From an optimization exercise on the open Yosys and OpenROAD flow, aimed at small area and a short achievable clock period; shortcuts taken in it are not production practice. Function was checked by simulation only, so behaviour that the tests miss may differ from the original. Some runs may be left out. An edit can pass the tests and still lose a function that they never use.

## flow/design.v in outline (module list and top-level ports)
// module UC: 49 lines
// module MD: 3851 lines
// module j17_core: 132 lines
module j17_core (
  input         clk,
  input         rst,
  input  [31:0] instr,
  input  [17:0] sw,
  input         btn,
  output [31:0] pc,
  output [31:0] result,
  output [6:0]  display1,
  output [6:0]  display2,
  output [6:0]  display3
);
  // ...
==> flow/flow/run.sh <==
#!/bin/bash
set -uo pipefail
bash standard.sh SETUP_SLACK_MARGIN=41 SETUP_MOVE_SEQUENCE=sizeup SKIP_PIN_SWAP=1 \
  SKIP_GATE_CLONING=1 BUFFER_PORTS_ARGS="-buffer_cell sky130_fd_sc_hd__buf_2" finish > flow_make.log 2>&1
status=$?
tail -n 40 flow_make.log
exit $status
==> flow/standard.sh <==
#!/bin/bash
# synth_recipe.tcl (not shown) runs the flow's synth.tcl, then flattens the netlist and writes it again
# the make line also repeats each setting of config.mk as NAME=value (left out here)
make -C /OpenROAD-flow-scripts/flow DESIGN_CONFIG=/design/flow/config.mk WORK_HOME=/design/flow/orfs CLKGATE_MAP_FILE= SYNTH_SCRIPT=/design/flow/synth_recipe.tcl "${@:-finish}"
==> flow/config.mk <==
export PLATFORM = sky130hd
export DESIGN_NAME = j17_core
export DESIGN_NICKNAME = j17_core
export VERILOG_FILES = /design/flow/design.v
export SDC_FILE = /design/flow/constraint.sdc
export NUM_CORES = 4
export LEC_CHECK = 0
export ABC_AREA = 1
export CAP_MARGIN = 10
export CORE_MARGIN = 2
export CORE_UTILIZATION = 40
export CTS_BUF_LIST = sky130_fd_sc_hd__clkbuf_8
export PLACE_DENSITY = 0.6
export SLEW_MARGIN = 10
==> flow/constraint.sdc <==
create_clock -name core_clock -period 120.0 [get_ports {clk}]
set_input_delay 24.0000 -clock core_clock [delete_from_list [all_inputs] [get_ports {clk}]]
set_output_delay 24.0000 -clock core_clock [all_outputs]
set_load 0.01 [all_outputs]
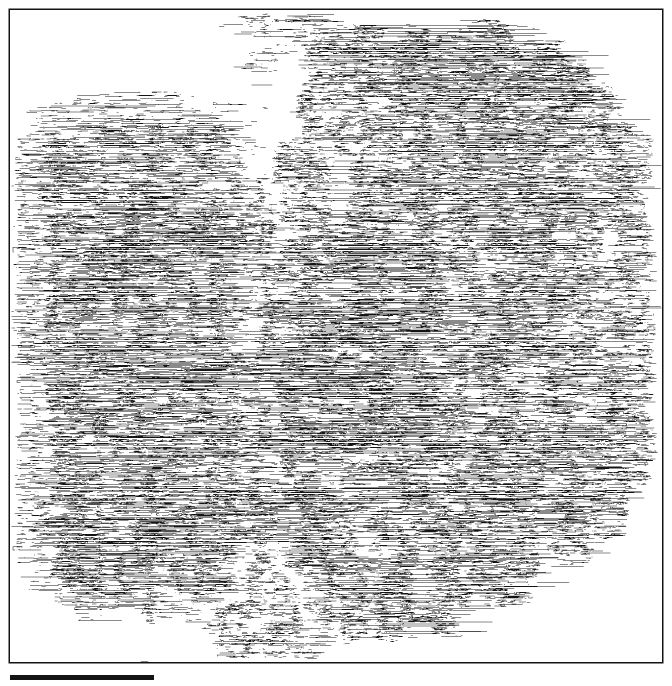
Run 1: signal wires on met1
The bar under the picture is 100 um long.
The longest straight run is 100 um. The layer holds 36% of the routed length. The layer carries 143 mm of wire.
total routed wirelength: 399 mm
routing usage on met1: 0.455
Vias: 81,900

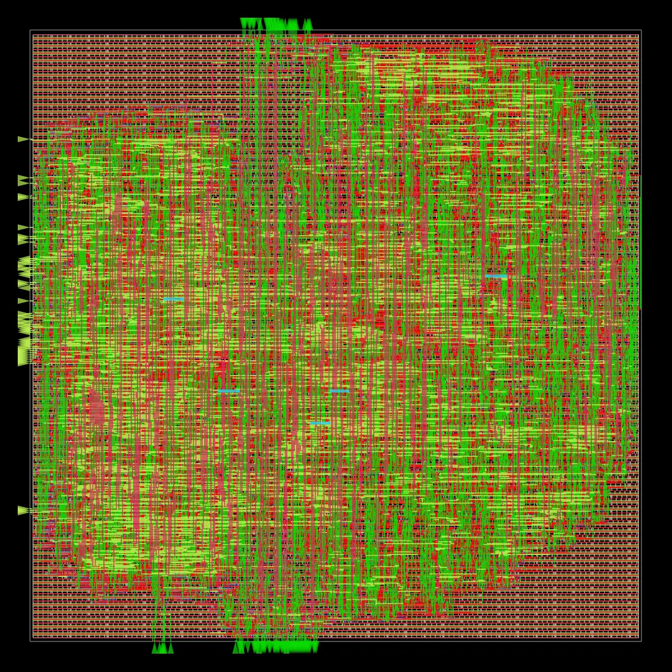
Run 1: signal routing as the flow saved it
Total GRT Usage: 0.379
total met3 wirelength after detailed routing: 44.0 mm
sum of routed wire segments on met1: 143 mm

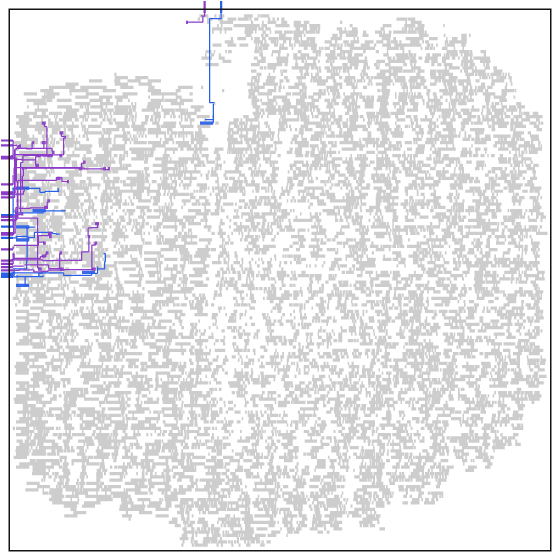
Run 1: wires at chosen ports, followed through buffers
Blue marks `display1`, direction output, edge 6 left, 1 top, end cells 7, wire 511 um.
count of pins on the block boundary: 138
number of port buffers: 137

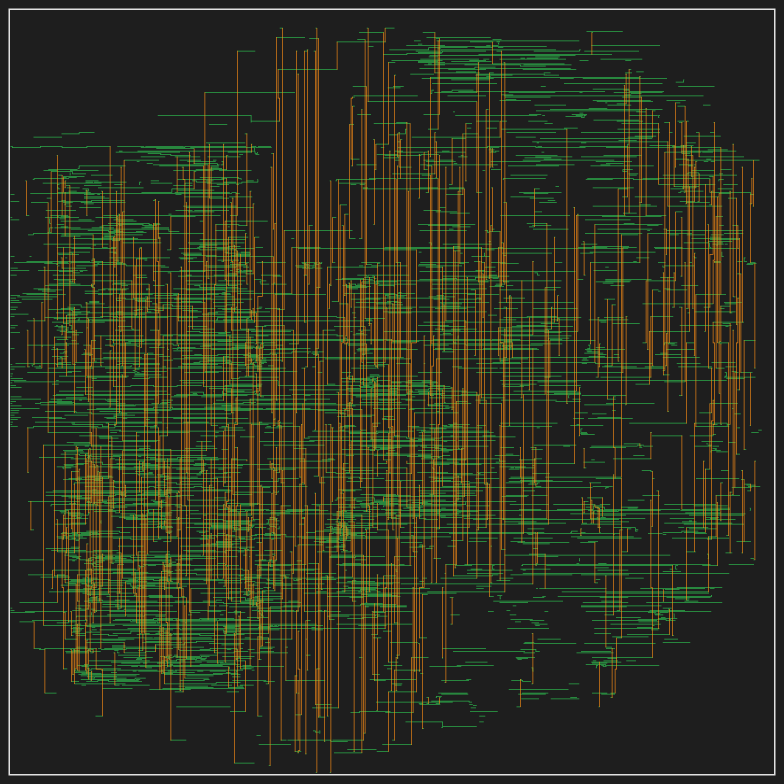
Run 1: wiring by layer
Only two layers are drawn.
Orange marks met4, wire length 40.3 mm. Green marks met3, wire length 44.0 mm.

==> metrics.yaml, run 1 <==
yosys:
  postSynthAreaPerCell_um2: 7.99
  dominantRegCellSynth: "sky130_fd_sc_hd__edfxtp_1"
  synth-edff-count: 544
  most_common_cell_in_the_netlist: "sky130_fd_sc_hd__nand2_1"
  ys_top_cells_by_count: "1,735 x sky130_fd_sc_hd__nand2_1, 1,226 x sky130_fd_sc_hd__inv_1, 864 x sky130_fd_sc_hd__ha_1, 762 x sky130_fd_sc_hd__a21oi_1, 673 x sky130_fd_sc_hd__o21ai_0"
  yosys_warnings: 2
  mappedNetlistArea_um2: 80400
  synth_cells: 10100
  ys_async_sr_fraction: 0
  synth.lib_cells_used.distinct: 82
  yosysSeqAreaShare: 0.222
  netlist.top_cell.by_area: "sky130_fd_sc_hd__edfxtp_1"
  synth_area_leaders: "sky130_fd_sc_hd__edfxtp_1 20%, sky130_fd_sc_hd__fa_1 14%, sky130_fd_sc_hd__ha_1 13%, sky130_fd_sc_hd__nand2_1 8.1%, sky130_fd_sc_hd__inv_1 5.7%"
  postSynthNetCount: 11500
  ys_ff_latch: 619
  yosysTopAreaCellShare: 0.203
worst_setup_path:
  worst-r2r-cell-count: 281
  critical_path.n_buffers_inverters: 44
  critical_path_peak_fanout: 44
  timing.critical_path.to_type: "flip-flop"
  crit_type: "input pin to flip-flop"
  path_depth: 279
  crit_start_category: "input pin"
  critPathMaxStageDelay_ps: 800
  crit_slowest_cell: "sky130_fd_sc_hd__a21boi_0"
  critical_path.most_common_cell: "sky130_fd_sc_hd__nand2_1"
  worstPathArrival_ps: 76900
  worst_path_dominant_cell_family: "compound AO/OA/AOI/OAI gates"
  timing.reg2reg.setup_slack_ps: 67020
  worst-endpoint-required_ps: 120600
clocking:
  bufs_on_longest_clock_path: 3
  cts_inserted_buffers: 96
  cts.clk_slew.worst_paths_ps: 70
  holdBufCountCts: 0
  clk_latency_ps: 890
  htree_num_levels: 3
  cts_root_buf: "sky130_fd_sc_hd__clkbuf_8"
  cts_tree: "built"
  cts_sinks: 619
route:
  drc_errors: 0
  dr.pass1.iters: 8
  drt-vias-per-instance: 6.35
  dr.first_iter.drc_count: 11000
  route.detailed.wl_per_inst_um: 30.9
  ant_nets: 0
timing:
  final_period_minus_worst_setup_slack_ps: 76290
  clock.fmax_mhz: 13.1
  post-route-period-util: 0.636
  worst-slew-pin-transition_ps: 1390
  totalNegativeSetupSlack_ps: 0
  timing.clock.skew_ps: 93.9
  worst_hold_slack_ps: 560
  slew_headroom: 0.0747
  hold_viol: 0
  timing.final.setup_violations: 0
  report.final.slew_viol_count: 0
  rsz_0062_raised_after_global_routing: "no"
min_path:
  worst_hold_path.num_cells: 2
  min_path_type: "flip-flop to flip-flop"
layout:
  largest_reg_flops: 256
  final_nets: 11600
  fillCellCount: 20000
  layout-drive-gt1-share: 0.118
  syn_to_final_growth_pct: 10.2
  final_cells: 12900
  final_design_area_no_fill_um2: 88600
die:
  floorplan.die.height_um: 452
  core_region_area_um2: 200000
  die_width_um: 452
  cell_rows: 164
  die_area_um2: 205000
  initial_core_util: 0.402
grt:
  first_global_vias: 79000
  overflow_left_after_global_routing: 0
  grt_pass1_wl_mm: 564
  grt_max_degree: 91
  grt_antenna_before_repair: 19
outcome:
  run_status: "no timing/DRC/antenna violations"
placement:
  post_dp_cell_area_um2: 85200
  gp_routability_congestion: 1.04
  post_detail_place_hpwl_mm: 290
  placed_cell_count: 12700
run:
  max_cap_viol_count: 0
run 1: metal layers:
layer | vias to the layer above | track usage | part of all wire
met5 | - | 0 | 0.00016
met4 | 10 | 0.311 | 0.10
li1 | 35300 | - | -
met2 | 5704 | 0.578 | 0.43
met1 | 39300 | 0.455 | 0.36
met3 | 1698 | 0.0892 | 0.11
run 1: worst min-delay path: stages (launching register included):
cell and delay, ps:
sky130_fd_sc_hd__dfxtp_1 360, sky130_fd_sc_hd__nand2_1 80, sky130_fd_sc_hd__a31oi_1 70
run 1: through the flow:
stage	worst slack [ps]	util
after detailed placement	30280	0.426
after global routing	40780	0.443
after global placement	30820	0.426
after floorplan	48170	-
after CTS	41050	0.439
final	43710	0.443
run 1: kinds of logic (layout without fill, tap and decap cells):
group                    after synthesis  after routing  share of synthesized area
AND/OR/NAND/NOR                     3462           3462                      0.193
XOR/XNOR                             344            344                     0.0375
adder cells (fa/ha/maj)             1410           1410                      0.270
other                                  0             13                          0
buffers and inverters               1699           1868                     0.0847
AO/OA/AOI/OAI                       2537           2537                      0.193
flip-flops                           619            619                      0.222
run 1: cell type report:
type	instances	area [um2]	share of cell area
Tap cell	2656	3320	0.0375
Antenna cell	13	32.5	0.000367
Inverter	1296	5000	0.0564
Timing Repair Buffer	406	3000	0.0339
Multi-Input combinational cell	7753	57600	0.650
Clock inverter	64	443	0.00500
Sequential cell	619	17800	0.201
Clock buffer	102	1400	0.0158
run 1: layout by cell type, fill, tap and decap left out, types with 132 or more instances in the layout:
| master | count |
|---|---|
| sky130_fd_sc_hd__buf_2 | 134 |
| sky130_fd_sc_hd__o21ai_0 | 620 |
| sky130_fd_sc_hd__a21oi_1 | 703 |
| sky130_fd_sc_hd__edfxtp_1 | 544 |
| sky130_fd_sc_hd__xor2_1 | 223 |
| sky130_fd_sc_hd__ha_1 | 864 |
| sky130_fd_sc_hd__a221oi_1 | 132 |
| sky130_fd_sc_hd__o211ai_1 | 225 |
| sky130_fd_sc_hd__o22ai_1 | 141 |
| sky130_fd_sc_hd__nand3_1 | 523 |
| sky130_fd_sc_hd__fa_1 | 546 |
| sky130_fd_sc_hd__nand4_1 | 277 |
| sky130_fd_sc_hd__nor2_1 | 543 |
| sky130_fd_sc_hd__inv_1 | 1222 |
| sky130_fd_sc_hd__buf_4 | 229 |
| sky130_fd_sc_hd__nand2_1 | 1681 |
run 1: repair_timing:
action | CTS | global route
endpoints found under the setup margin | 576 | 576
resized for setup | 167 | 255
setup buffers | 0 | 0
pin swaps | 0 | 0
--- run 2 (diff from run 1) ---
==> flow/flow/run.sh (replaced) <==
#!/bin/bash
set -uo pipefail
bash standard.sh SETUP_SLACK_MARGIN=43 SETUP_MOVE_SEQUENCE=sizeup SKIP_PIN_SWAP=1 \
  SKIP_GATE_CLONING=1 BUFFER_PORTS_ARGS="-buffer_cell sky130_fd_sc_hd__buf_2" finish > flow_make.log 2>&1
status=$?
tail -n 40 flow_make.log
exit $status
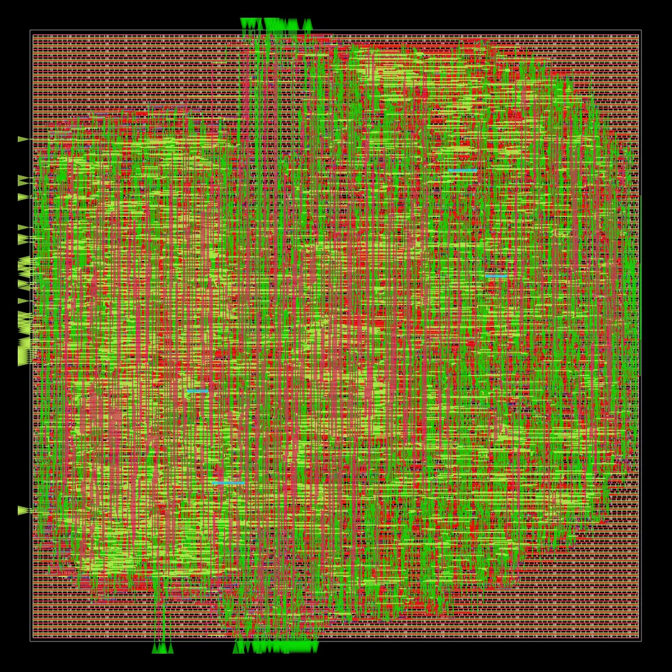
Run 2: signal routing as the flow saved it
detailed route wirelength on metal2: 171 mm
Total GRT Usage: 0.380
sum of routed wire segments on met1: 143 mm
total routed wirelength: 400 mm
total met3 wirelength after detailed routing: 44.9 mm

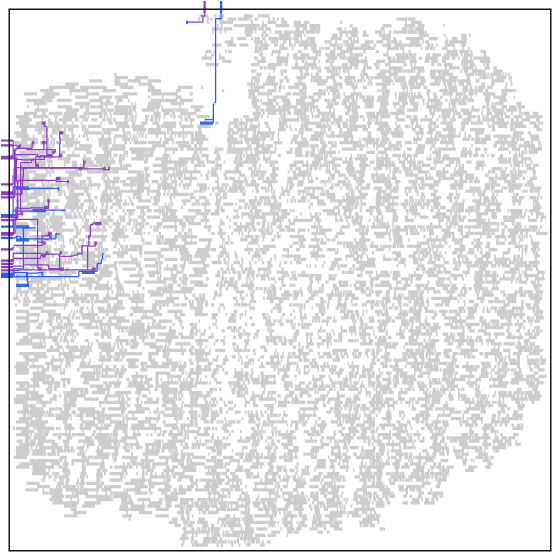
Run 2: wires at chosen ports, followed through buffers
Blue marks `display1`, direction output, edge 6 left, 1 top, end cells 7, wire 491 um.

==> metrics.yaml, run 2 <==
outcome:
  run_status: "no timing/DRC/antenna violations"
timing:
  worst-slew-pin-transition_ps: 1430
  hold_viol: 0
  totalNegativeSetupSlack_ps: 0
  worst_hold_slack_ps: 559
  rsz_0062_raised_after_global_routing: "no"
  report.final.slew_viol_count: 0
  final_period_minus_worst_setup_slack_ps: 74230
  timing.final.setup_violations: 0
  slew_headroom: 0.0473
  timing.clock.skew_ps: 97.1
  clock.fmax_mhz: 13.5
  post-route-period-util: 0.619
yosys:
  postSynthAreaPerCell_um2: 7.99
  ys_top_cells_by_count: "1,735 x sky130_fd_sc_hd__nand2_1, 1,226 x sky130_fd_sc_hd__inv_1, 864 x sky130_fd_sc_hd__ha_1, 762 x sky130_fd_sc_hd__a21oi_1, 673 x sky130_fd_sc_hd__o21ai_0"
  synth.lib_cells_used.distinct: 82
  netlist.top_cell.by_area: "sky130_fd_sc_hd__edfxtp_1"
  synth_area_leaders: "sky130_fd_sc_hd__edfxtp_1 20%, sky130_fd_sc_hd__fa_1 14%, sky130_fd_sc_hd__ha_1 13%, sky130_fd_sc_hd__nand2_1 8.1%, sky130_fd_sc_hd__inv_1 5.7%"
  dominantRegCellSynth: "sky130_fd_sc_hd__edfxtp_1"
  postSynthNetCount: 11500
  yosys_warnings: 2
  most_common_cell_in_the_netlist: "sky130_fd_sc_hd__nand2_1"
  synth_cells: 10100
  synth-edff-count: 544
  ys_async_sr_fraction: 0
  yosysSeqAreaShare: 0.222
  ys_ff_latch: 619
  mappedNetlistArea_um2: 80400
  yosysTopAreaCellShare: 0.203
route:
  dr.first_iter.drc_count: 10700
  dr.pass1.iters: 8
  drt-vias-per-instance: 6.33
  ant_nets: 0
  drc_errors: 0
min_path:
  worst_hold_path.num_cells: 2
  min_path_type: "flip-flop to flip-flop"
clocking:
  cts_inserted_buffers: 96
  cts.clk_slew.worst_paths_ps: 70
  cts_root_buf: "sky130_fd_sc_hd__clkbuf_8"
  cts_sinks: 619
  cts_tree: "built"
  cts.repair_timing.setup_buffer_count: 0
  bufs_on_longest_clock_path: 3
  clk_latency_ps: 890
  holdBufCountCts: 0
  htree_num_levels: 3
grt:
  first_global_vias: 79300
  grt_pass1_wl_mm: 565
  overflow_left_after_global_routing: 0
  grt_antenna_before_repair: 13
  grt_max_degree: 91
worst_setup_path:
  worstPathArrival_ps: 74870
  critical_path.most_common_cell: "sky130_fd_sc_hd__nand2_1"
  worst-endpoint-required_ps: 120640
  critical_path_peak_fanout: 42
  crit_type: "input pin to flip-flop"
  worst-r2r-cell-count: 276
  crit_slowest_cell: "sky130_fd_sc_hd__a21boi_0"
  timing.reg2reg.setup_slack_ps: 68930
  crit_start_category: "input pin"
  critPathMaxStageDelay_ps: 770
  timing.critical_path.to_type: "flip-flop"
placement:
  post_detail_place_hpwl_mm: 290
  numPortBuffers: 137
  gp_routability_congestion: 1.04
run:
  max_cap_viol_count: 0
die:
  cell_rows: 164
  die_width_um: 452
  count_of_pins_on_the_block_boundary: 138
  die_area_um2: 205000
  core_region_area_um2: 200000
  floorplan.die.height_um: 452
  initial_core_util: 0.402
layout:
  final_nets: 11600
  layout.cells.most_common: "sky130_fd_sc_hd__nand2_1"
  syn_to_final_growth_pct: 11.2
  commonest_cells_after_routing_fill_and_taps_aside: "1,653 x sky130_fd_sc_hd__nand2_1, 1,210 x sky130_fd_sc_hd__inv_1, 861 x sky130_fd_sc_hd__ha_1, 673 x sky130_fd_sc_hd__a21oi_1, 597 x sky130_fd_sc_hd__o21ai_0"
  largest_reg_flops: 256
  layout-drive-gt1-share: 0.130
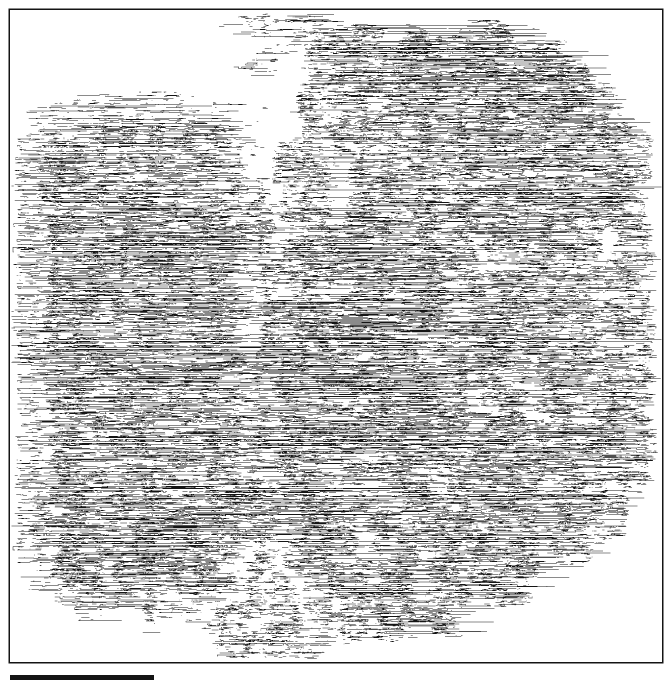
Run 2: signal wires on met1
The bar under the picture is 100 um long.
The longest straight run is 111 um. 11,087 nets have wire on it.

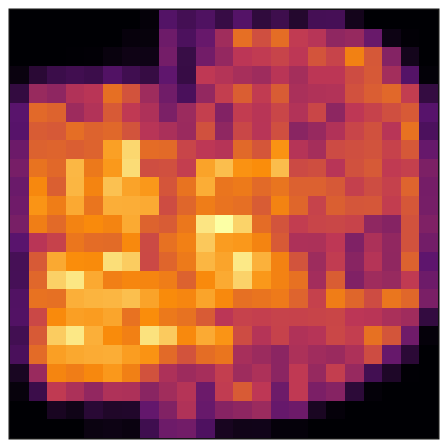
Run 2: routed metal per tile
The die is cut into 23 by 23 equal tiles; black is low, pale yellow is high, scaled to the fullest tile. Values are wire area over tile area, all layers added.
The fullest tile reaches 0.76. 52% of the tiles are over half the peak. The mean over all tiles is 0.35. 11% of the tiles are nearly empty.
final routed wire length divided by cell count: 31.0 um
Vias: 81,600

==> run 2: per-layer routing <==
layer,track usage,part of all wire
met5,0,0.00017
met3,0.0914,0.11
met1,0.453,0.36
met4,0.322,0.10
met2,0.576,0.43
==> run 2: cells by family (layout without fill, tap and decap cells) <==
| kind of cell | count (synthesis) | count (layout) | synth area share |
|---|---|---|---|
| and+or+nand+nor | 3462 | 3462 | 0.193 |
| AOI/OAI and AO/OA | 2537 | 2537 | 0.193 |
| buffers and inverters | 1699 | 1869 | 0.0847 |
| adders and majority gates | 1410 | 1410 | 0.270 |
| DFF | 619 | 619 | 0.222 |
| xor gates and xnor gates | 344 | 344 | 0.0375 |
| other | 0 | 7 | 0 |
==> run 2: critical path, delay by kind of cell <==
| kind | cells | cell delay (ps) |
|---|---|---|
| xor+xnor | 3 | 450 |
| compound gates | 93 | 17630 |
| buf+inv | 46 | 8010 |
| fa+ha+maj | 29 | 10480 |
| simple gates | 106 | 14080 |
==> run 2: area by class of cell <==
class,instances,area (um2)
multi-input combinational,7753,58200
inverter,1296,5060
antenna,7,17.5
sequential,619,17800
timing repair buffer,407,3130
fill,19900,110000
clock inverter,64,443
clock buffer,102,1400
tap,2656,3320
==> run 2: timing repair <==
item	CTS	global route
setup endpoints to repair	576	576
resized for setup	255	389
pin swaps	0	0
==> run 2: per-stage QoR <==
step | setup WS, ps | cells | util | instance area (um2)
floorplan | 48170 | 10100 | - | 80400
global placement | 30820 | 12700 | 0.426 | 85200
detailed placement | 30280 | 12700 | 0.426 | 85200
CTS | 43030 | 12900 | 0.440 | 88000
global route | 42750 | 12900 | 0.447 | 89400
finish | 45770 | 12900 | 0.447 | 89400
--- run 3 (diff from run 2) ---
==> flow/flow/run.sh (replaced) <==
#!/bin/bash
set -uo pipefail
bash standard.sh SETUP_SLACK_MARGIN=42 SETUP_MOVE_SEQUENCE=sizeup SKIP_PIN_SWAP=1 \
  SKIP_GATE_CLONING=1 BUFFER_PORTS_ARGS="-buffer_cell sky130_fd_sc_hd__buf_2" finish > flow_make.log 2>&1
status=$?
tail -n 40 flow_make.log
exit $status
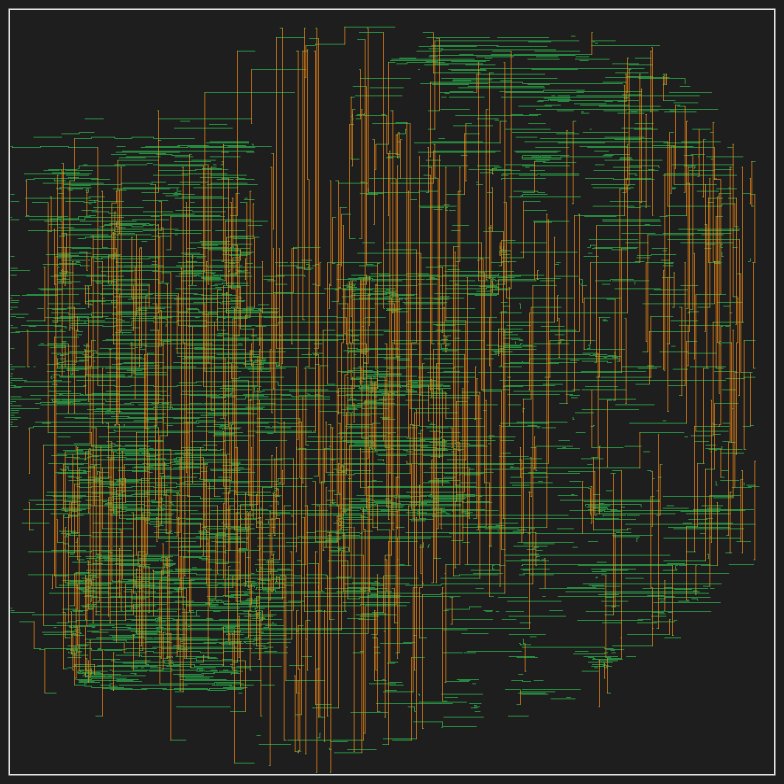
Run 3: wiring by layer
Only two layers are drawn.
Orange marks met4, wire length 40.3 mm. Green marks met3, wire length 43.2 mm.
total routed wirelength: 399 mm
final routed wire length divided by cell count: 30.9 um
Vias: 81,400

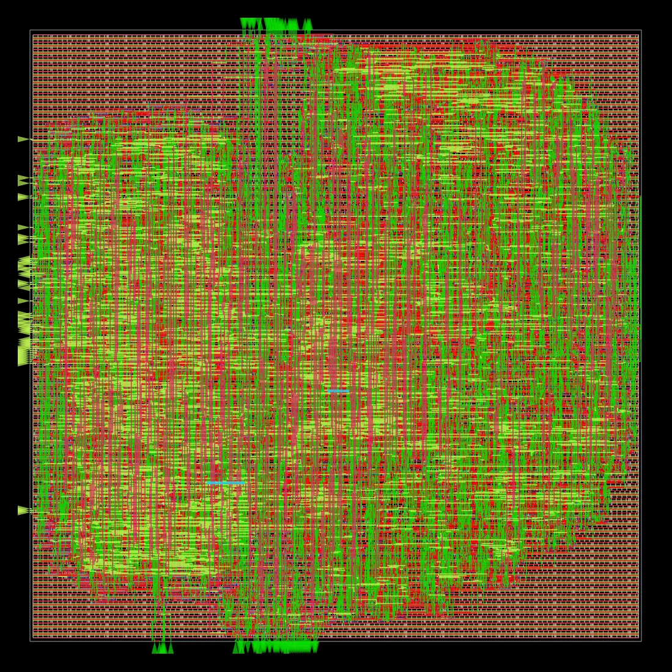
Run 3: signal routing as the flow saved it
detailed route wirelength on metal2: 172 mm
total met3 wirelength after detailed routing: 43.2 mm
Total GRT Usage: 0.379
sum of routed wire segments on met1: 144 mm

==> metrics.yaml, run 3 <==
outcome:
  run_status: "no timing/DRC/antenna violations"
run:
  max_cap_viol_count: 0
yosys:
  yosysTopAreaCellShare: 0.203
  yosys_warnings: 2
  synth_cells: 10100
  ys_top_cells_by_count: "1,735 x sky130_fd_sc_hd__nand2_1, 1,226 x sky130_fd_sc_hd__inv_1, 864 x sky130_fd_sc_hd__ha_1, 762 x sky130_fd_sc_hd__a21oi_1, 673 x sky130_fd_sc_hd__o21ai_0"
  synth_compound_area_frac: 0.193
  postSynthNetCount: 11500
  synth.lib_cells_used.distinct: 82
  postSynthAreaPerCell_um2: 7.99
  synth_area_leaders: "sky130_fd_sc_hd__edfxtp_1 20%, sky130_fd_sc_hd__fa_1 14%, sky130_fd_sc_hd__ha_1 13%, sky130_fd_sc_hd__nand2_1 8.1%, sky130_fd_sc_hd__inv_1 5.7%"
  netlist.top_cell.by_area: "sky130_fd_sc_hd__edfxtp_1"
  area_share_of_fa_ha_maj_cells_after_synthesis: 0.270
  yosysSeqAreaShare: 0.222
  ys_async_sr_fraction: 0
  most_common_cell_in_the_netlist: "sky130_fd_sc_hd__nand2_1"
  yosys-mux-area-fraction: 0
  synth-edff-count: 544
worst_setup_path:
  worst_path_dominant_cell_family: "compound AO/OA/AOI/OAI gates"
  path_depth: 287
  timing.critical_path.to_type: "flip-flop"
  worst-endpoint-required_ps: 120640
  crit_type: "input pin to flip-flop"
  critical_path.most_common_cell: "sky130_fd_sc_hd__nand2_1"
  crit_slowest_cell: "sky130_fd_sc_hd__a21boi_0"
  worstPathArrival_ps: 75860
  critical_path.n_buffers_inverters: 47
route:
  dr.first_iter.drc_count: 11000
  drt-vias-per-instance: 6.31
  drc_errors: 0
  ant_nets: 0
die:
  die_area_um2: 205000
  core_region_area_um2: 200000
  floorplan.die.height_um: 452
  initial_core_util: 0.402
clocking:
  cts_inserted_buffers: 96
  htree_num_levels: 3
  cts.clk_slew.worst_paths_ps: 70
  cts_tree: "built"
  bufs_on_longest_clock_path: 3
  cts_root_buf: "sky130_fd_sc_hd__clkbuf_8"
  cts.repair_timing.setup_buffer_count: 0
  clk_latency_ps: 880
  cts_sinks: 619
placement:
  gp_routability_congestion: 1.04
  numPortBuffers: 137
  post_dp_cell_area_um2: 85200
timing:
  worst-slew-pin-transition_ps: 1410
  timing.final.setup_violations: 0
  slew_headroom: 0.0575
  rsz_0062_raised_after_global_routing: "no"
  final_period_minus_worst_setup_slack_ps: 75210
  post-route-period-util: 0.627
  totalNegativeSetupSlack_ps: 0
layout:
  layout.cells.most_common: "sky130_fd_sc_hd__nand2_1"
  layout-drive-gt1-share: 0.124
  final_design_area_no_fill_um2: 89000
  largest_reg_flops: 256
  syn_to_final_growth_pct: 10.6
grt:
  first_global_vias: 79100
  grt_max_degree: 91
  overflow_left_after_global_routing: 0
  grt_antenna_before_repair: 13
min_path:
  min_path_type: "flip-flop to flip-flop"
  worst_hold_path.num_cells: 2
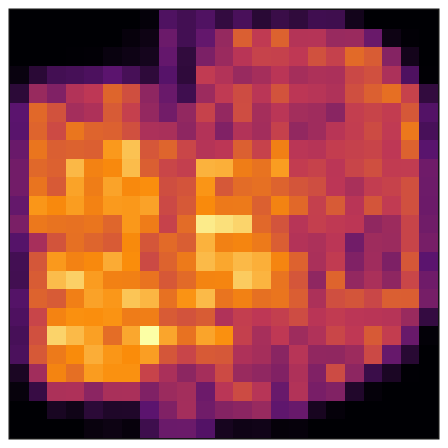
Run 3: routed metal per tile
The die is cut into 23 by 23 equal tiles; black is low, pale yellow is high, scaled to the fullest tile. Values are wire area over tile area, all layers added.
48% of the tiles are over half the peak. 11% of the tiles are nearly empty. The fullest tile reaches 0.78.

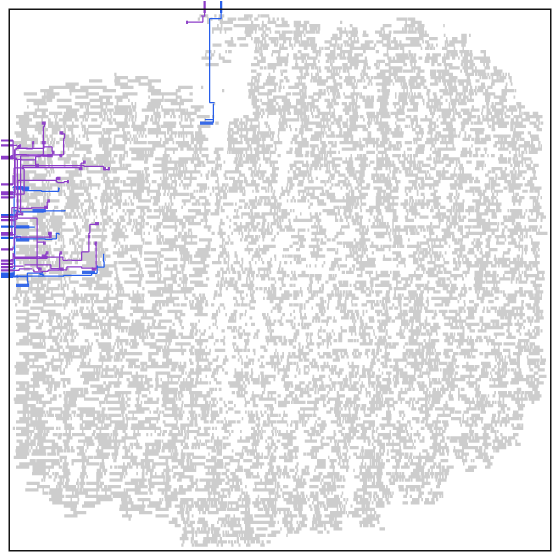
Run 3: wires at chosen ports, followed through buffers
Blue marks `display1`, direction output, edge 6 left, 1 top, end cells 7, wire 510 um.

[run 3: metal layers]
metal / up-vias / global-route usage / share of wire
li1: 35300 / - / -
met1: 39100 / 0.454 / 0.36
met2: 5482 / 0.576 / 0.43
met3: 1611 / 0.0885 / 0.11
met4: 4 / 0.319 / 0.10
met5: - / 0 / 0.000098
[run 3: metrics by stage]
| stage | utilization | setup WS (ps) | hold slack [ps] |
|---|---|---|---|
| after floorplan | - | 48170 | 482 |
| after global placement | 0.426 | 30820 | 533 |
| after detailed placement | 0.426 | 30280 | 541 |
| after CTS | 0.439 | 42010 | 561 |
| after global routing | 0.445 | 41780 | 596 |
| final | 0.445 | 44790 | 563 |
[run 3: layout make-up]
cell class | count | area, um2
multi-input cells | 7753 | 57800
flip-flops and latches | 619 | 17800
diodes | 12 | 30.0
fillers | 20000 | 111000
clock buffers | 102 | 1400
well taps | 2656 | 3320
clock inverters | 64 | 443
repair buffers | 406 | 3060
inverters | 1296 | 5020
[run 3: kinds of logic (layout without fill, tap and decap cells)]
logic type               Yosys count  count (layout)
XOR/XNOR                         344             344
buffers and inverters           1699            1868
flip-flops                       619             619
AO/OA/AOI/OAI                   2537            2537
AND/OR/NAND/NOR                 3462            3462
adder cells (fa/ha/maj)         1410            1410
other                              0              12
[run 3: repair_timing]
action / in CTS / in global routing
endpoints found under the setup margin: 576 / 576
resized for setup: 202 / 315
hold buffers: 0 / 0
[run 3: tightest hold or removal path, stage by stage (launching register included)]
cell	delay (ps)
sky130_fd_sc_hd__dfxtp_1	360
sky130_fd_sc_hd__nand2_1	90
sky130_fd_sc_hd__a31oi_1	70
--- run 4 (diff from run 3) ---
==> flow/flow/run.sh (replaced) <==
#!/bin/bash
set -uo pipefail
bash standard.sh SETUP_SLACK_MARGIN=44 SETUP_MOVE_SEQUENCE=sizeup SKIP_PIN_SWAP=1 \
  SKIP_GATE_CLONING=1 BUFFER_PORTS_ARGS="-buffer_cell sky130_fd_sc_hd__buf_2" finish > flow_make.log 2>&1
status=$?
tail -n 40 flow_make.log
exit $status
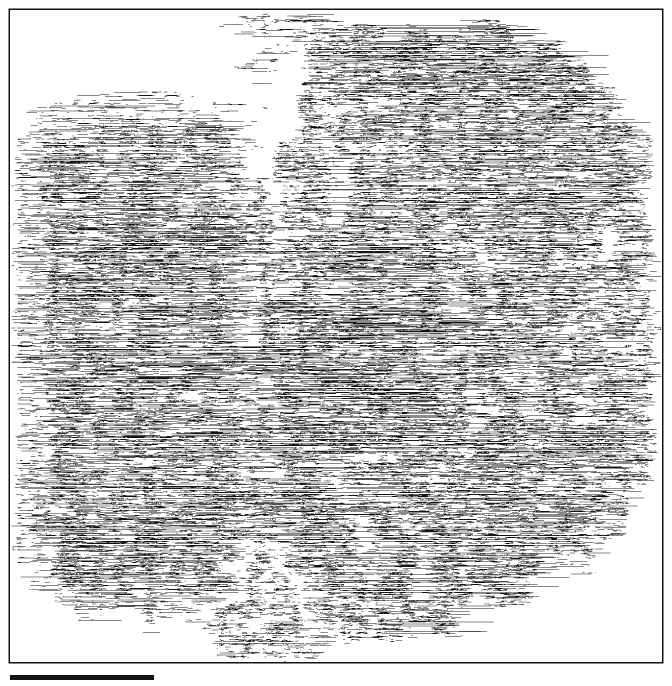
Run 4: signal wires on met1
The bar under the picture is 100 um long.
The longest straight run is 116 um. The layer carries 143 mm of wire.

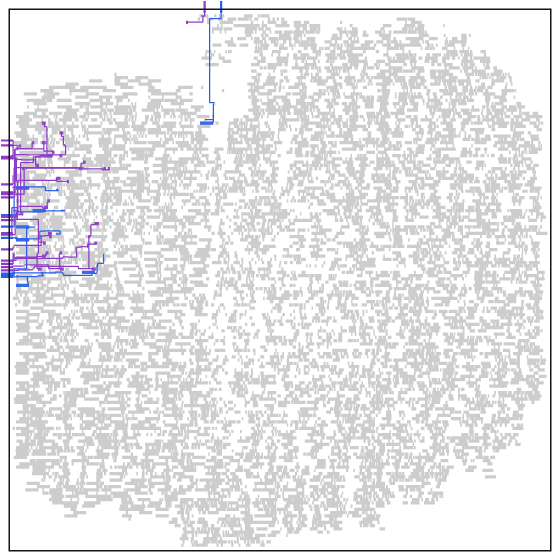
Run 4: wires at chosen ports, followed through buffers
Blue marks `display1`, direction output, edge 6 left, 1 top, end cells 7, wire 506 um.

==> metrics.yaml, run 4 <==
worst_setup_path:
  worstPathArrival_ps: 74010
  worst-r2r-cell-count: 300
  timing.reg2reg.setup_slack_ps: 69770
  timing.critical_path.to_type: "flip-flop"
  critical_path_peak_fanout: 42
  critical_path.most_common_cell: "sky130_fd_sc_hd__nand2_1"
  crit_type: "input pin to flip-flop"
clocking:
  cts_tree: "built"
  htree_num_levels: 3
  holdBufCountCts: 0
  cts_root_buf: "sky130_fd_sc_hd__clkbuf_8"
  clk_latency_ps: 880
timing:
  timing.final.setup_violations: 0
  report.final.slew_viol_count: 0
  timing.clock.skew_ps: 94.5
  rsz_0062_raised_after_global_routing: "no"
  final_period_minus_worst_setup_slack_ps: 73360
  worst-slew-pin-transition_ps: 1420
grt:
  grtUsageTotal: 0.379
  first_global_vias: 79300
  grt_max_degree: 91
  grt_antenna_before_repair: 15
die:
  cell_rows: 164
  die_width_um: 452
yosys:
  yosysTopAreaCellShare: 0.203
  dominantRegCellSynth: "sky130_fd_sc_hd__edfxtp_1"
  ys_ff_latch: 619
  ys_async_sr_fraction: 0
  synth-simple-area-share: 0.193
  synth-xor-area-share: 0.0375
  postSynthNetCount: 11500
  netlist.top_cell.by_area: "sky130_fd_sc_hd__edfxtp_1"
  yosys_warnings: 2
  main_combinational_cell_family_by_area_after_synthesis: "adder cells"
  synth-edff-count: 544
  synth.lib_cells_used.distinct: 82
layout:
  syn_to_final_growth_pct: 11.7
  fillCellCount: 19900
  layout-drive-gt1-share: 0.139
  largest_reg_flops: 256
  final_cells: 12900
  layout.cells.most_common: "sky130_fd_sc_hd__nand2_1"
placement:
  post_dp_cell_area_um2: 85200
  gp_routability_congestion: 1.04
  post_detail_place_hpwl_mm: 290
  placed_cell_count: 12700
  numPortBuffers: 137
outcome:
  run_status: "no timing/DRC/antenna violations"
min_path:
  worst_hold_path.num_cells: 2
  min_path_type: "flip-flop to flip-flop"
route:
  drt-vias-per-instance: 6.34
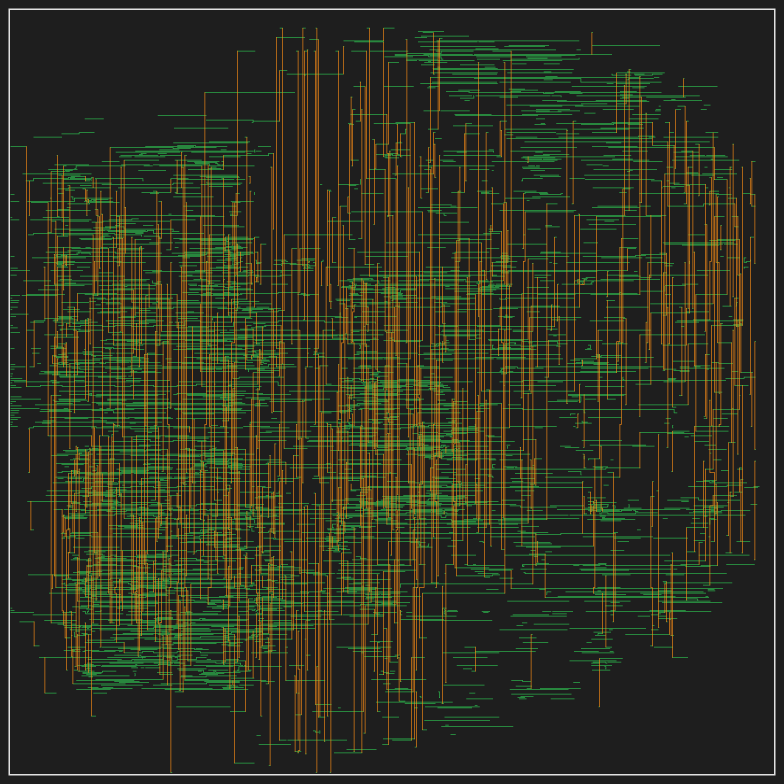
Run 4: wiring by layer
Only two layers are drawn.
Green marks met3, wire length 44.2 mm. Orange marks met4, wire length 41.0 mm.

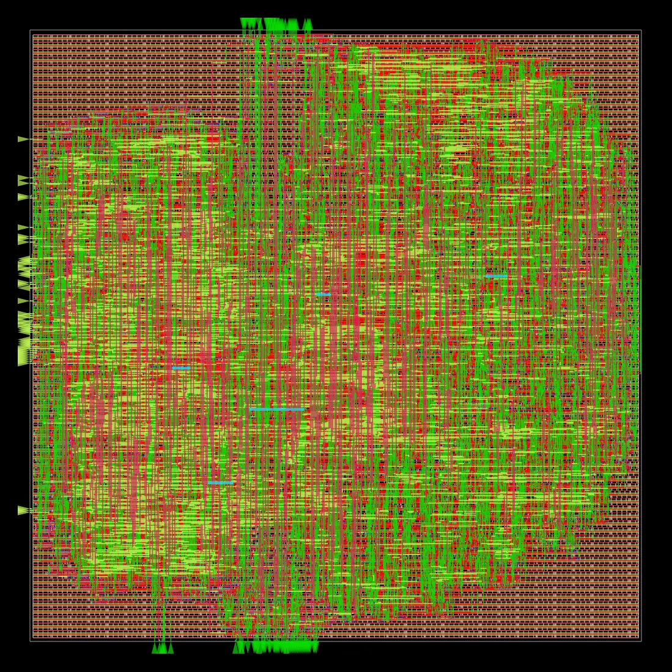
Run 4: signal routing as the flow saved it
detailed route wirelength on metal2: 172 mm
total routed wirelength: 400 mm
top routing layer in use: met5

run 4: routing by layer:
layer	vias up	wire, um	track usage	part of all wire
met5	-	88	0	0.00022
met4	10	41000	0.323	0.10
met3	1638	44200	0.0849	0.11
met2	5538	172000	0.576	0.43
met1	39400	143000	0.456	0.36
li1	35300	-	-	-
run 4: timing repair:
| action | CTS | global route |
|---|---|---|
| setup buffers | 0 | 0 |
| gates resized for setup | 296 | 486 |
| cloned | 0 | 0 |
| setup endpoints to repair | 576 | 576 |
| pin swaps | 0 | 0 |
run 4: final cells by class:
class,instances,area (um2),share of cell area
inverter,1296,5080,0.0566
multi-input combinational,7753,58600,0.652
timing repair buffer,405,3150,0.0351
clock inverter,64,443,0.00493
sequential,619,17800,0.199
antenna,8,20.0,0.000223
clock buffer,102,1400,0.0156
tap,2656,3320,0.0370
run 4: cell families after synthesis:
kind of cell,after synthesis
flops,619
xor+xnor,344
compound gates,2537
simple gates,3462
buf+inv,1699
fa+ha+maj,1410
run 4: per-stage QoR:
step                setup slack [ps]  utilization
CTS                            44010        0.441
global placement               30820        0.426
global route                   43770        0.450
floorplan                      48170            -
finish                         46640        0.450
detailed placement             30280        0.426
run 4: worst max-delay path, delay by kind of cell:
kind	cells	cell delay, ps
AOI/OAI and AO/OA	106	18450
xor gates and xnor gates	2	310
buffers and inverters	50	8200
adders and majority gates	21	6910
and+or+nand+nor	122	15750
--- run 5 (diff from run 4) ---
==> flow/flow/run.sh (replaced) <==
#!/bin/bash
set -uo pipefail
bash standard.sh SETUP_SLACK_MARGIN=45 SETUP_MOVE_SEQUENCE=sizeup SKIP_PIN_SWAP=1 \
  SKIP_GATE_CLONING=1 BUFFER_PORTS_ARGS="-buffer_cell sky130_fd_sc_hd__buf_2" finish > flow_make.log 2>&1
status=$?
tail -n 40 flow_make.log
exit $status
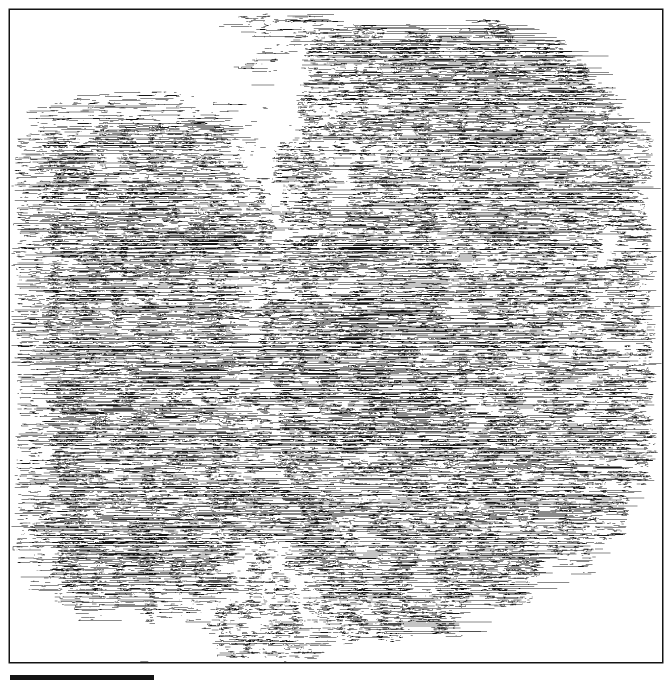
Run 5: signal wires on met1
The bar under the picture is 100 um long.
The layer carries 144 mm of wire. The layer holds 36% of the routed length. 11,088 nets have wire on it.
routing usage on met1: 0.455
total routed wirelength: 400 mm
Vias: 81,500

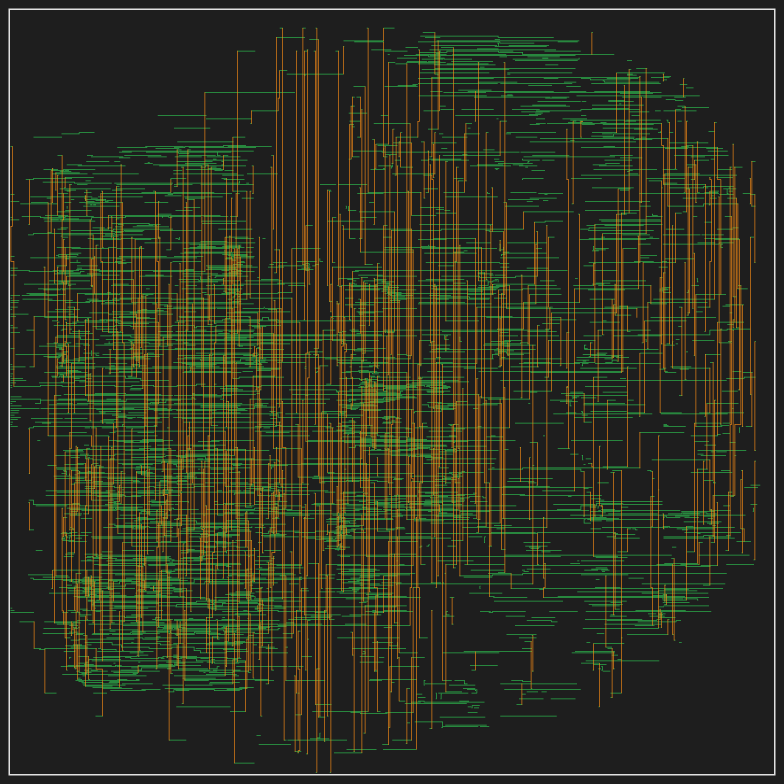
Run 5: wiring by layer
Only two layers are drawn.
Green marks met3, wire length 43.5 mm. Orange marks met4, wire length 40.4 mm.

==> metrics.yaml, run 5 <==
outcome:
  run_status: "no timing/DRC/antenna violations"
clocking:
  cts_sinks: 619
  cts_inserted_buffers: 96
  holdBufCountCts: 0
  clk_latency_ps: 880
  htree_num_levels: 3
  cts.clk_slew.worst_paths_ps: 70
  cts.repair_timing.setup_buffer_count: 0
timing:
  totalNegativeSetupSlack_ps: 0
  clock.fmax_mhz: 13.7
  worst-slew-pin-transition_ps: 1410
  slew_headroom: 0.0579
  final_period_minus_worst_setup_slack_ps: 72790
  rsz_0062_raised_after_global_routing: "no"
  timing.clock.skew_ps: 98.4
  timing.final.setup_violations: 0
  post-route-period-util: 0.607
  hold_viol: 0
  report.final.slew_viol_count: 0
worst_setup_path:
  crit_type: "input pin to flip-flop"
  critical_path.n_buffers_inverters: 51
  crit_slowest_cell: "sky130_fd_sc_hd__clkinvlp_4"
  critical_path_peak_fanout: 49
  path_depth: 290
  worstPathArrival_ps: 73410
  worst-r2r-cell-count: 288
  worst-endpoint-required_ps: 120620
  crit_start_category: "input pin"
min_path:
  min_path_type: "flip-flop to flip-flop"
layout:
  largest_reg_flops: 256
  final_nets: 11600
  layout-drive-gt1-share: 0.150
  fillCellCount: 19800
  final_core_utilization: 0.454
  syn_to_final_growth_pct: 12.8
  commonest_cells_after_routing_fill_and_taps_aside: "1,610 x sky130_fd_sc_hd__nand2_1, 1,176 x sky130_fd_sc_hd__inv_1, 840 x sky130_fd_sc_hd__ha_1, 627 x sky130_fd_sc_hd__a21oi_1, 571 x sky130_fd_sc_hd__o21ai_0"
yosys:
  postSynthNetCount: 11500
  dominantRegCellSynth: "sky130_fd_sc_hd__edfxtp_1"
  ys_async_sr_fraction: 0
  synth_cells: 10100
  synth.lib_cells_used.distinct: 82
  mappedNetlistArea_um2: 80400
  ys_top_cells_by_count: "1,735 x sky130_fd_sc_hd__nand2_1, 1,226 x sky130_fd_sc_hd__inv_1, 864 x sky130_fd_sc_hd__ha_1, 762 x sky130_fd_sc_hd__a21oi_1, 673 x sky130_fd_sc_hd__o21ai_0"
  yosysTopAreaCellShare: 0.203
  synth_area_leaders: "sky130_fd_sc_hd__edfxtp_1 20%, sky130_fd_sc_hd__fa_1 14%, sky130_fd_sc_hd__ha_1 13%, sky130_fd_sc_hd__nand2_1 8.1%, sky130_fd_sc_hd__inv_1 5.7%"
  postSynthAreaPerCell_um2: 7.99
  yosysSeqAreaShare: 0.222
  ys_ff_latch: 619
die:
  floorplan.die.height_um: 452
  die_area_um2: 205000
  initial_core_util: 0.402
  cell_rows: 164
  die_width_um: 452
  core_region_area_um2: 200000
route:
  ant_nets: 0
  drc_errors: 0
  drt-vias-per-instance: 6.31
  dr.first_iter.drc_count: 11100
placement:
  gp_routability_congestion: 1.04
  numPortBuffers: 137
  post_detail_place_hpwl_mm: 290
grt:
  overflow_left_after_global_routing: 0
  grt_pass1_wl_mm: 565
  first_global_vias: 79300
  grt_max_degree: 91
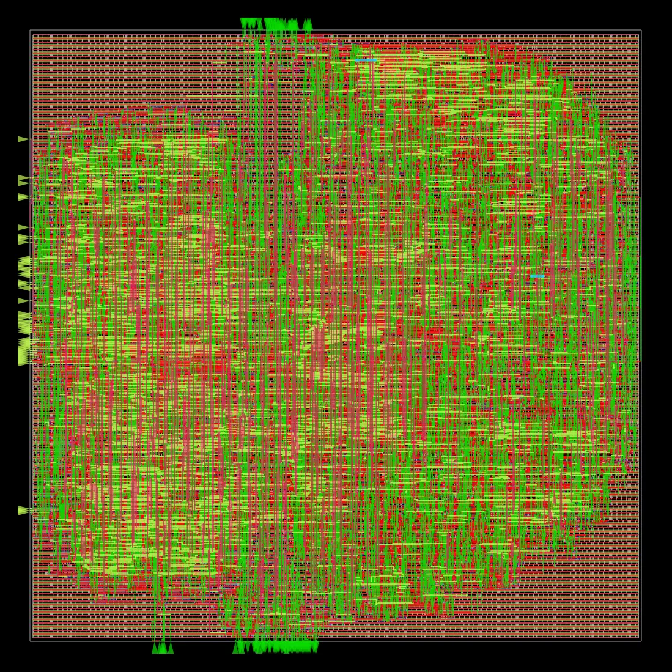
Run 5: signal routing as the flow saved it
final routed wire length divided by cell count: 31.0 um
sum of routed wire segments on met1: 144 mm

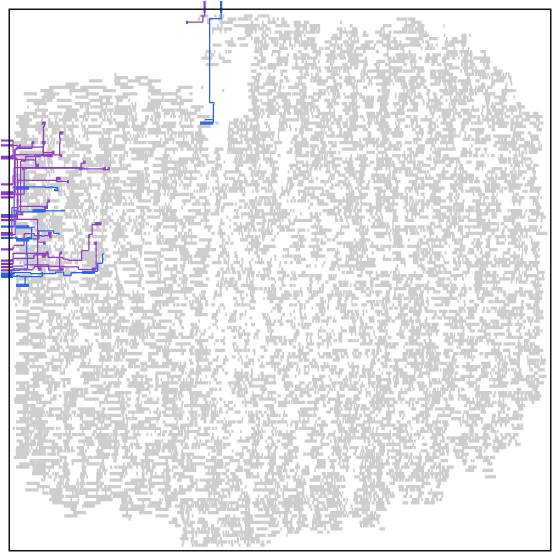
Run 5: wires at chosen ports, followed through buffers
Blue marks `display1`, direction output, edge 6 left, 1 top, end cells 7, wire 513 um.

run 5: layer usage:
layer	routed length (um)	track usage	share of wire
met1	144000	0.455	0.36
met4	40400	0.317	0.10
met2	173000	0.579	0.43
met5	22	0	0.000055
met3	43500	0.0870	0.11
run 5: logic make-up after synthesis:
family | count (synthesis) | share of synthesized area
flops | 619 | 0.222
buf+inv | 1699 | 0.0847
compound gates | 2537 | 0.193
xor+xnor | 344 | 0.0375
simple gates | 3462 | 0.193
fa+ha+maj | 1410 | 0.270
run 5: cell type report:
class	instances	area, um2	area share
Multi-Input combinational cell	7753	59300	0.654
Inverter	1296	5150	0.0568
Clock buffer	102	1400	0.0155
Timing Repair Buffer	405	3220	0.0355
Tap cell	2656	3320	0.0366
Sequential cell	619	17800	0.197
Antenna cell	12	30.0	0.000331
Clock inverter	64	443	0.00488
run 5: tightest hold or removal path, delay by kind of cell, from the launching register on:
family	cells	cell delay, ps
flops	1	360
simple gates	1	80
compound gates	1	70
run 5: timing repair:
| action | in CTS | in global routing |
|---|---|---|
| setup endpoints to repair | 576 | 576 |
| pin swaps | 0 | 0 |
| resized for setup | 354 | 639 |
run 5: through the flow:
step / hold WS [ps] / setup slack, ps / instances / instance area (um2)
after floorplan: 482 / 48170 / 10100 / 80400
after global placement: 533 / 30820 / 12700 / 85200
after detailed placement: 541 / 30280 / 12700 / 85200
after CTS: 561 / 45010 / 12900 / 88400
after global routing: 596 / 44630 / 12900 / 90700
final: 559 / 47210 / 12900 / 90700
--- run 6 (diff from run 5) ---
--- a/flow/design.v
+++ b/flow/design.v
@@ -281,8 +281,5 @@
   wire u30_1 = div ? (c30_1 & ~c30_2) : (~b[31] & b[30]);
   assign q[31] = c30_2; assign q[30] = c30_3 | (c30_1 & ~c30_2);
-  wire h30 = div ? c30_2 : b[31];
-  wire l30_3 = div ? c30_3 : b[30];
-  wire l30_1 = div ? c30_1 : b[30];
-  wire [31:0] r30 = {(h30 ? (l30_3 ? s30_3 : s30_2) : (l30_1 ? s30_1 : r32[31:30])), r32[29:0]};
+  wire [31:0] r30 = {(u30_3 ? s30_3 : u30_2 ? s30_2 : u30_1 ? s30_1 : r32[31:30]), r32[29:0]};
   wire [4:0] g28_1_0, p28_1_0;
   assign g28_1_0[0] = div; assign p28_1_0[0] = 1'b0;
@@ -343,8 +340,5 @@
   wire u28_1 = div ? (c28_1 & ~c28_2) : (~b[29] & b[28]);
   assign q[29] = c28_2; assign q[28] = c28_3 | (c28_1 & ~c28_2);
-  wire h28 = div ? c28_2 : b[29];
-  wire l28_3 = div ? c28_3 : b[28];
-  wire l28_1 = div ? c28_1 : b[28];
-  wire [31:0] r28 = {(h28 ? (l28_3 ? s28_3 : s28_2) : (l28_1 ? s28_1 : r30[31:28])), r30[27:0]};
+  wire [31:0] r28 = {(u28_3 ? s28_3 : u28_2 ? s28_2 : u28_1 ? s28_1 : r30[31:28]), r30[27:0]};
   wire [6:0] g26_1_0, p26_1_0;
   assign g26_1_0[0] = div; assign p26_1_0[0] = 1'b0;
@@ -435,8 +429,5 @@
   wire u26_1 = div ? (c26_1 & ~c26_2) : (~b[27] & b[26]);
   assign q[27] = c26_2; assign q[26] = c26_3 | (c26_1 & ~c26_2);
-  wire h26 = div ? c26_2 : b[27];
-  wire l26_3 = div ? c26_3 : b[26];
-  wire l26_1 = div ? c26_1 : b[26];
-  wire [31:0] r26 = {(h26 ? (l26_3 ? s26_3 : s26_2) : (l26_1 ? s26_1 : r28[31:26])), r28[25:0]};
+  wire [31:0] r26 = {(u26_3 ? s26_3 : u26_2 ? s26_2 : u26_1 ? s26_1 : r28[31:26]), r28[25:0]};
   wire [8:0] g24_1_0, p24_1_0;
   assign g24_1_0[0] = div; assign p24_1_0[0] = 1'b0;
@@ -551,8 +542,5 @@
   wire u24_1 = div ? (c24_1 & ~c24_2) : (~b[25] & b[24]);
   assign q[25] = c24_2; assign q[24] = c24_3 | (c24_1 & ~c24_2);
-  wire h24 = div ? c24_2 : b[25];
-  wire l24_3 = div ? c24_3 : b[24];
-  wire l24_1 = div ? c24_1 : b[24];
-  wire [31:0] r24 = {(h24 ? (l24_3 ? s24_3 : s24_2) : (l24_1 ? s24_1 : r26[31:24])), r26[23:0]};
+  wire [31:0] r24 = {(u24_3 ? s24_3 : u24_2 ? s24_2 : u24_1 ? s24_1 : r26[31:24]), r26[23:0]};
   wire [10:0] g22_1_0, p22_1_0;
   assign g22_1_0[0] = div; assign p22_1_0[0] = 1'b0;
@@ -694,8 +682,5 @@
   wire u22_1 = div ? (c22_1 & ~c22_2) : (~b[23] & b[22]);
   assign q[23] = c22_2; assign q[22] = c22_3 | (c22_1 & ~c22_2);
-  wire h22 = div ? c22_2 : b[23];
-  wire l22_3 = div ? c22_3 : b[22];
-  wire l22_1 = div ? c22_1 : b[22];
-  wire [31:0] r22 = {(h22 ? (l22_3 ? s22_3 : s22_2) : (l22_1 ? s22_1 : r24[31:22])), r24[21:0]};
+  wire [31:0] r22 = {(u22_3 ? s22_3 : u22_2 ? s22_2 : u22_1 ? s22_1 : r24[31:22]), r24[21:0]};
   wire [12:0] g20_1_0, p20_1_0;
   assign g20_1_0[0] = div; assign p20_1_0[0] = 1'b0;
@@ -861,8 +846,5 @@
   wire u20_1 = div ? (c20_1 & ~c20_2) : (~b[21] & b[20]);
   assign q[21] = c20_2; assign q[20] = c20_3 | (c20_1 & ~c20_2);
-  wire h20 = div ? c20_2 : b[21];
-  wire l20_3 = div ? c20_3 : b[20];
-  wire l20_1 = div ? c20_1 : b[20];
-  wire [31:0] r20 = {(h20 ? (l20_3 ? s20_3 : s20_2) : (l20_1 ? s20_1 : r22[31:20])), r22[19:0]};
+  wire [31:0] r20 = {(u20_3 ? s20_3 : u20_2 ? s20_2 : u20_1 ? s20_1 : r22[31:20]), r22[19:0]};
   wire [14:0] g18_1_0, p18_1_0;
   assign g18_1_0[0] = div; assign p18_1_0[0] = 1'b0;
@@ -1049,8 +1031,5 @@
   wire u18_1 = div ? (c18_1 & ~c18_2) : (~b[19] & b[18]);
   assign q[19] = c18_2; assign q[18] = c18_3 | (c18_1 & ~c18_2);
-  wire h18 = div ? c18_2 : b[19];
-  wire l18_3 = div ? c18_3 : b[18];
-  wire l18_1 = div ? c18_1 : b[18];
-  wire [31:0] r18 = {(h18 ? (l18_3 ? s18_3 : s18_2) : (l18_1 ? s18_1 : r20[31:18])), r20[17:0]};
+  wire [31:0] r18 = {(u18_3 ? s18_3 : u18_2 ? s18_2 : u18_1 ? s18_1 : r20[31:18]), r20[17:0]};
   wire [16:0] g16_1_0, p16_1_0;
   assign g16_1_0[0] = div; assign p16_1_0[0] = 1'b0;
@@ -1261,8 +1240,5 @@
   wire u16_1 = div ? (c16_1 & ~c16_2) : (~b[17] & b[16]);
   assign q[17] = c16_2; assign q[16] = c16_3 | (c16_1 & ~c16_2);
-  wire h16 = div ? c16_2 : b[17];
-  wire l16_3 = div ? c16_3 : b[16];
-  wire l16_1 = div ? c16_1 : b[16];
-  wire [31:0] r16 = {(h16 ? (l16_3 ? s16_3 : s16_2) : (l16_1 ? s16_1 : r18[31:16])), r18[15:0]};
+  wire [31:0] r16 = {(u16_3 ? s16_3 : u16_2 ? s16_2 : u16_1 ? s16_1 : r18[31:16]), r18[15:0]};
   wire [18:0] g14_1_0, p14_1_0;
   assign g14_1_0[0] = div; assign p14_1_0[0] = 1'b0;
@@ -1500,8 +1476,5 @@
   wire u14_1 = div ? (c14_1 & ~c14_2) : (~b[15] & b[14]);
   assign q[15] = c14_2; assign q[14] = c14_3 | (c14_1 & ~c14_2);
-  wire h14 = div ? c14_2 : b[15];
-  wire l14_3 = div ? c14_3 : b[14];
-  wire l14_1 = div ? c14_1 : b[14];
-  wire [31:0] r14 = {(h14 ? (l14_3 ? s14_3 : s14_2) : (l14_1 ? s14_1 : r16[31:14])), r16[13:0]};
+  wire [31:0] r14 = {(u14_3 ? s14_3 : u14_2 ? s14_2 : u14_1 ? s14_1 : r16[31:14]), r16[13:0]};
   wire [20:0] g12_1_0, p12_1_0;
   assign g12_1_0[0] = div; assign p12_1_0[0] = 1'b0;
@@ -1763,8 +1736,5 @@
   wire u12_1 = div ? (c12_1 & ~c12_2) : (~b[13] & b[12]);
   assign q[13] = c12_2; assign q[12] = c12_3 | (c12_1 & ~c12_2);
-  wire h12 = div ? c12_2 : b[13];
-  wire l12_3 = div ? c12_3 : b[12];
-  wire l12_1 = div ? c12_1 : b[12];
-  wire [31:0] r12 = {(h12 ? (l12_3 ? s12_3 : s12_2) : (l12_1 ? s12_1 : r14[31:12])), r14[11:0]};
+  wire [31:0] r12 = {(u12_3 ? s12_3 : u12_2 ? s12_2 : u12_1 ? s12_1 : r14[31:12]), r14[11:0]};
   wire [22:0] g10_1_0, p10_1_0;
   assign g10_1_0[0] = div; assign p10_1_0[0] = 1'b0;
@@ -2053,8 +2023,5 @@
   wire u10_1 = div ? (c10_1 & ~c10_2) : (~b[11] & b[10]);
   assign q[11] = c10_2; assign q[10] = c10_3 | (c10_1 & ~c10_2);
-  wire h10 = div ? c10_2 : b[11];
-  wire l10_3 = div ? c10_3 : b[10];
-  wire l10_1 = div ? c10_1 : b[10];
-  wire [31:0] r10 = {(h10 ? (l10_3 ? s10_3 : s10_2) : (l10_1 ? s10_1 : r12[31:10])), r12[9:0]};
+  wire [31:0] r10 = {(u10_3 ? s10_3 : u10_2 ? s10_2 : u10_1 ? s10_1 : r12[31:10]), r12[9:0]};
   wire [24:0] g8_1_0, p8_1_0;
   assign g8_1_0[0] = div; assign p8_1_0[0] = 1'b0;
@@ -2367,8 +2334,5 @@
   wire u8_1 = div ? (c8_1 & ~c8_2) : (~b[9] & b[8]);
   assign q[9] = c8_2; assign q[8] = c8_3 | (c8_1 & ~c8_2);
-  wire h8 = div ? c8_2 : b[9];
-  wire l8_3 = div ? c8_3 : b[8];
-  wire l8_1 = div ? c8_1 : b[8];
-  wire [31:0] r8 = {(h8 ? (l8_3 ? s8_3 : s8_2) : (l8_1 ? s8_1 : r10[31:8])), r10[7:0]};
+  wire [31:0] r8 = {(u8_3 ? s8_3 : u8_2 ? s8_2 : u8_1 ? s8_1 : r10[31:8]), r10[7:0]};
   wire [26:0] g6_1_0, p6_1_0;
   assign g6_1_0[0] = div; assign p6_1_0[0] = 1'b0;
@@ -2714,8 +2678,5 @@
   wire u6_1 = div ? (c6_1 & ~c6_2) : (~b[7] & b[6]);
   assign q[7] = c6_2; assign q[6] = c6_3 | (c6_1 & ~c6_2);
-  wire h6 = div ? c6_2 : b[7];
-  wire l6_3 = div ? c6_3 : b[6];
-  wire l6_1 = div ? c6_1 : b[6];
-  wire [31:0] r6 = {(h6 ? (l6_3 ? s6_3 : s6_2) : (l6_1 ? s6_1 : r8[31:6])), r8[5:0]};
+  wire [31:0] r6 = {(u6_3 ? s6_3 : u6_2 ? s6_2 : u6_1 ? s6_1 : r8[31:6]), r8[5:0]};
   wire [28:0] g4_1_0, p4_1_0;
   assign g4_1_0[0] = div; assign p4_1_0[0] = 1'b0;
@@ -3085,8 +3046,5 @@
   wire u4_1 = div ? (c4_1 & ~c4_2) : (~b[5] & b[4]);
   assign q[5] = c4_2; assign q[4] = c4_3 | (c4_1 & ~c4_2);
-  wire h4 = div ? c4_2 : b[5];
-  wire l4_3 = div ? c4_3 : b[4];
-  wire l4_1 = div ? c4_1 : b[4];
-  wire [31:0] r4 = {(h4 ? (l4_3 ? s4_3 : s4_2) : (l4_1 ? s4_1 : r6[31:4])), r6[3:0]};
+  wire [31:0] r4 = {(u4_3 ? s4_3 : u4_2 ? s4_2 : u4_1 ? s4_1 : r6[31:4]), r6[3:0]};
   wire [30:0] g2_1_0, p2_1_0;
   assign g2_1_0[0] = div; assign p2_1_0[0] = 1'b0;
@@ -3477,8 +3435,5 @@
   wire u2_1 = div ? (c2_1 & ~c2_2) : (~b[3] & b[2]);
   assign q[3] = c2_2; assign q[2] = c2_3 | (c2_1 & ~c2_2);
-  wire h2 = div ? c2_2 : b[3];
-  wire l2_3 = div ? c2_3 : b[2];
-  wire l2_1 = div ? c2_1 : b[2];
-  wire [31:0] r2 = {(h2 ? (l2_3 ? s2_3 : s2_2) : (l2_1 ? s2_1 : r4[31:2])), r4[1:0]};
+  wire [31:0] r2 = {(u2_3 ? s2_3 : u2_2 ? s2_2 : u2_1 ? s2_1 : r4[31:2]), r4[1:0]};
   wire [32:0] g0_1_0, p0_1_0;
   assign g0_1_0[0] = div; assign p0_1_0[0] = 1'b0;
@@ -3893,8 +3848,5 @@
   wire u0_1 = div ? (c0_1 & ~c0_2) : (~b[1] & b[0]);
   assign q[1] = c0_2; assign q[0] = c0_3 | (c0_1 & ~c0_2);
-  wire h0 = div ? c0_2 : b[1];
-  wire l0_3 = div ? c0_3 : b[0];
-  wire l0_1 = div ? c0_1 : b[0];
-  wire [31:0] r0 = (h0 ? (l0_3 ? s0_3 : s0_2) : (l0_1 ? s0_1 : r2[31:0]));
+  wire [31:0] r0 = (u0_3 ? s0_3 : u0_2 ? s0_2 : u0_1 ? s0_1 : r2[31:0]);
   assign acc = r0;
 endmodule
==> flow/flow/run.sh (replaced) <==
#!/bin/bash
set -uo pipefail
bash standard.sh SETUP_SLACK_MARGIN=40 SETUP_MOVE_SEQUENCE=sizeup SKIP_PIN_SWAP=1 \
  SKIP_GATE_CLONING=1 BUFFER_PORTS_ARGS="-buffer_cell sky130_fd_sc_hd__buf_2" finish > flow_make.log 2>&1
status=$?
tail -n 40 flow_make.log
exit $status
--- a/flow/config.mk
+++ b/flow/config.mk
@@ -7,8 +7,8 @@
 export LEC_CHECK = 0
 export ABC_AREA = 1
-export CAP_MARGIN = 10
+export CAP_MARGIN = 20
 export CORE_MARGIN = 2
 export CORE_UTILIZATION = 40
 export CTS_BUF_LIST = sky130_fd_sc_hd__clkbuf_8
 export PLACE_DENSITY = 0.6
-export SLEW_MARGIN = 10
+export SLEW_MARGIN = 20
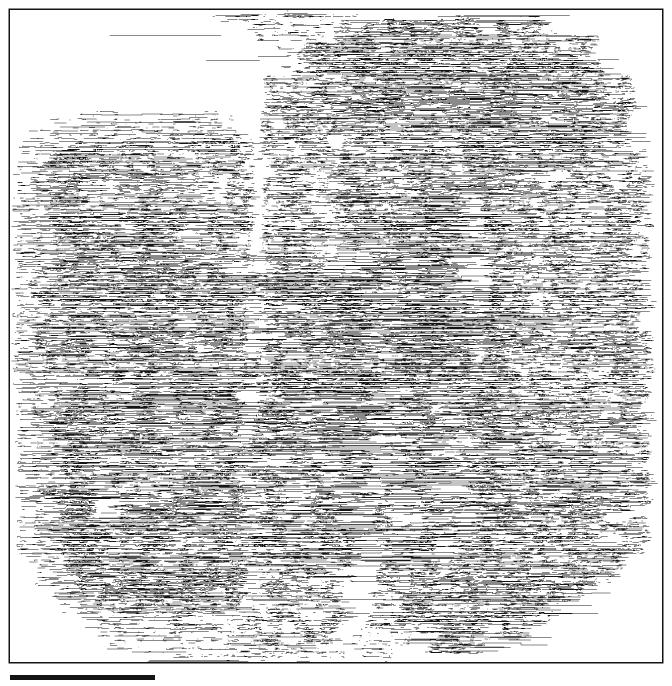
Run 6: signal wires on met1
The bar under the picture is 100 um long.
The wires run mostly horizontal. 10,908 nets have wire on it.

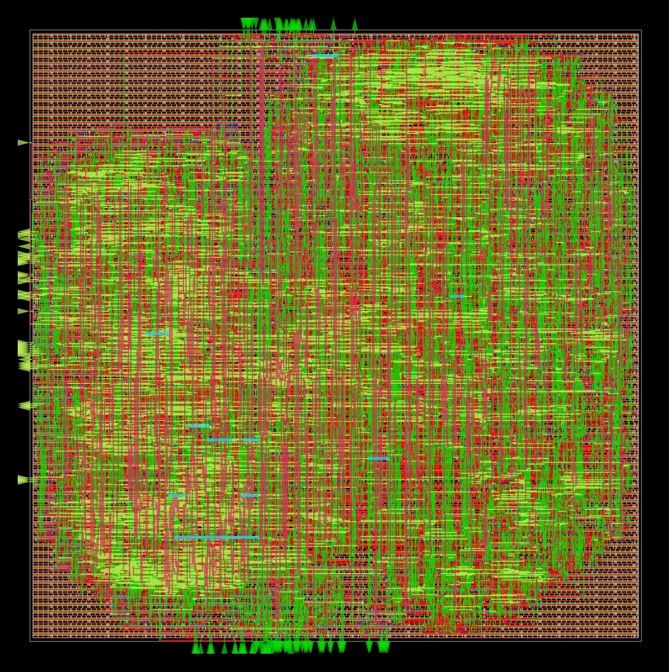
Run 6: signal routing as the flow saved it
sum of routed wire segments on met1: 148 mm
total met3 wirelength after detailed routing: 44.6 mm
final routed wire length divided by cell count: 32.3 um

==> metrics.yaml, run 6 <==
placement:
  post_dp_cell_area_um2: 84300
  numPortBuffers: 137
  post_detail_place_hpwl_mm: 300
  gp_routability_congestion: 1.05
clocking:
  cts_tree: "built"
  cts.clk_slew.worst_paths_ps: 60
  cts.repair_timing.setup_buffer_count: 0
  clk_latency_ps: 870
  bufs_on_longest_clock_path: 3
  cts_sinks: 619
  cts_root_buf: "sky130_fd_sc_hd__clkbuf_8"
  cts_inserted_buffers: 96
worst_setup_path:
  timing.critical_path.to_type: "flip-flop"
  crit_slowest_cell: "sky130_fd_sc_hd__clkinvlp_4"
  critical_path_peak_fanout: 32
  crit_start_category: "input pin"
  critical_path.n_buffers_inverters: 56
  worstPathArrival_ps: 77630
  worst_path_dominant_cell_family: "compound AO/OA/AOI/OAI gates"
  timing.reg2reg.setup_slack_ps: 66460
  crit_type: "input pin to flip-flop"
  critical_path.most_common_cell: "sky130_fd_sc_hd__nand2_1"
  worst-endpoint-required_ps: 120590
route:
  ant_nets: 0
  drc_errors: 0
  dr.first_iter.drc_count: 10700
  drt-vias-per-instance: 6.37
yosys:
  netlist.top_cell.by_area: "sky130_fd_sc_hd__edfxtp_1"
  synth_area_leaders: "sky130_fd_sc_hd__edfxtp_1 21%, sky130_fd_sc_hd__fa_1 14%, sky130_fd_sc_hd__ha_1 14%, sky130_fd_sc_hd__nand2_1 8.1%, sky130_fd_sc_hd__inv_1 5.7%"
  dominantRegCellSynth: "sky130_fd_sc_hd__edfxtp_1"
  yosysTopAreaCellShare: 0.206
  ys_async_sr_fraction: 0
  yosysSeqAreaShare: 0.225
  ys_top_cells_by_count: "1,703 x sky130_fd_sc_hd__nand2_1, 1,203 x sky130_fd_sc_hd__inv_1, 864 x sky130_fd_sc_hd__ha_1, 754 x sky130_fd_sc_hd__a21oi_1, 621 x sky130_fd_sc_hd__nor2_1"
  yosys_warnings: 2
  ys_ff_latch: 619
  synth-edff-count: 544
  synth_cells: 9818
  mappedNetlistArea_um2: 79200
  postSynthAreaPerCell_um2: 8.07
  postSynthNetCount: 11300
layout:
  largest_reg_flops: 256
  commonest_cells_after_routing_fill_and_taps_aside: "1,648 x sky130_fd_sc_hd__nand2_1, 1,172 x sky130_fd_sc_hd__inv_1, 855 x sky130_fd_sc_hd__ha_1, 690 x sky130_fd_sc_hd__a21oi_1, 600 x sky130_fd_sc_hd__nor2_1"
  layout-drive-gt1-share: 0.133
  final_nets: 11400
  fillCellCount: 19700
  layout.cells.most_common: "sky130_fd_sc_hd__nand2_1"
  final_cells: 12700
timing:
  timing.clock.skew_ps: 101
  totalNegativeSetupSlack_ps: 0
  final_period_minus_worst_setup_slack_ps: 77040
  timing.final.ws_setup_ps: 42960
  post-route-period-util: 0.642
  report.final.slew_viol_count: 0
  hold_viol: 0
  slew_headroom: 0.178
  rsz_0062_raised_after_global_routing: "no"
  worst-slew-pin-transition_ps: 1230
die:
  die_area_um2: 202000
  cell_rows: 163
  count_of_pins_on_the_block_boundary: 138
  floorplan.die.height_um: 449
  initial_core_util: 0.402
outcome:
  run_status: "no timing/DRC/antenna violations"
min_path:
  min_path_type: "flip-flop to flip-flop"
  worst_hold_path.num_cells: 2
grt:
  grt_max_degree: 100
  grt_pass1_wl_mm: 573
  grt_antenna_before_repair: 27
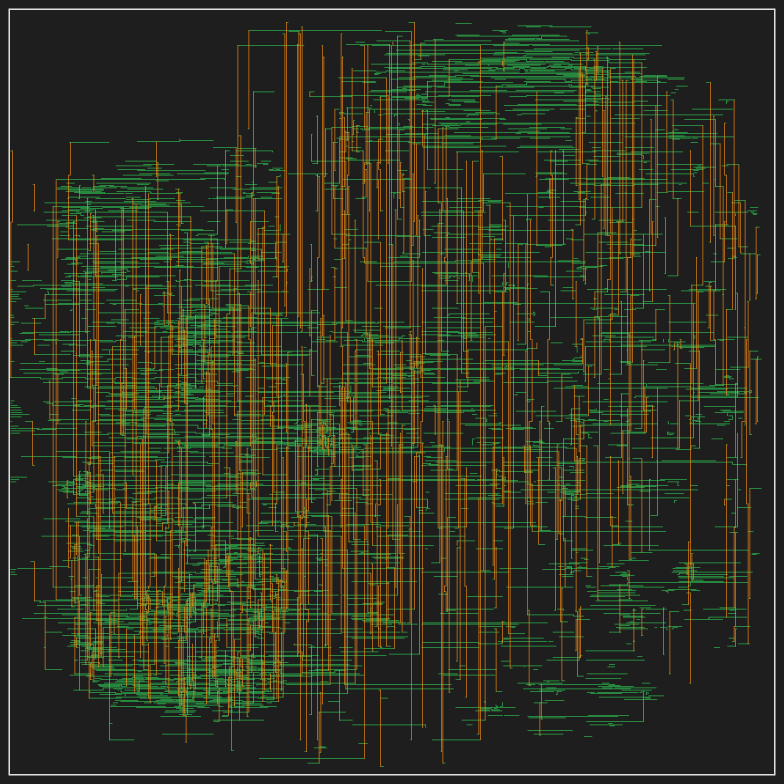
Run 6: wiring by layer
Only two layers are drawn.
Green marks met3, wire length 44.6 mm. Orange marks met4, wire length 42.1 mm.

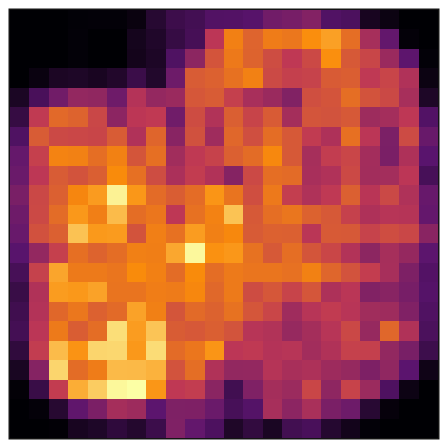
Run 6: routed metal per tile
The die is cut into 22 by 22 equal tiles; black is low, pale yellow is high, scaled to the fullest tile. Values are wire area over tile area, all layers added.
50% of the tiles are over half the peak. The mean over all tiles is 0.37. The fullest tile reaches 0.80.
Vias: 81,000
Total GRT Usage: 0.393
total routed wirelength: 410 mm

## run 6: changes by cell type after synthesis, moves of 23 or more
| cell | change |
|---|---|
| sky130_fd_sc_hd__o211ai_1 | -176 |
| sky130_fd_sc_hd__o21ai_0 | -143 |
| sky130_fd_sc_hd__nand2_2 | -24 |
| sky130_fd_sc_hd__nand2_1 | -32 |
| sky130_fd_sc_hd__a211oi_1 | +42 |
| sky130_fd_sc_hd__inv_1 | -23 |
| sky130_fd_sc_hd__nor2_1 | +64 |
| sky130_fd_sc_hd__or2_2 | +50 |
| sky130_fd_sc_hd__a221oi_1 | +110 |
| sky130_fd_sc_hd__a21boi_0 | -32 |
## run 6: what timing repair did
item	CTS	global route
hold buffers	0	0
gates resized for setup	174	373
setup endpoints to repair	576	576
## run 6: kinds of logic (layout without fill, tap and decap cells)
logic type | after synthesis | in the layout | share of synthesized area
adders and majority gates | 1410 | 1410 | 0.275
buffers and inverters | 1631 | 1871 | 0.0822
xor gates and xnor gates | 345 | 345 | 0.0382
other | 0 | 16 | 0
AOI/OAI and AO/OA | 2307 | 2307 | 0.181
muxes | 7 | 7 | 0.000885
and+or+nand+nor | 3499 | 3499 | 0.198
DFF | 619 | 619 | 0.225
## run 6: per-stage QoR
step,util,hold WS [ps]
6_report,0.449,523
5_1_grt,0.448,549
4_1_cts,0.441,521
3_5_place_dp,0.428,516
3_3_place_gp,0.428,499
2_1_floorplan,-,477
## run 6: final cells by class
cell class	count	area, um2	share of cell area
antenna	16	40.0	0.000453
clock buffer	97	1340	0.0151
clock inverter	81	604	0.00684
inverter	1278	5040	0.0570
multi-input combinational	7568	57200	0.647
sequential	619	17800	0.202
tap	2640	3300	0.0374
timing repair buffer	415	3040	0.0344
## run 6: per-layer routing
metal  routed length (um)  GRT usage  vias up  part of all wire
met5                  173    0.00237        -           0.00042
met4                42100      0.327       20              0.10
met3                44600      0.102     1669              0.11
met2               175000      0.595     5598              0.43
met1               148000      0.469    39100              0.36
li1                     -          -    34600                 -
## run 6: worst register-to-register path: cells and delay by family, from the launching register on
family | cells | cell delay (ps)
AOI/OAI and AO/OA | 112 | 21940
xor gates and xnor gates | 2 | 410
buffers and inverters | 50 | 7980
muxes | 2 | 670
adders and majority gates | 19 | 5860
and+or+nand+nor | 118 | 16000
DFF | 1 | 510
--- run 7 (diff from run 6) ---
--- a/flow/config.mk
+++ b/flow/config.mk
@@ -7,8 +7,8 @@
 export LEC_CHECK = 0
 export ABC_AREA = 1
-export CAP_MARGIN = 20
+export CAP_MARGIN = 10
 export CORE_MARGIN = 2
 export CORE_UTILIZATION = 40
 export CTS_BUF_LIST = sky130_fd_sc_hd__clkbuf_8
 export PLACE_DENSITY = 0.6
-export SLEW_MARGIN = 20
+export SLEW_MARGIN = 10
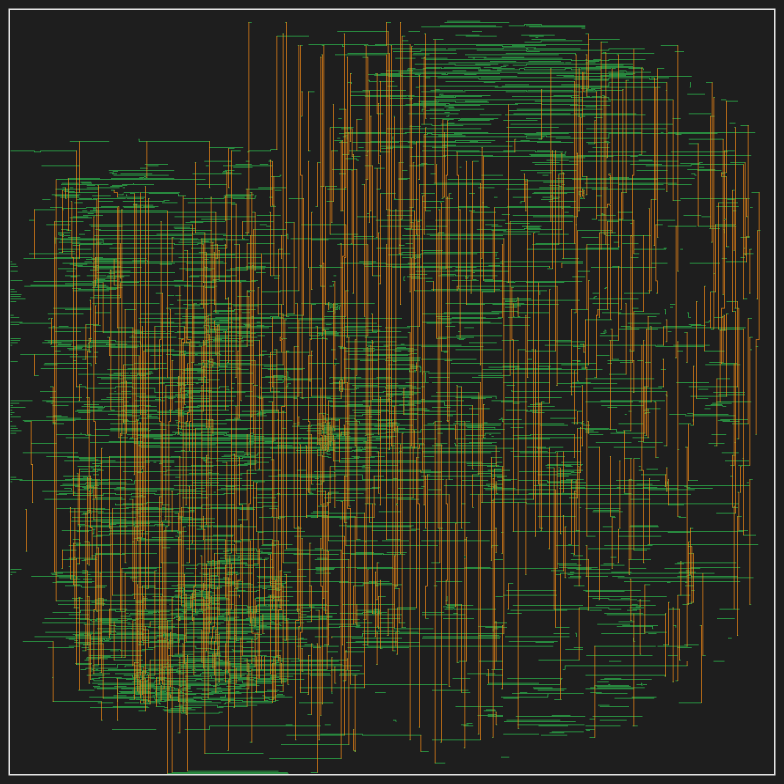
Run 7: wiring by layer
Only two layers are drawn.
Orange marks met4, wire length 43.1 mm. Green marks met3, wire length 45.3 mm.

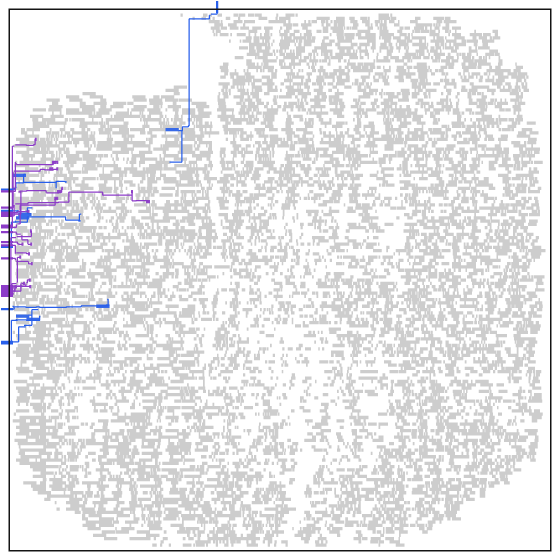
Run 7: wires at chosen ports, followed through buffers
Blue marks `display1`, direction output, edge 6 left, 1 top, end cells 7, wire 553 um.

==> metrics.yaml, run 7 <==
outcome:
  run_status: "no timing/DRC/antenna violations"
worst_setup_path:
  worst-r2r-cell-count: 296
  timing.critical_path.to_type: "flip-flop"
  worst-endpoint-required_ps: 120500
  critical_path.most_common_cell: "sky130_fd_sc_hd__nand2_1"
  critical_path_peak_fanout: 35
  critPathMaxStageDelay_ps: 690
  crit_start_category: "input pin"
  crit_slowest_cell: "sky130_fd_sc_hd__nor2_4"
  timing.reg2reg.setup_slack_ps: 66500
yosys:
  ys_ff_latch: 619
  ys_async_sr_fraction: 0
  mappedNetlistArea_um2: 79200
  yosys_warnings: 2
  yosysTopAreaCellShare: 0.206
  synth_compound_area_frac: 0.181
  synth.lib_cells_used.distinct: 88
  netlist.top_cell.by_area: "sky130_fd_sc_hd__edfxtp_1"
  main_combinational_cell_family_by_area_after_synthesis: "adder cells"
  synth_area_leaders: "sky130_fd_sc_hd__edfxtp_1 21%, sky130_fd_sc_hd__fa_1 14%, sky130_fd_sc_hd__ha_1 14%, sky130_fd_sc_hd__nand2_1 8.1%, sky130_fd_sc_hd__inv_1 5.7%"
  synth-xor-area-share: 0.0382
  yosys-mux-area-fraction: 0.000885
  synth_cells: 9818
  postSynthAreaPerCell_um2: 8.07
  dominantRegCellSynth: "sky130_fd_sc_hd__edfxtp_1"
  synth-simple-area-share: 0.198
  ys_top_cells_by_count: "1,703 x sky130_fd_sc_hd__nand2_1, 1,203 x sky130_fd_sc_hd__inv_1, 864 x sky130_fd_sc_hd__ha_1, 754 x sky130_fd_sc_hd__a21oi_1, 621 x sky130_fd_sc_hd__nor2_1"
  most_common_cell_in_the_netlist: "sky130_fd_sc_hd__nand2_1"
  area_share_of_fa_ha_maj_cells_after_synthesis: 0.275
route:
  drc_errors: 0
  dr.first_iter.drc_count: 10900
  routed_wirelength_mm: 410
clocking:
  cts_sinks: 619
  cts_root_buf: "sky130_fd_sc_hd__clkbuf_8"
  htree_num_levels: 3
  cts_tree: "built"
  clk_latency_ps: 830
  cts_inserted_buffers: 96
  cts.clk_slew.worst_paths_ps: 60
  holdBufCountCts: 0
  bufs_on_longest_clock_path: 3
placement:
  gp_routability_congestion: 1.05
  post_detail_place_hpwl_mm: 300
  numPortBuffers: 137
die:
  floorplan.die.height_um: 449
  die_width_um: 449
  die_area_um2: 202000
  count_of_pins_on_the_block_boundary: 138
  initial_core_util: 0.402
  cell_rows: 163
timing:
  slew_headroom: 0.127
  final_period_minus_worst_setup_slack_ps: 77000
  totalNegativeSetupSlack_ps: 0
  report.final.slew_viol_count: 0
  rsz_0062_raised_after_global_routing: "no"
  hold_viol: 0
  worst_hold_slack_ps: 523
  timing.final.setup_violations: 0
  post-route-period-util: 0.642
grt:
  first_global_vias: 78600
  grt_pass1_wl_mm: 572
  grt_antenna_before_repair: 26
  overflow_left_after_global_routing: 0
min_path:
  min_path_type: "flip-flop to flip-flop"
layout:
  largest_reg_flops: 256
  commonest_cells_after_routing_fill_and_taps_aside: "1,643 x sky130_fd_sc_hd__nand2_1, 1,169 x sky130_fd_sc_hd__inv_1, 854 x sky130_fd_sc_hd__ha_1, 683 x sky130_fd_sc_hd__a21oi_1, 603 x sky130_fd_sc_hd__nor2_1"
  final_nets: 11400
  layout.cells.most_common: "sky130_fd_sc_hd__nand2_1"
run:
  max_cap_viol_count: 0
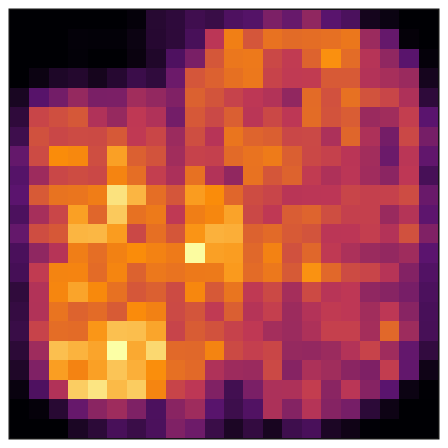
Run 7: routed metal per tile
The die is cut into 22 by 22 equal tiles; black is low, pale yellow is high, scaled to the fullest tile. Values are wire area over tile area, all layers added.
7.6% of the tiles are nearly empty. The fullest tile reaches 0.81. 50% of the tiles are over half the peak. The emptiest ninth of the die: top left. The mean over all tiles is 0.37.
final routed wire length divided by cell count: 32.2 um
Total GRT Usage: 0.392
Vias: 80,900

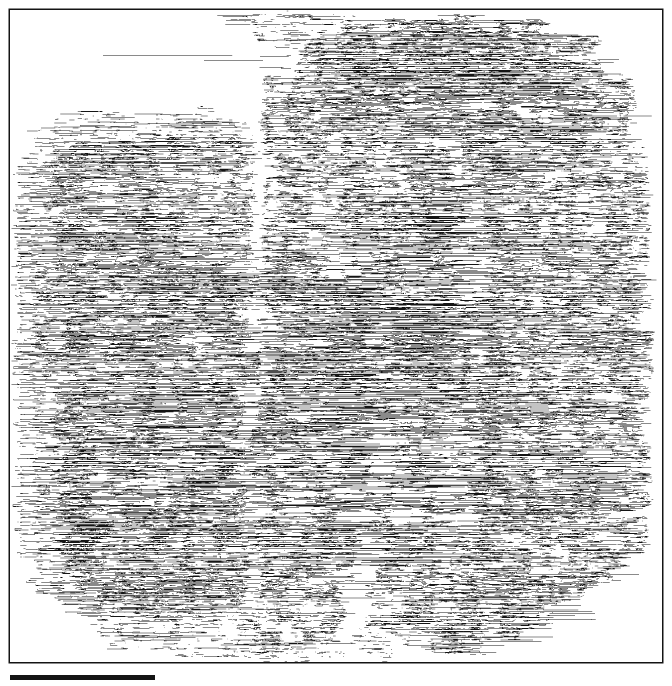
Run 7: signal wires on met1
The bar under the picture is 100 um long.
The layer carries 147 mm of wire. The wires run mostly horizontal.

[run 7: kinds of logic (layout without fill, tap and decap cells)]
group	after synthesis	count (layout)
buffers and inverters	1631	1873
other	0	16
and+or+nand+nor	3499	3499
xor gates and xnor gates	345	345
AOI/OAI and AO/OA	2307	2307
DFF	619	619
muxes	7	7
adders and majority gates	1410	1410
[run 7: what timing repair did]
item / 4_1_cts / 5_1_grt
hold endpoints to repair: 0 / 0
resized for setup: 176 / 388
buffers inserted: 0 / 0
setup endpoints to repair: 576 / 576
[run 7: area by class of cell]
cell class / instances / area (um2)
Sequential cell: 619 / 17800
Fill cell: 19700 / 108000
Timing Repair Buffer: 414 / 3050
Multi-Input combinational cell: 7568 / 57200
Inverter: 1278 / 5020
Clock inverter: 77 / 623
Clock buffer: 104 / 1430
Tap cell: 2640 / 3300
Antenna cell: 16 / 40.0
[run 7: per-stage QoR]
stage	instance area, um2	instances	utilization	setup slack, ps
after floorplan	79200	9818	-	45940
after global placement	84300	12500	0.428	30480
after detailed placement	84300	12500	0.428	29510
after CTS	87100	12700	0.442	40040
after global routing	88500	12700	0.449	39720
final	88500	12700	0.449	43000
[run 7: metal layers]
layer,wire (um),track usage
met1,147000,0.467
met2,174000,0.591
met3,45300,0.103
met4,43100,0.332
met5,98,0
[run 7: critical path, delay by kind of cell]
family | cells | cell delay, ps
compound gates | 115 | 22180
xor+xnor | 2 | 370
fa+ha+maj | 21 | 7040
buf+inv | 46 | 7580
mux | 2 | 710
simple gates | 111 | 15210
## Run 8: large edit since run 7, in outline
flow/design.v: 3984 -> 5038 lines; modules unchanged: 1
  MD: edited, 3803 -> 4857 lines
  j17_core: edited, 132 -> 132 lines
==> module j17_core as of run 8 <==
module j17_core (
  input         clk,
  input         rst,
  input  [31:0] instr,
  input  [17:0] sw,
  input         btn,
  output [31:0] pc,
  output [31:0] result,
  output [6:0]  display1,
  output [6:0]  display2,
  output [6:0]  display3
);
  wire is_imm, c_add, c_sub, c_mul, c_div, c_mod, c_not, c_and, c_or, c_shl, c_shr, c_ones;
  wire w_alu, w_b, push, pop, j_a, j_cmp, j_z, j_nz, halt;
  wire [2:0] cmp_sel;
  UC uc (
    .instruction(instr), .is_imm(is_imm), .c_add(c_add), .c_sub(c_sub), .c_mul(c_mul),
    .c_div(c_div), .c_mod(c_mod), .c_not(c_not), .c_and(c_and), .c_or(c_or),
    .c_shl(c_shl), .c_shr(c_shr), .c_ones(c_ones), .w_alu(w_alu), .w_b(w_b),
    .push(push), .pop(pop), .j_a(j_a), .j_cmp(j_cmp), .j_z(j_z), .j_nz(j_nz),
    .halt(halt), .cmp_sel(cmp_sel)
  );
  wire       f   = instr[25];
  wire [2:0] ra  = instr[24:22];
  wire       f1  = instr[21];
  wire [2:0] rb  = instr[20:18];
  wire [2:0] rt  = instr[17:15];
  wire [20:0] imm = instr[20:0];
  reg [31:0] PC, RES;
  reg [31:0] R [0:7];
  reg [31:0] D0, D1, D2, D5, D6, D7, D8, D9, D10;    
  reg [9:0]  SP;                                      
  reg        LB;
  assign pc = PC;
  assign result = RES;
  assign display1 = D0[6:0];
  assign display2 = D1[6:0];
  assign display3 = D2[6:0];
  wire [31:0] bw = (!LB && !btn) ? 32'd1 : {31'd0, btn};
  function [31:0] mrd;
    input [9:0] ad;
    input [31:0] d0, d1, d2, d5, d6, d7, d8, d9, d10, p3, p4;
    begin
      case (ad)
        10'd0: mrd = d0;
        10'd1: mrd = d1;
        10'd2: mrd = d2;
        10'd3: mrd = p3;
        10'd4: mrd = p4;
        10'd5: mrd = d5;
        10'd6: mrd = d6;
        10'd7: mrd = d7;
        10'd8: mrd = d8;
        10'd9: mrd = d9;
        10'd10: mrd = d10;
        default: mrd = 32'd0;
      endcase
    end
  endfunction
  wire [31:0] sw_word = {14'd0, sw};
  wire [31:0] rA = R[ra];
  wire [31:0] rB = R[rb];
  wire [31:0] rT = R[rt];
  wire [9:0]  sp1 = SP + 10'd1;
  wire [9:0]  adB = pop ? sp1 : rB[9:0];
  wire [31:0] mA = mrd(rA[9:0], D0, D1, D2, D5, D6, D7, D8, D9, D10, sw_word, bw);
  wire [31:0] mB = mrd(adB,     D0, D1, D2, D5, D6, D7, D8, D9, D10, sw_word, bw);
  wire [31:0] A = f ? mA : rA;
  wire [31:0] B = is_imm ? {{11{imm[20]}}, imm} : (f1 ? mB : rB);
  wire        sub = !c_add;
  wire [32:0] as = {1'b0, A} + {1'b0, B ^ {32{sub}}} + {32'd0, sub};
  wire        eq = (A == B);
  wire        lt = !as[32];
  reg         cond;
  always @(*) begin
    case (cmp_sel)
      3'd0: cond = eq;
      3'd1: cond = lt;
      3'd2: cond = !lt && !eq;
      3'd3: cond = !eq;
      3'd4: cond = lt || eq;
      default: cond = !lt;
    endcase
  end
  wire az = (A == 32'd0);
  wire [31:0] md_acc, md_q;
  MD md (.div(!c_mul), .a(A), .b(B), .acc(md_acc), .q(md_q));
  wire [31:0] F_lo =
      ({32{c_add | c_sub}} & as[31:0]) |
      ({32{c_not}} & ~A) |
      ({32{c_and}} & (A & B)) |
      ({32{c_or}}  & (A | B)) |
      ({32{c_shl}} & {A[30:0], 1'b0}) |
      ({32{c_shr}} & {1'b0, A[31:1]}) |
      ({32{c_ones}}) |
      ({32{!w_alu && !c_ones}} & A);
  wire [31:0] F = c_div ? md_q : ((c_mul | c_mod) ? md_acc : F_lo);
  wire [31:0] W = pop ? mB : (w_b ? B : F);
  wire do_wr  = w_alu | w_b | pop;
  wire wr_reg = do_wr && !f;
  wire wr_ram = (do_wr && f) || push;
  wire [9:0] wad = push ? SP : rA[9:0];
  reg [31:0] J;
  always @(*) begin
    if (halt) J = 32'd0;
    else if (j_a) J = A;
    else if (j_cmp && cond) J = rT;
    else if ((j_z && az) || (j_nz && !az)) J = B;
    else J = 32'd1;
  end
  wire [31:0] wd = rst ? 32'd0 : W;
  integer k;
  always @(posedge clk) begin
    PC  <= rst ? 32'd0 : PC + J;
    RES <= rst ? 32'd0 : F;
    LB  <= rst ? 1'b0 : btn;
    if (rst) SP <= 10'd10;
    else if (push) SP <= SP - 10'd1;
    else if (pop) SP <= sp1;
    for (k = 0; k < 8; k = k + 1)
      if (rst || (wr_reg && ra == k)) R[k] <= wd;
    if (rst || (wr_ram && wad == 10'd0)) D0 <= wd;
    if (rst || (wr_ram && wad == 10'd1)) D1 <= wd;
    if (rst || (wr_ram && wad == 10'd2)) D2 <= wd;
    if (rst || (wr_ram && wad == 10'd5)) D5 <= wd;
    if (rst || (wr_ram && wad == 10'd6)) D6 <= wd;
    if (rst || (wr_ram && wad == 10'd7)) D7 <= wd;
    if (rst || (wr_ram && wad == 10'd8)) D8 <= wd;
    if (rst || (wr_ram && wad == 10'd9)) D9 <= wd;
    if (rst || (wr_ram && wad == 10'd10)) D10 <= wd;
  end
endmodule
==> flow/run.sh (new file) <==
#!/bin/bash
# synth_recipe.tcl (not shown) runs the flow's synth.tcl, then flattens the netlist and writes it again
# the make line also repeats each setting of config.mk as NAME=value (left out here)
make -C /OpenROAD-flow-scripts/flow DESIGN_CONFIG=/design/flow/config.mk WORK_HOME=/design/flow/orfs CLKGATE_MAP_FILE= SYNTH_SCRIPT=/design/flow/synth_recipe.tcl finish
==> flow/config.mk (replaced) <==
export PLATFORM = sky130hd
export DESIGN_NAME = j17_core
export DESIGN_NICKNAME = j17_core
export VERILOG_FILES = /design/flow/design.v
export SDC_FILE = /design/flow/constraint.sdc
export NUM_CORES = 4
export LEC_CHECK = 0
export CAP_MARGIN = 20
export CORE_MARGIN = 2
export CORE_UTILIZATION = 40
export PLACE_DENSITY = 0.6
export SLEW_MARGIN = 20
removed: flow/flow/run.sh
removed: flow/standard.sh
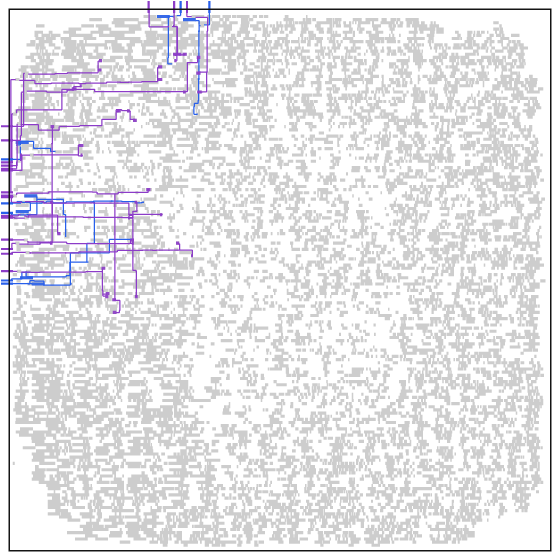
Run 8: wires at chosen ports, followed through buffers
Blue marks `display1`, direction output, edge 5 left, 2 top, end cells 7, wire 781 um.

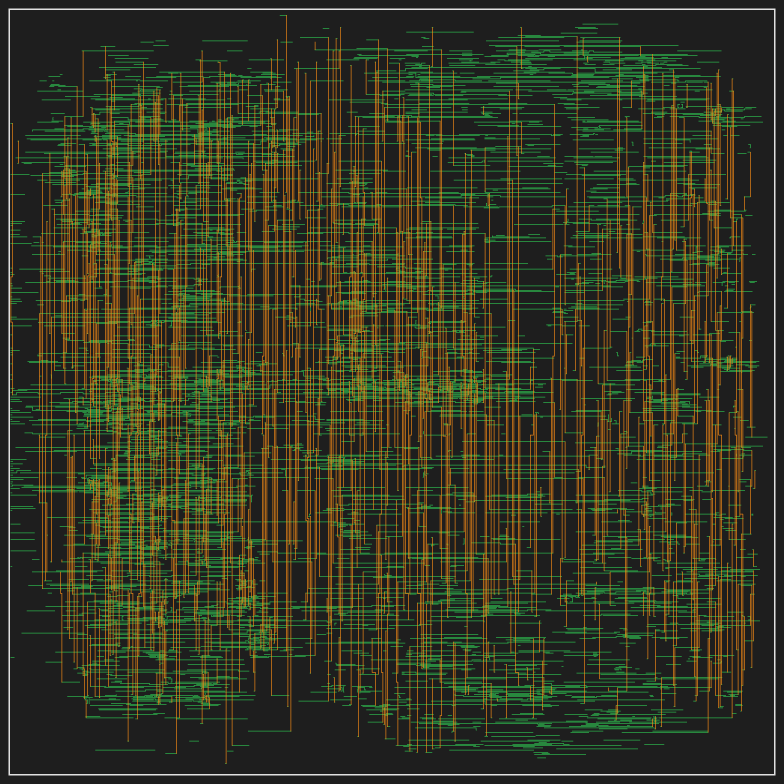
Run 8: wiring by layer
Only two layers are drawn.
Green marks met3, wire length 58.5 mm. Orange marks met4, wire length 57.4 mm.

==> metrics.yaml, run 8 <==
outcome:
  run_status: "no timing/DRC/antenna violations"
grt:
  overflow_left_after_global_routing: 0
  first_global_vias: 89500
  grt_max_degree: 111
  grt_antenna_before_repair: 34
  grt_pass1_wl_mm: 711
  grtUsageTotal: 0.460
yosys:
  mappedNetlistArea_um2: 85600
  ys_top_cells_by_count: "975 x sky130_fd_sc_hd__ha_1, 886 x sky130_fd_sc_hd__a21oi_1, 857 x sky130_fd_sc_hd__nor2_1, 804 x sky130_fd_sc_hd__nand2_1, 649 x sky130_fd_sc_hd__o21ai_0"
  yosysTopAreaCellShare: 0.191
  dominantRegCellSynth: "sky130_fd_sc_hd__edfxtp_1"
  synth_area_leaders: "sky130_fd_sc_hd__edfxtp_1 19%, sky130_fd_sc_hd__ha_1 14%, sky130_fd_sc_hd__a21oi_1 5.2%, sky130_fd_sc_hd__xnor2_1 4.1%, sky130_fd_sc_hd__o21ai_0 3.8%"
  ys_ff_latch: 619
  synth.lib_cells_used.distinct: 134
  yosysSeqAreaShare: 0.208
  most_common_cell_in_the_netlist: "sky130_fd_sc_hd__ha_1"
  synth-edff-count: 544
  postSynthNetCount: 11600
  netlist.top_cell.by_area: "sky130_fd_sc_hd__edfxtp_1"
  ys_async_sr_fraction: 0
  postSynthAreaPerCell_um2: 8.24
  yosys_warnings: 2
  synth_cells: 10400
timing:
  post-route-period-util: 0.874
  totalNegativeSetupSlack_ps: 0
  worst_hold_slack_ps: 569
  clock.fmax_mhz: 9.53
  timing.final.setup_violations: 0
  final_period_minus_worst_setup_slack_ps: 104890
  timing.clock.skew_ps: 20.2
  hold_viol: 0
  report.final.slew_viol_count: 0
  worst-slew-pin-transition_ps: 1410
  slew_headroom: 0.0591
  rsz_0062_raised_after_global_routing: "no"
run:
  max_cap_viol_count: 0
worst_setup_path:
  crit_slowest_cell: "sky130_fd_sc_hd__a22oi_1"
  critical_path.most_common_cell: "sky130_fd_sc_hd__o21ai_0"
  crit_type: "input pin to flip-flop"
  crit_start_category: "input pin"
  timing.reg2reg.setup_slack_ps: 38720
  critical_path_peak_fanout: 45
  critPathMaxStageDelay_ps: 1060
  worst-endpoint-required_ps: 120390
  timing.critical_path.to_type: "flip-flop"
  worstPathArrival_ps: 105280
  worst-r2r-cell-count: 283
route:
  route.detailed.wl_per_inst_um: 38.9
  drc_errors: 0
  dr.pass1.iters: 7
  ant_nets: 0
  met1_length_mm: 188
  met2RoutedLength_mm: 217
  maxUsedRoutingLayer: "met5"
  drt-vias-per-instance: 7.10
  route.vias.total: 95200
  dr.first_iter.drc_count: 14600
die:
  initial_core_util: 0.403
  cell_rows: 169
  die_width_um: 467
  die_area_um2: 218000
  floorplan.die.height_um: 467
  count_of_pins_on_the_block_boundary: 138
  core_region_area_um2: 213000
placement:
  gp_routability_congestion: 1.06
  numPortBuffers: 137
  placed_cell_count: 13300
  post_detail_place_hpwl_mm: 392
layout:
  final_core_utilization: 0.446
  layout.cells.most_common: "sky130_fd_sc_hd__ha_1"
  final_cells: 13400
  final_nets: 11700
  fillCellCount: 21100
  syn_to_final_growth_pct: 10.6
  commonest_cells_after_routing_fill_and_taps_aside: "975 x sky130_fd_sc_hd__ha_1, 865 x sky130_fd_sc_hd__a21oi_1, 846 x sky130_fd_sc_hd__nor2_1, 804 x sky130_fd_sc_hd__nand2_1, 640 x sky130_fd_sc_hd__o21ai_0"
  layout-drive-gt1-share: 0.0924
  largest_reg_flops: 256
clocking:
  holdBufCountCts: 0
  clk_latency_ps: 680
  cts_sinks: 619
  cts_tree: "built"
  htree_num_levels: 2
  cts_inserted_buffers: 57
  cts_root_buf: "sky130_fd_sc_hd__clkbuf_16"
  bufs_on_longest_clock_path: 3
  cts.repair_timing.setup_buffer_count: 0
  cts.clk_slew.worst_paths_ps: 70
  cts_resized: 0
min_path:
  worst_hold_path.num_cells: 2
  min_path_type: "flip-flop to flip-flop"
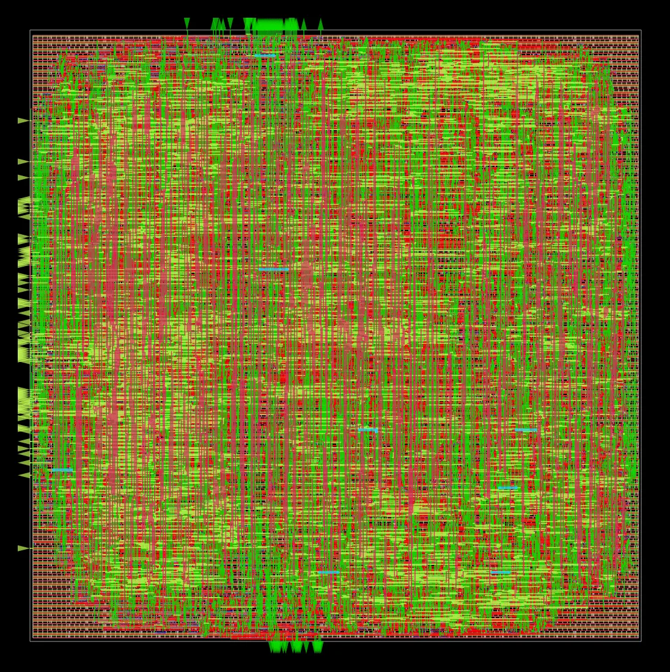
Run 8: signal routing as the flow saved it
total met3 wirelength after detailed routing: 58.5 mm
total routed wirelength: 521 mm

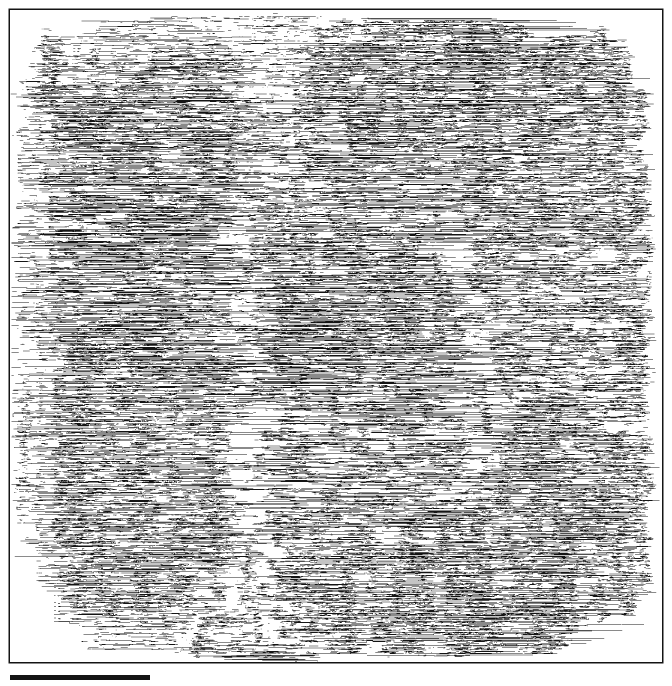
Run 8: signal wires on met1
The bar under the picture is 100 um long.
The layer holds 36% of the routed length. The wires run mostly horizontal.

-- run 8: cell types whose count changed after synthesis, sizes merged, moves of 195 or more --
| cell | delta |
|---|---|
| nor2 | +195 |
| inv | -865 |
| nand3 | -270 |
| xnor2 | +273 |
| nor3 | +237 |
| nand2 | -956 |
| a21o | +228 |
| fa | -396 |
-- run 8: cell type report --
| cell class | instances | area, um2 | area share |
|---|---|---|---|
| Multi-Input combinational cell | 8850 | 65200 | 0.689 |
| Sequential cell | 619 | 17800 | 0.188 |
| Timing Repair Buffer | 584 | 4750 | 0.0501 |
| Tap cell | 2821 | 3530 | 0.0373 |
| Clock buffer | 72 | 1570 | 0.0166 |
| Inverter | 397 | 1500 | 0.0158 |
| Clock inverter | 32 | 263 | 0.00277 |
| Antenna cell | 21 | 52.6 | 0.000555 |
-- run 8: cell families (layout without fill, tap and decap cells) --
logic type | Yosys count | in the layout | share of synthesized area
buf+inv | 917 | 1085 | 0.0436
mux | 261 | 261 | 0.0354
simple gates | 3122 | 3122 | 0.175
other cells | 0 | 21 | 0
fa+ha+maj | 1125 | 1125 | 0.178
compound gates | 3681 | 3681 | 0.292
xor+xnor | 661 | 661 | 0.0676
flops | 619 | 619 | 0.208
-- run 8: worst max-delay path: cells and delay by family --
kind,cells,cell delay (ps)
fa+ha+maj,20,7290
compound gates,162,46450
buf+inv,20,5330
xor+xnor,3,530
simple gates,73,19730
mux,5,1580
-- run 8: metrics by stage --
| stage | setup slack (ps) | area, um2 |
|---|---|---|
| final | 15110 | 94700 |
| after global routing | 11690 | 94700 |
| after CTS | 17830 | 94500 |
| after detailed placement | 17400 | 92600 |
| after global placement | 15780 | 92500 |
| after floorplan | 35140 | 85600 |
-- run 8: per-layer routing --
metal	up-vias	GRT usage
li1	39800	-
met1	46100	0.546
met3	2043	0.116
met2	7138	0.683
met5	-	0
met4	16	0.416

==> gallery <==
Routed metal per tile.
The die is cut into 23 by 23 equal tiles; black is low, pale yellow is high, scaled to the fullest tile. Values are wire area over tile area, all layers added.
Plate I
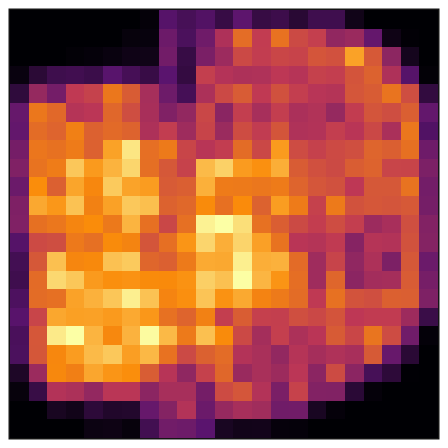
Plate II
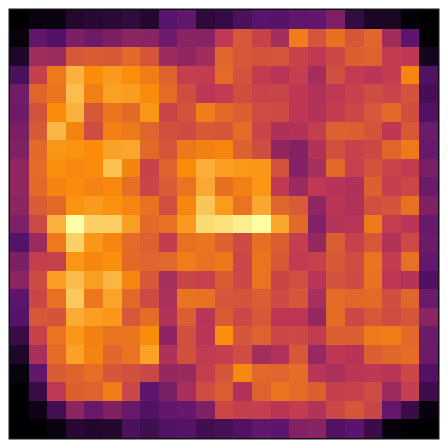
Plate II: run 8
Plate I: run 4

Key to Plate II:
The mean over all tiles is 0.43. 1.9% of the tiles are nearly empty. The fullest tile reaches 0.82.

[separate check: timing with driven ports]
No port has a modelled driver above. Below, the same layouts with a new extraction and two added sets of constraints.
Step 1: set_driving_cell puts a clkbuf_16 on clk and a buf_2 on each other input, an assumption about the parent block.
Step 2 moves the port delays by t, midway between the first and last clock arrival at a register: inputs arrive t later, outputs are due t later. That takes back most of the time a late clock gives input paths.
Slacks: ideal / step 1 / step 2; pairs: ideal / step 1.
run | t (ns) | slack for setup (ns) | hold WS [ns] | slew at the worst register clock pin (ns) | cell pins on the clock port's net
run 1 | 0.909 | 43.706 / 43.742 / 42.832 | 0.560 / 0.560 / 0.560 | 0.08 / 0.08 | 1
run 2 | 0.906 | 45.768 / 45.803 / 44.897 | 0.559 / 0.559 / 0.559 | 0.08 / 0.08 | 1
run 3 | 0.898 | 44.787 / 44.824 / 43.926 | 0.563 / 0.563 / 0.563 | 0.08 / 0.08 | 1
run 4 | 0.900 | 46.642 / 46.679 / 45.779 | 0.559 / 0.559 / 0.559 | 0.08 / 0.08 | 1
run 5 | 0.899 | 47.212 / 47.232 / 46.333 | 0.559 / 0.559 / 0.559 | 0.08 / 0.08 | 1
run 6 | 0.885 | 42.957 / 42.925 / 42.039 | 0.523 / 0.523 / 0.523 | 0.08 / 0.08 | 1
run 7 | 0.875 | 42.997 / 42.904 / 42.029 | 0.523 / 0.523 / 0.523 | 0.08 / 0.08 | 1
run 8 | 0.745 | 15.110 / 15.142 / 14.397 | 0.569 / 0.569 / 0.569 | 0.08 / 0.08 | 1
After both steps setup and hold are still met in every run listed. The setup slack of run 7, which loses most, moves by -0.093 ns with the drivers and by -0.968 ns with both steps.
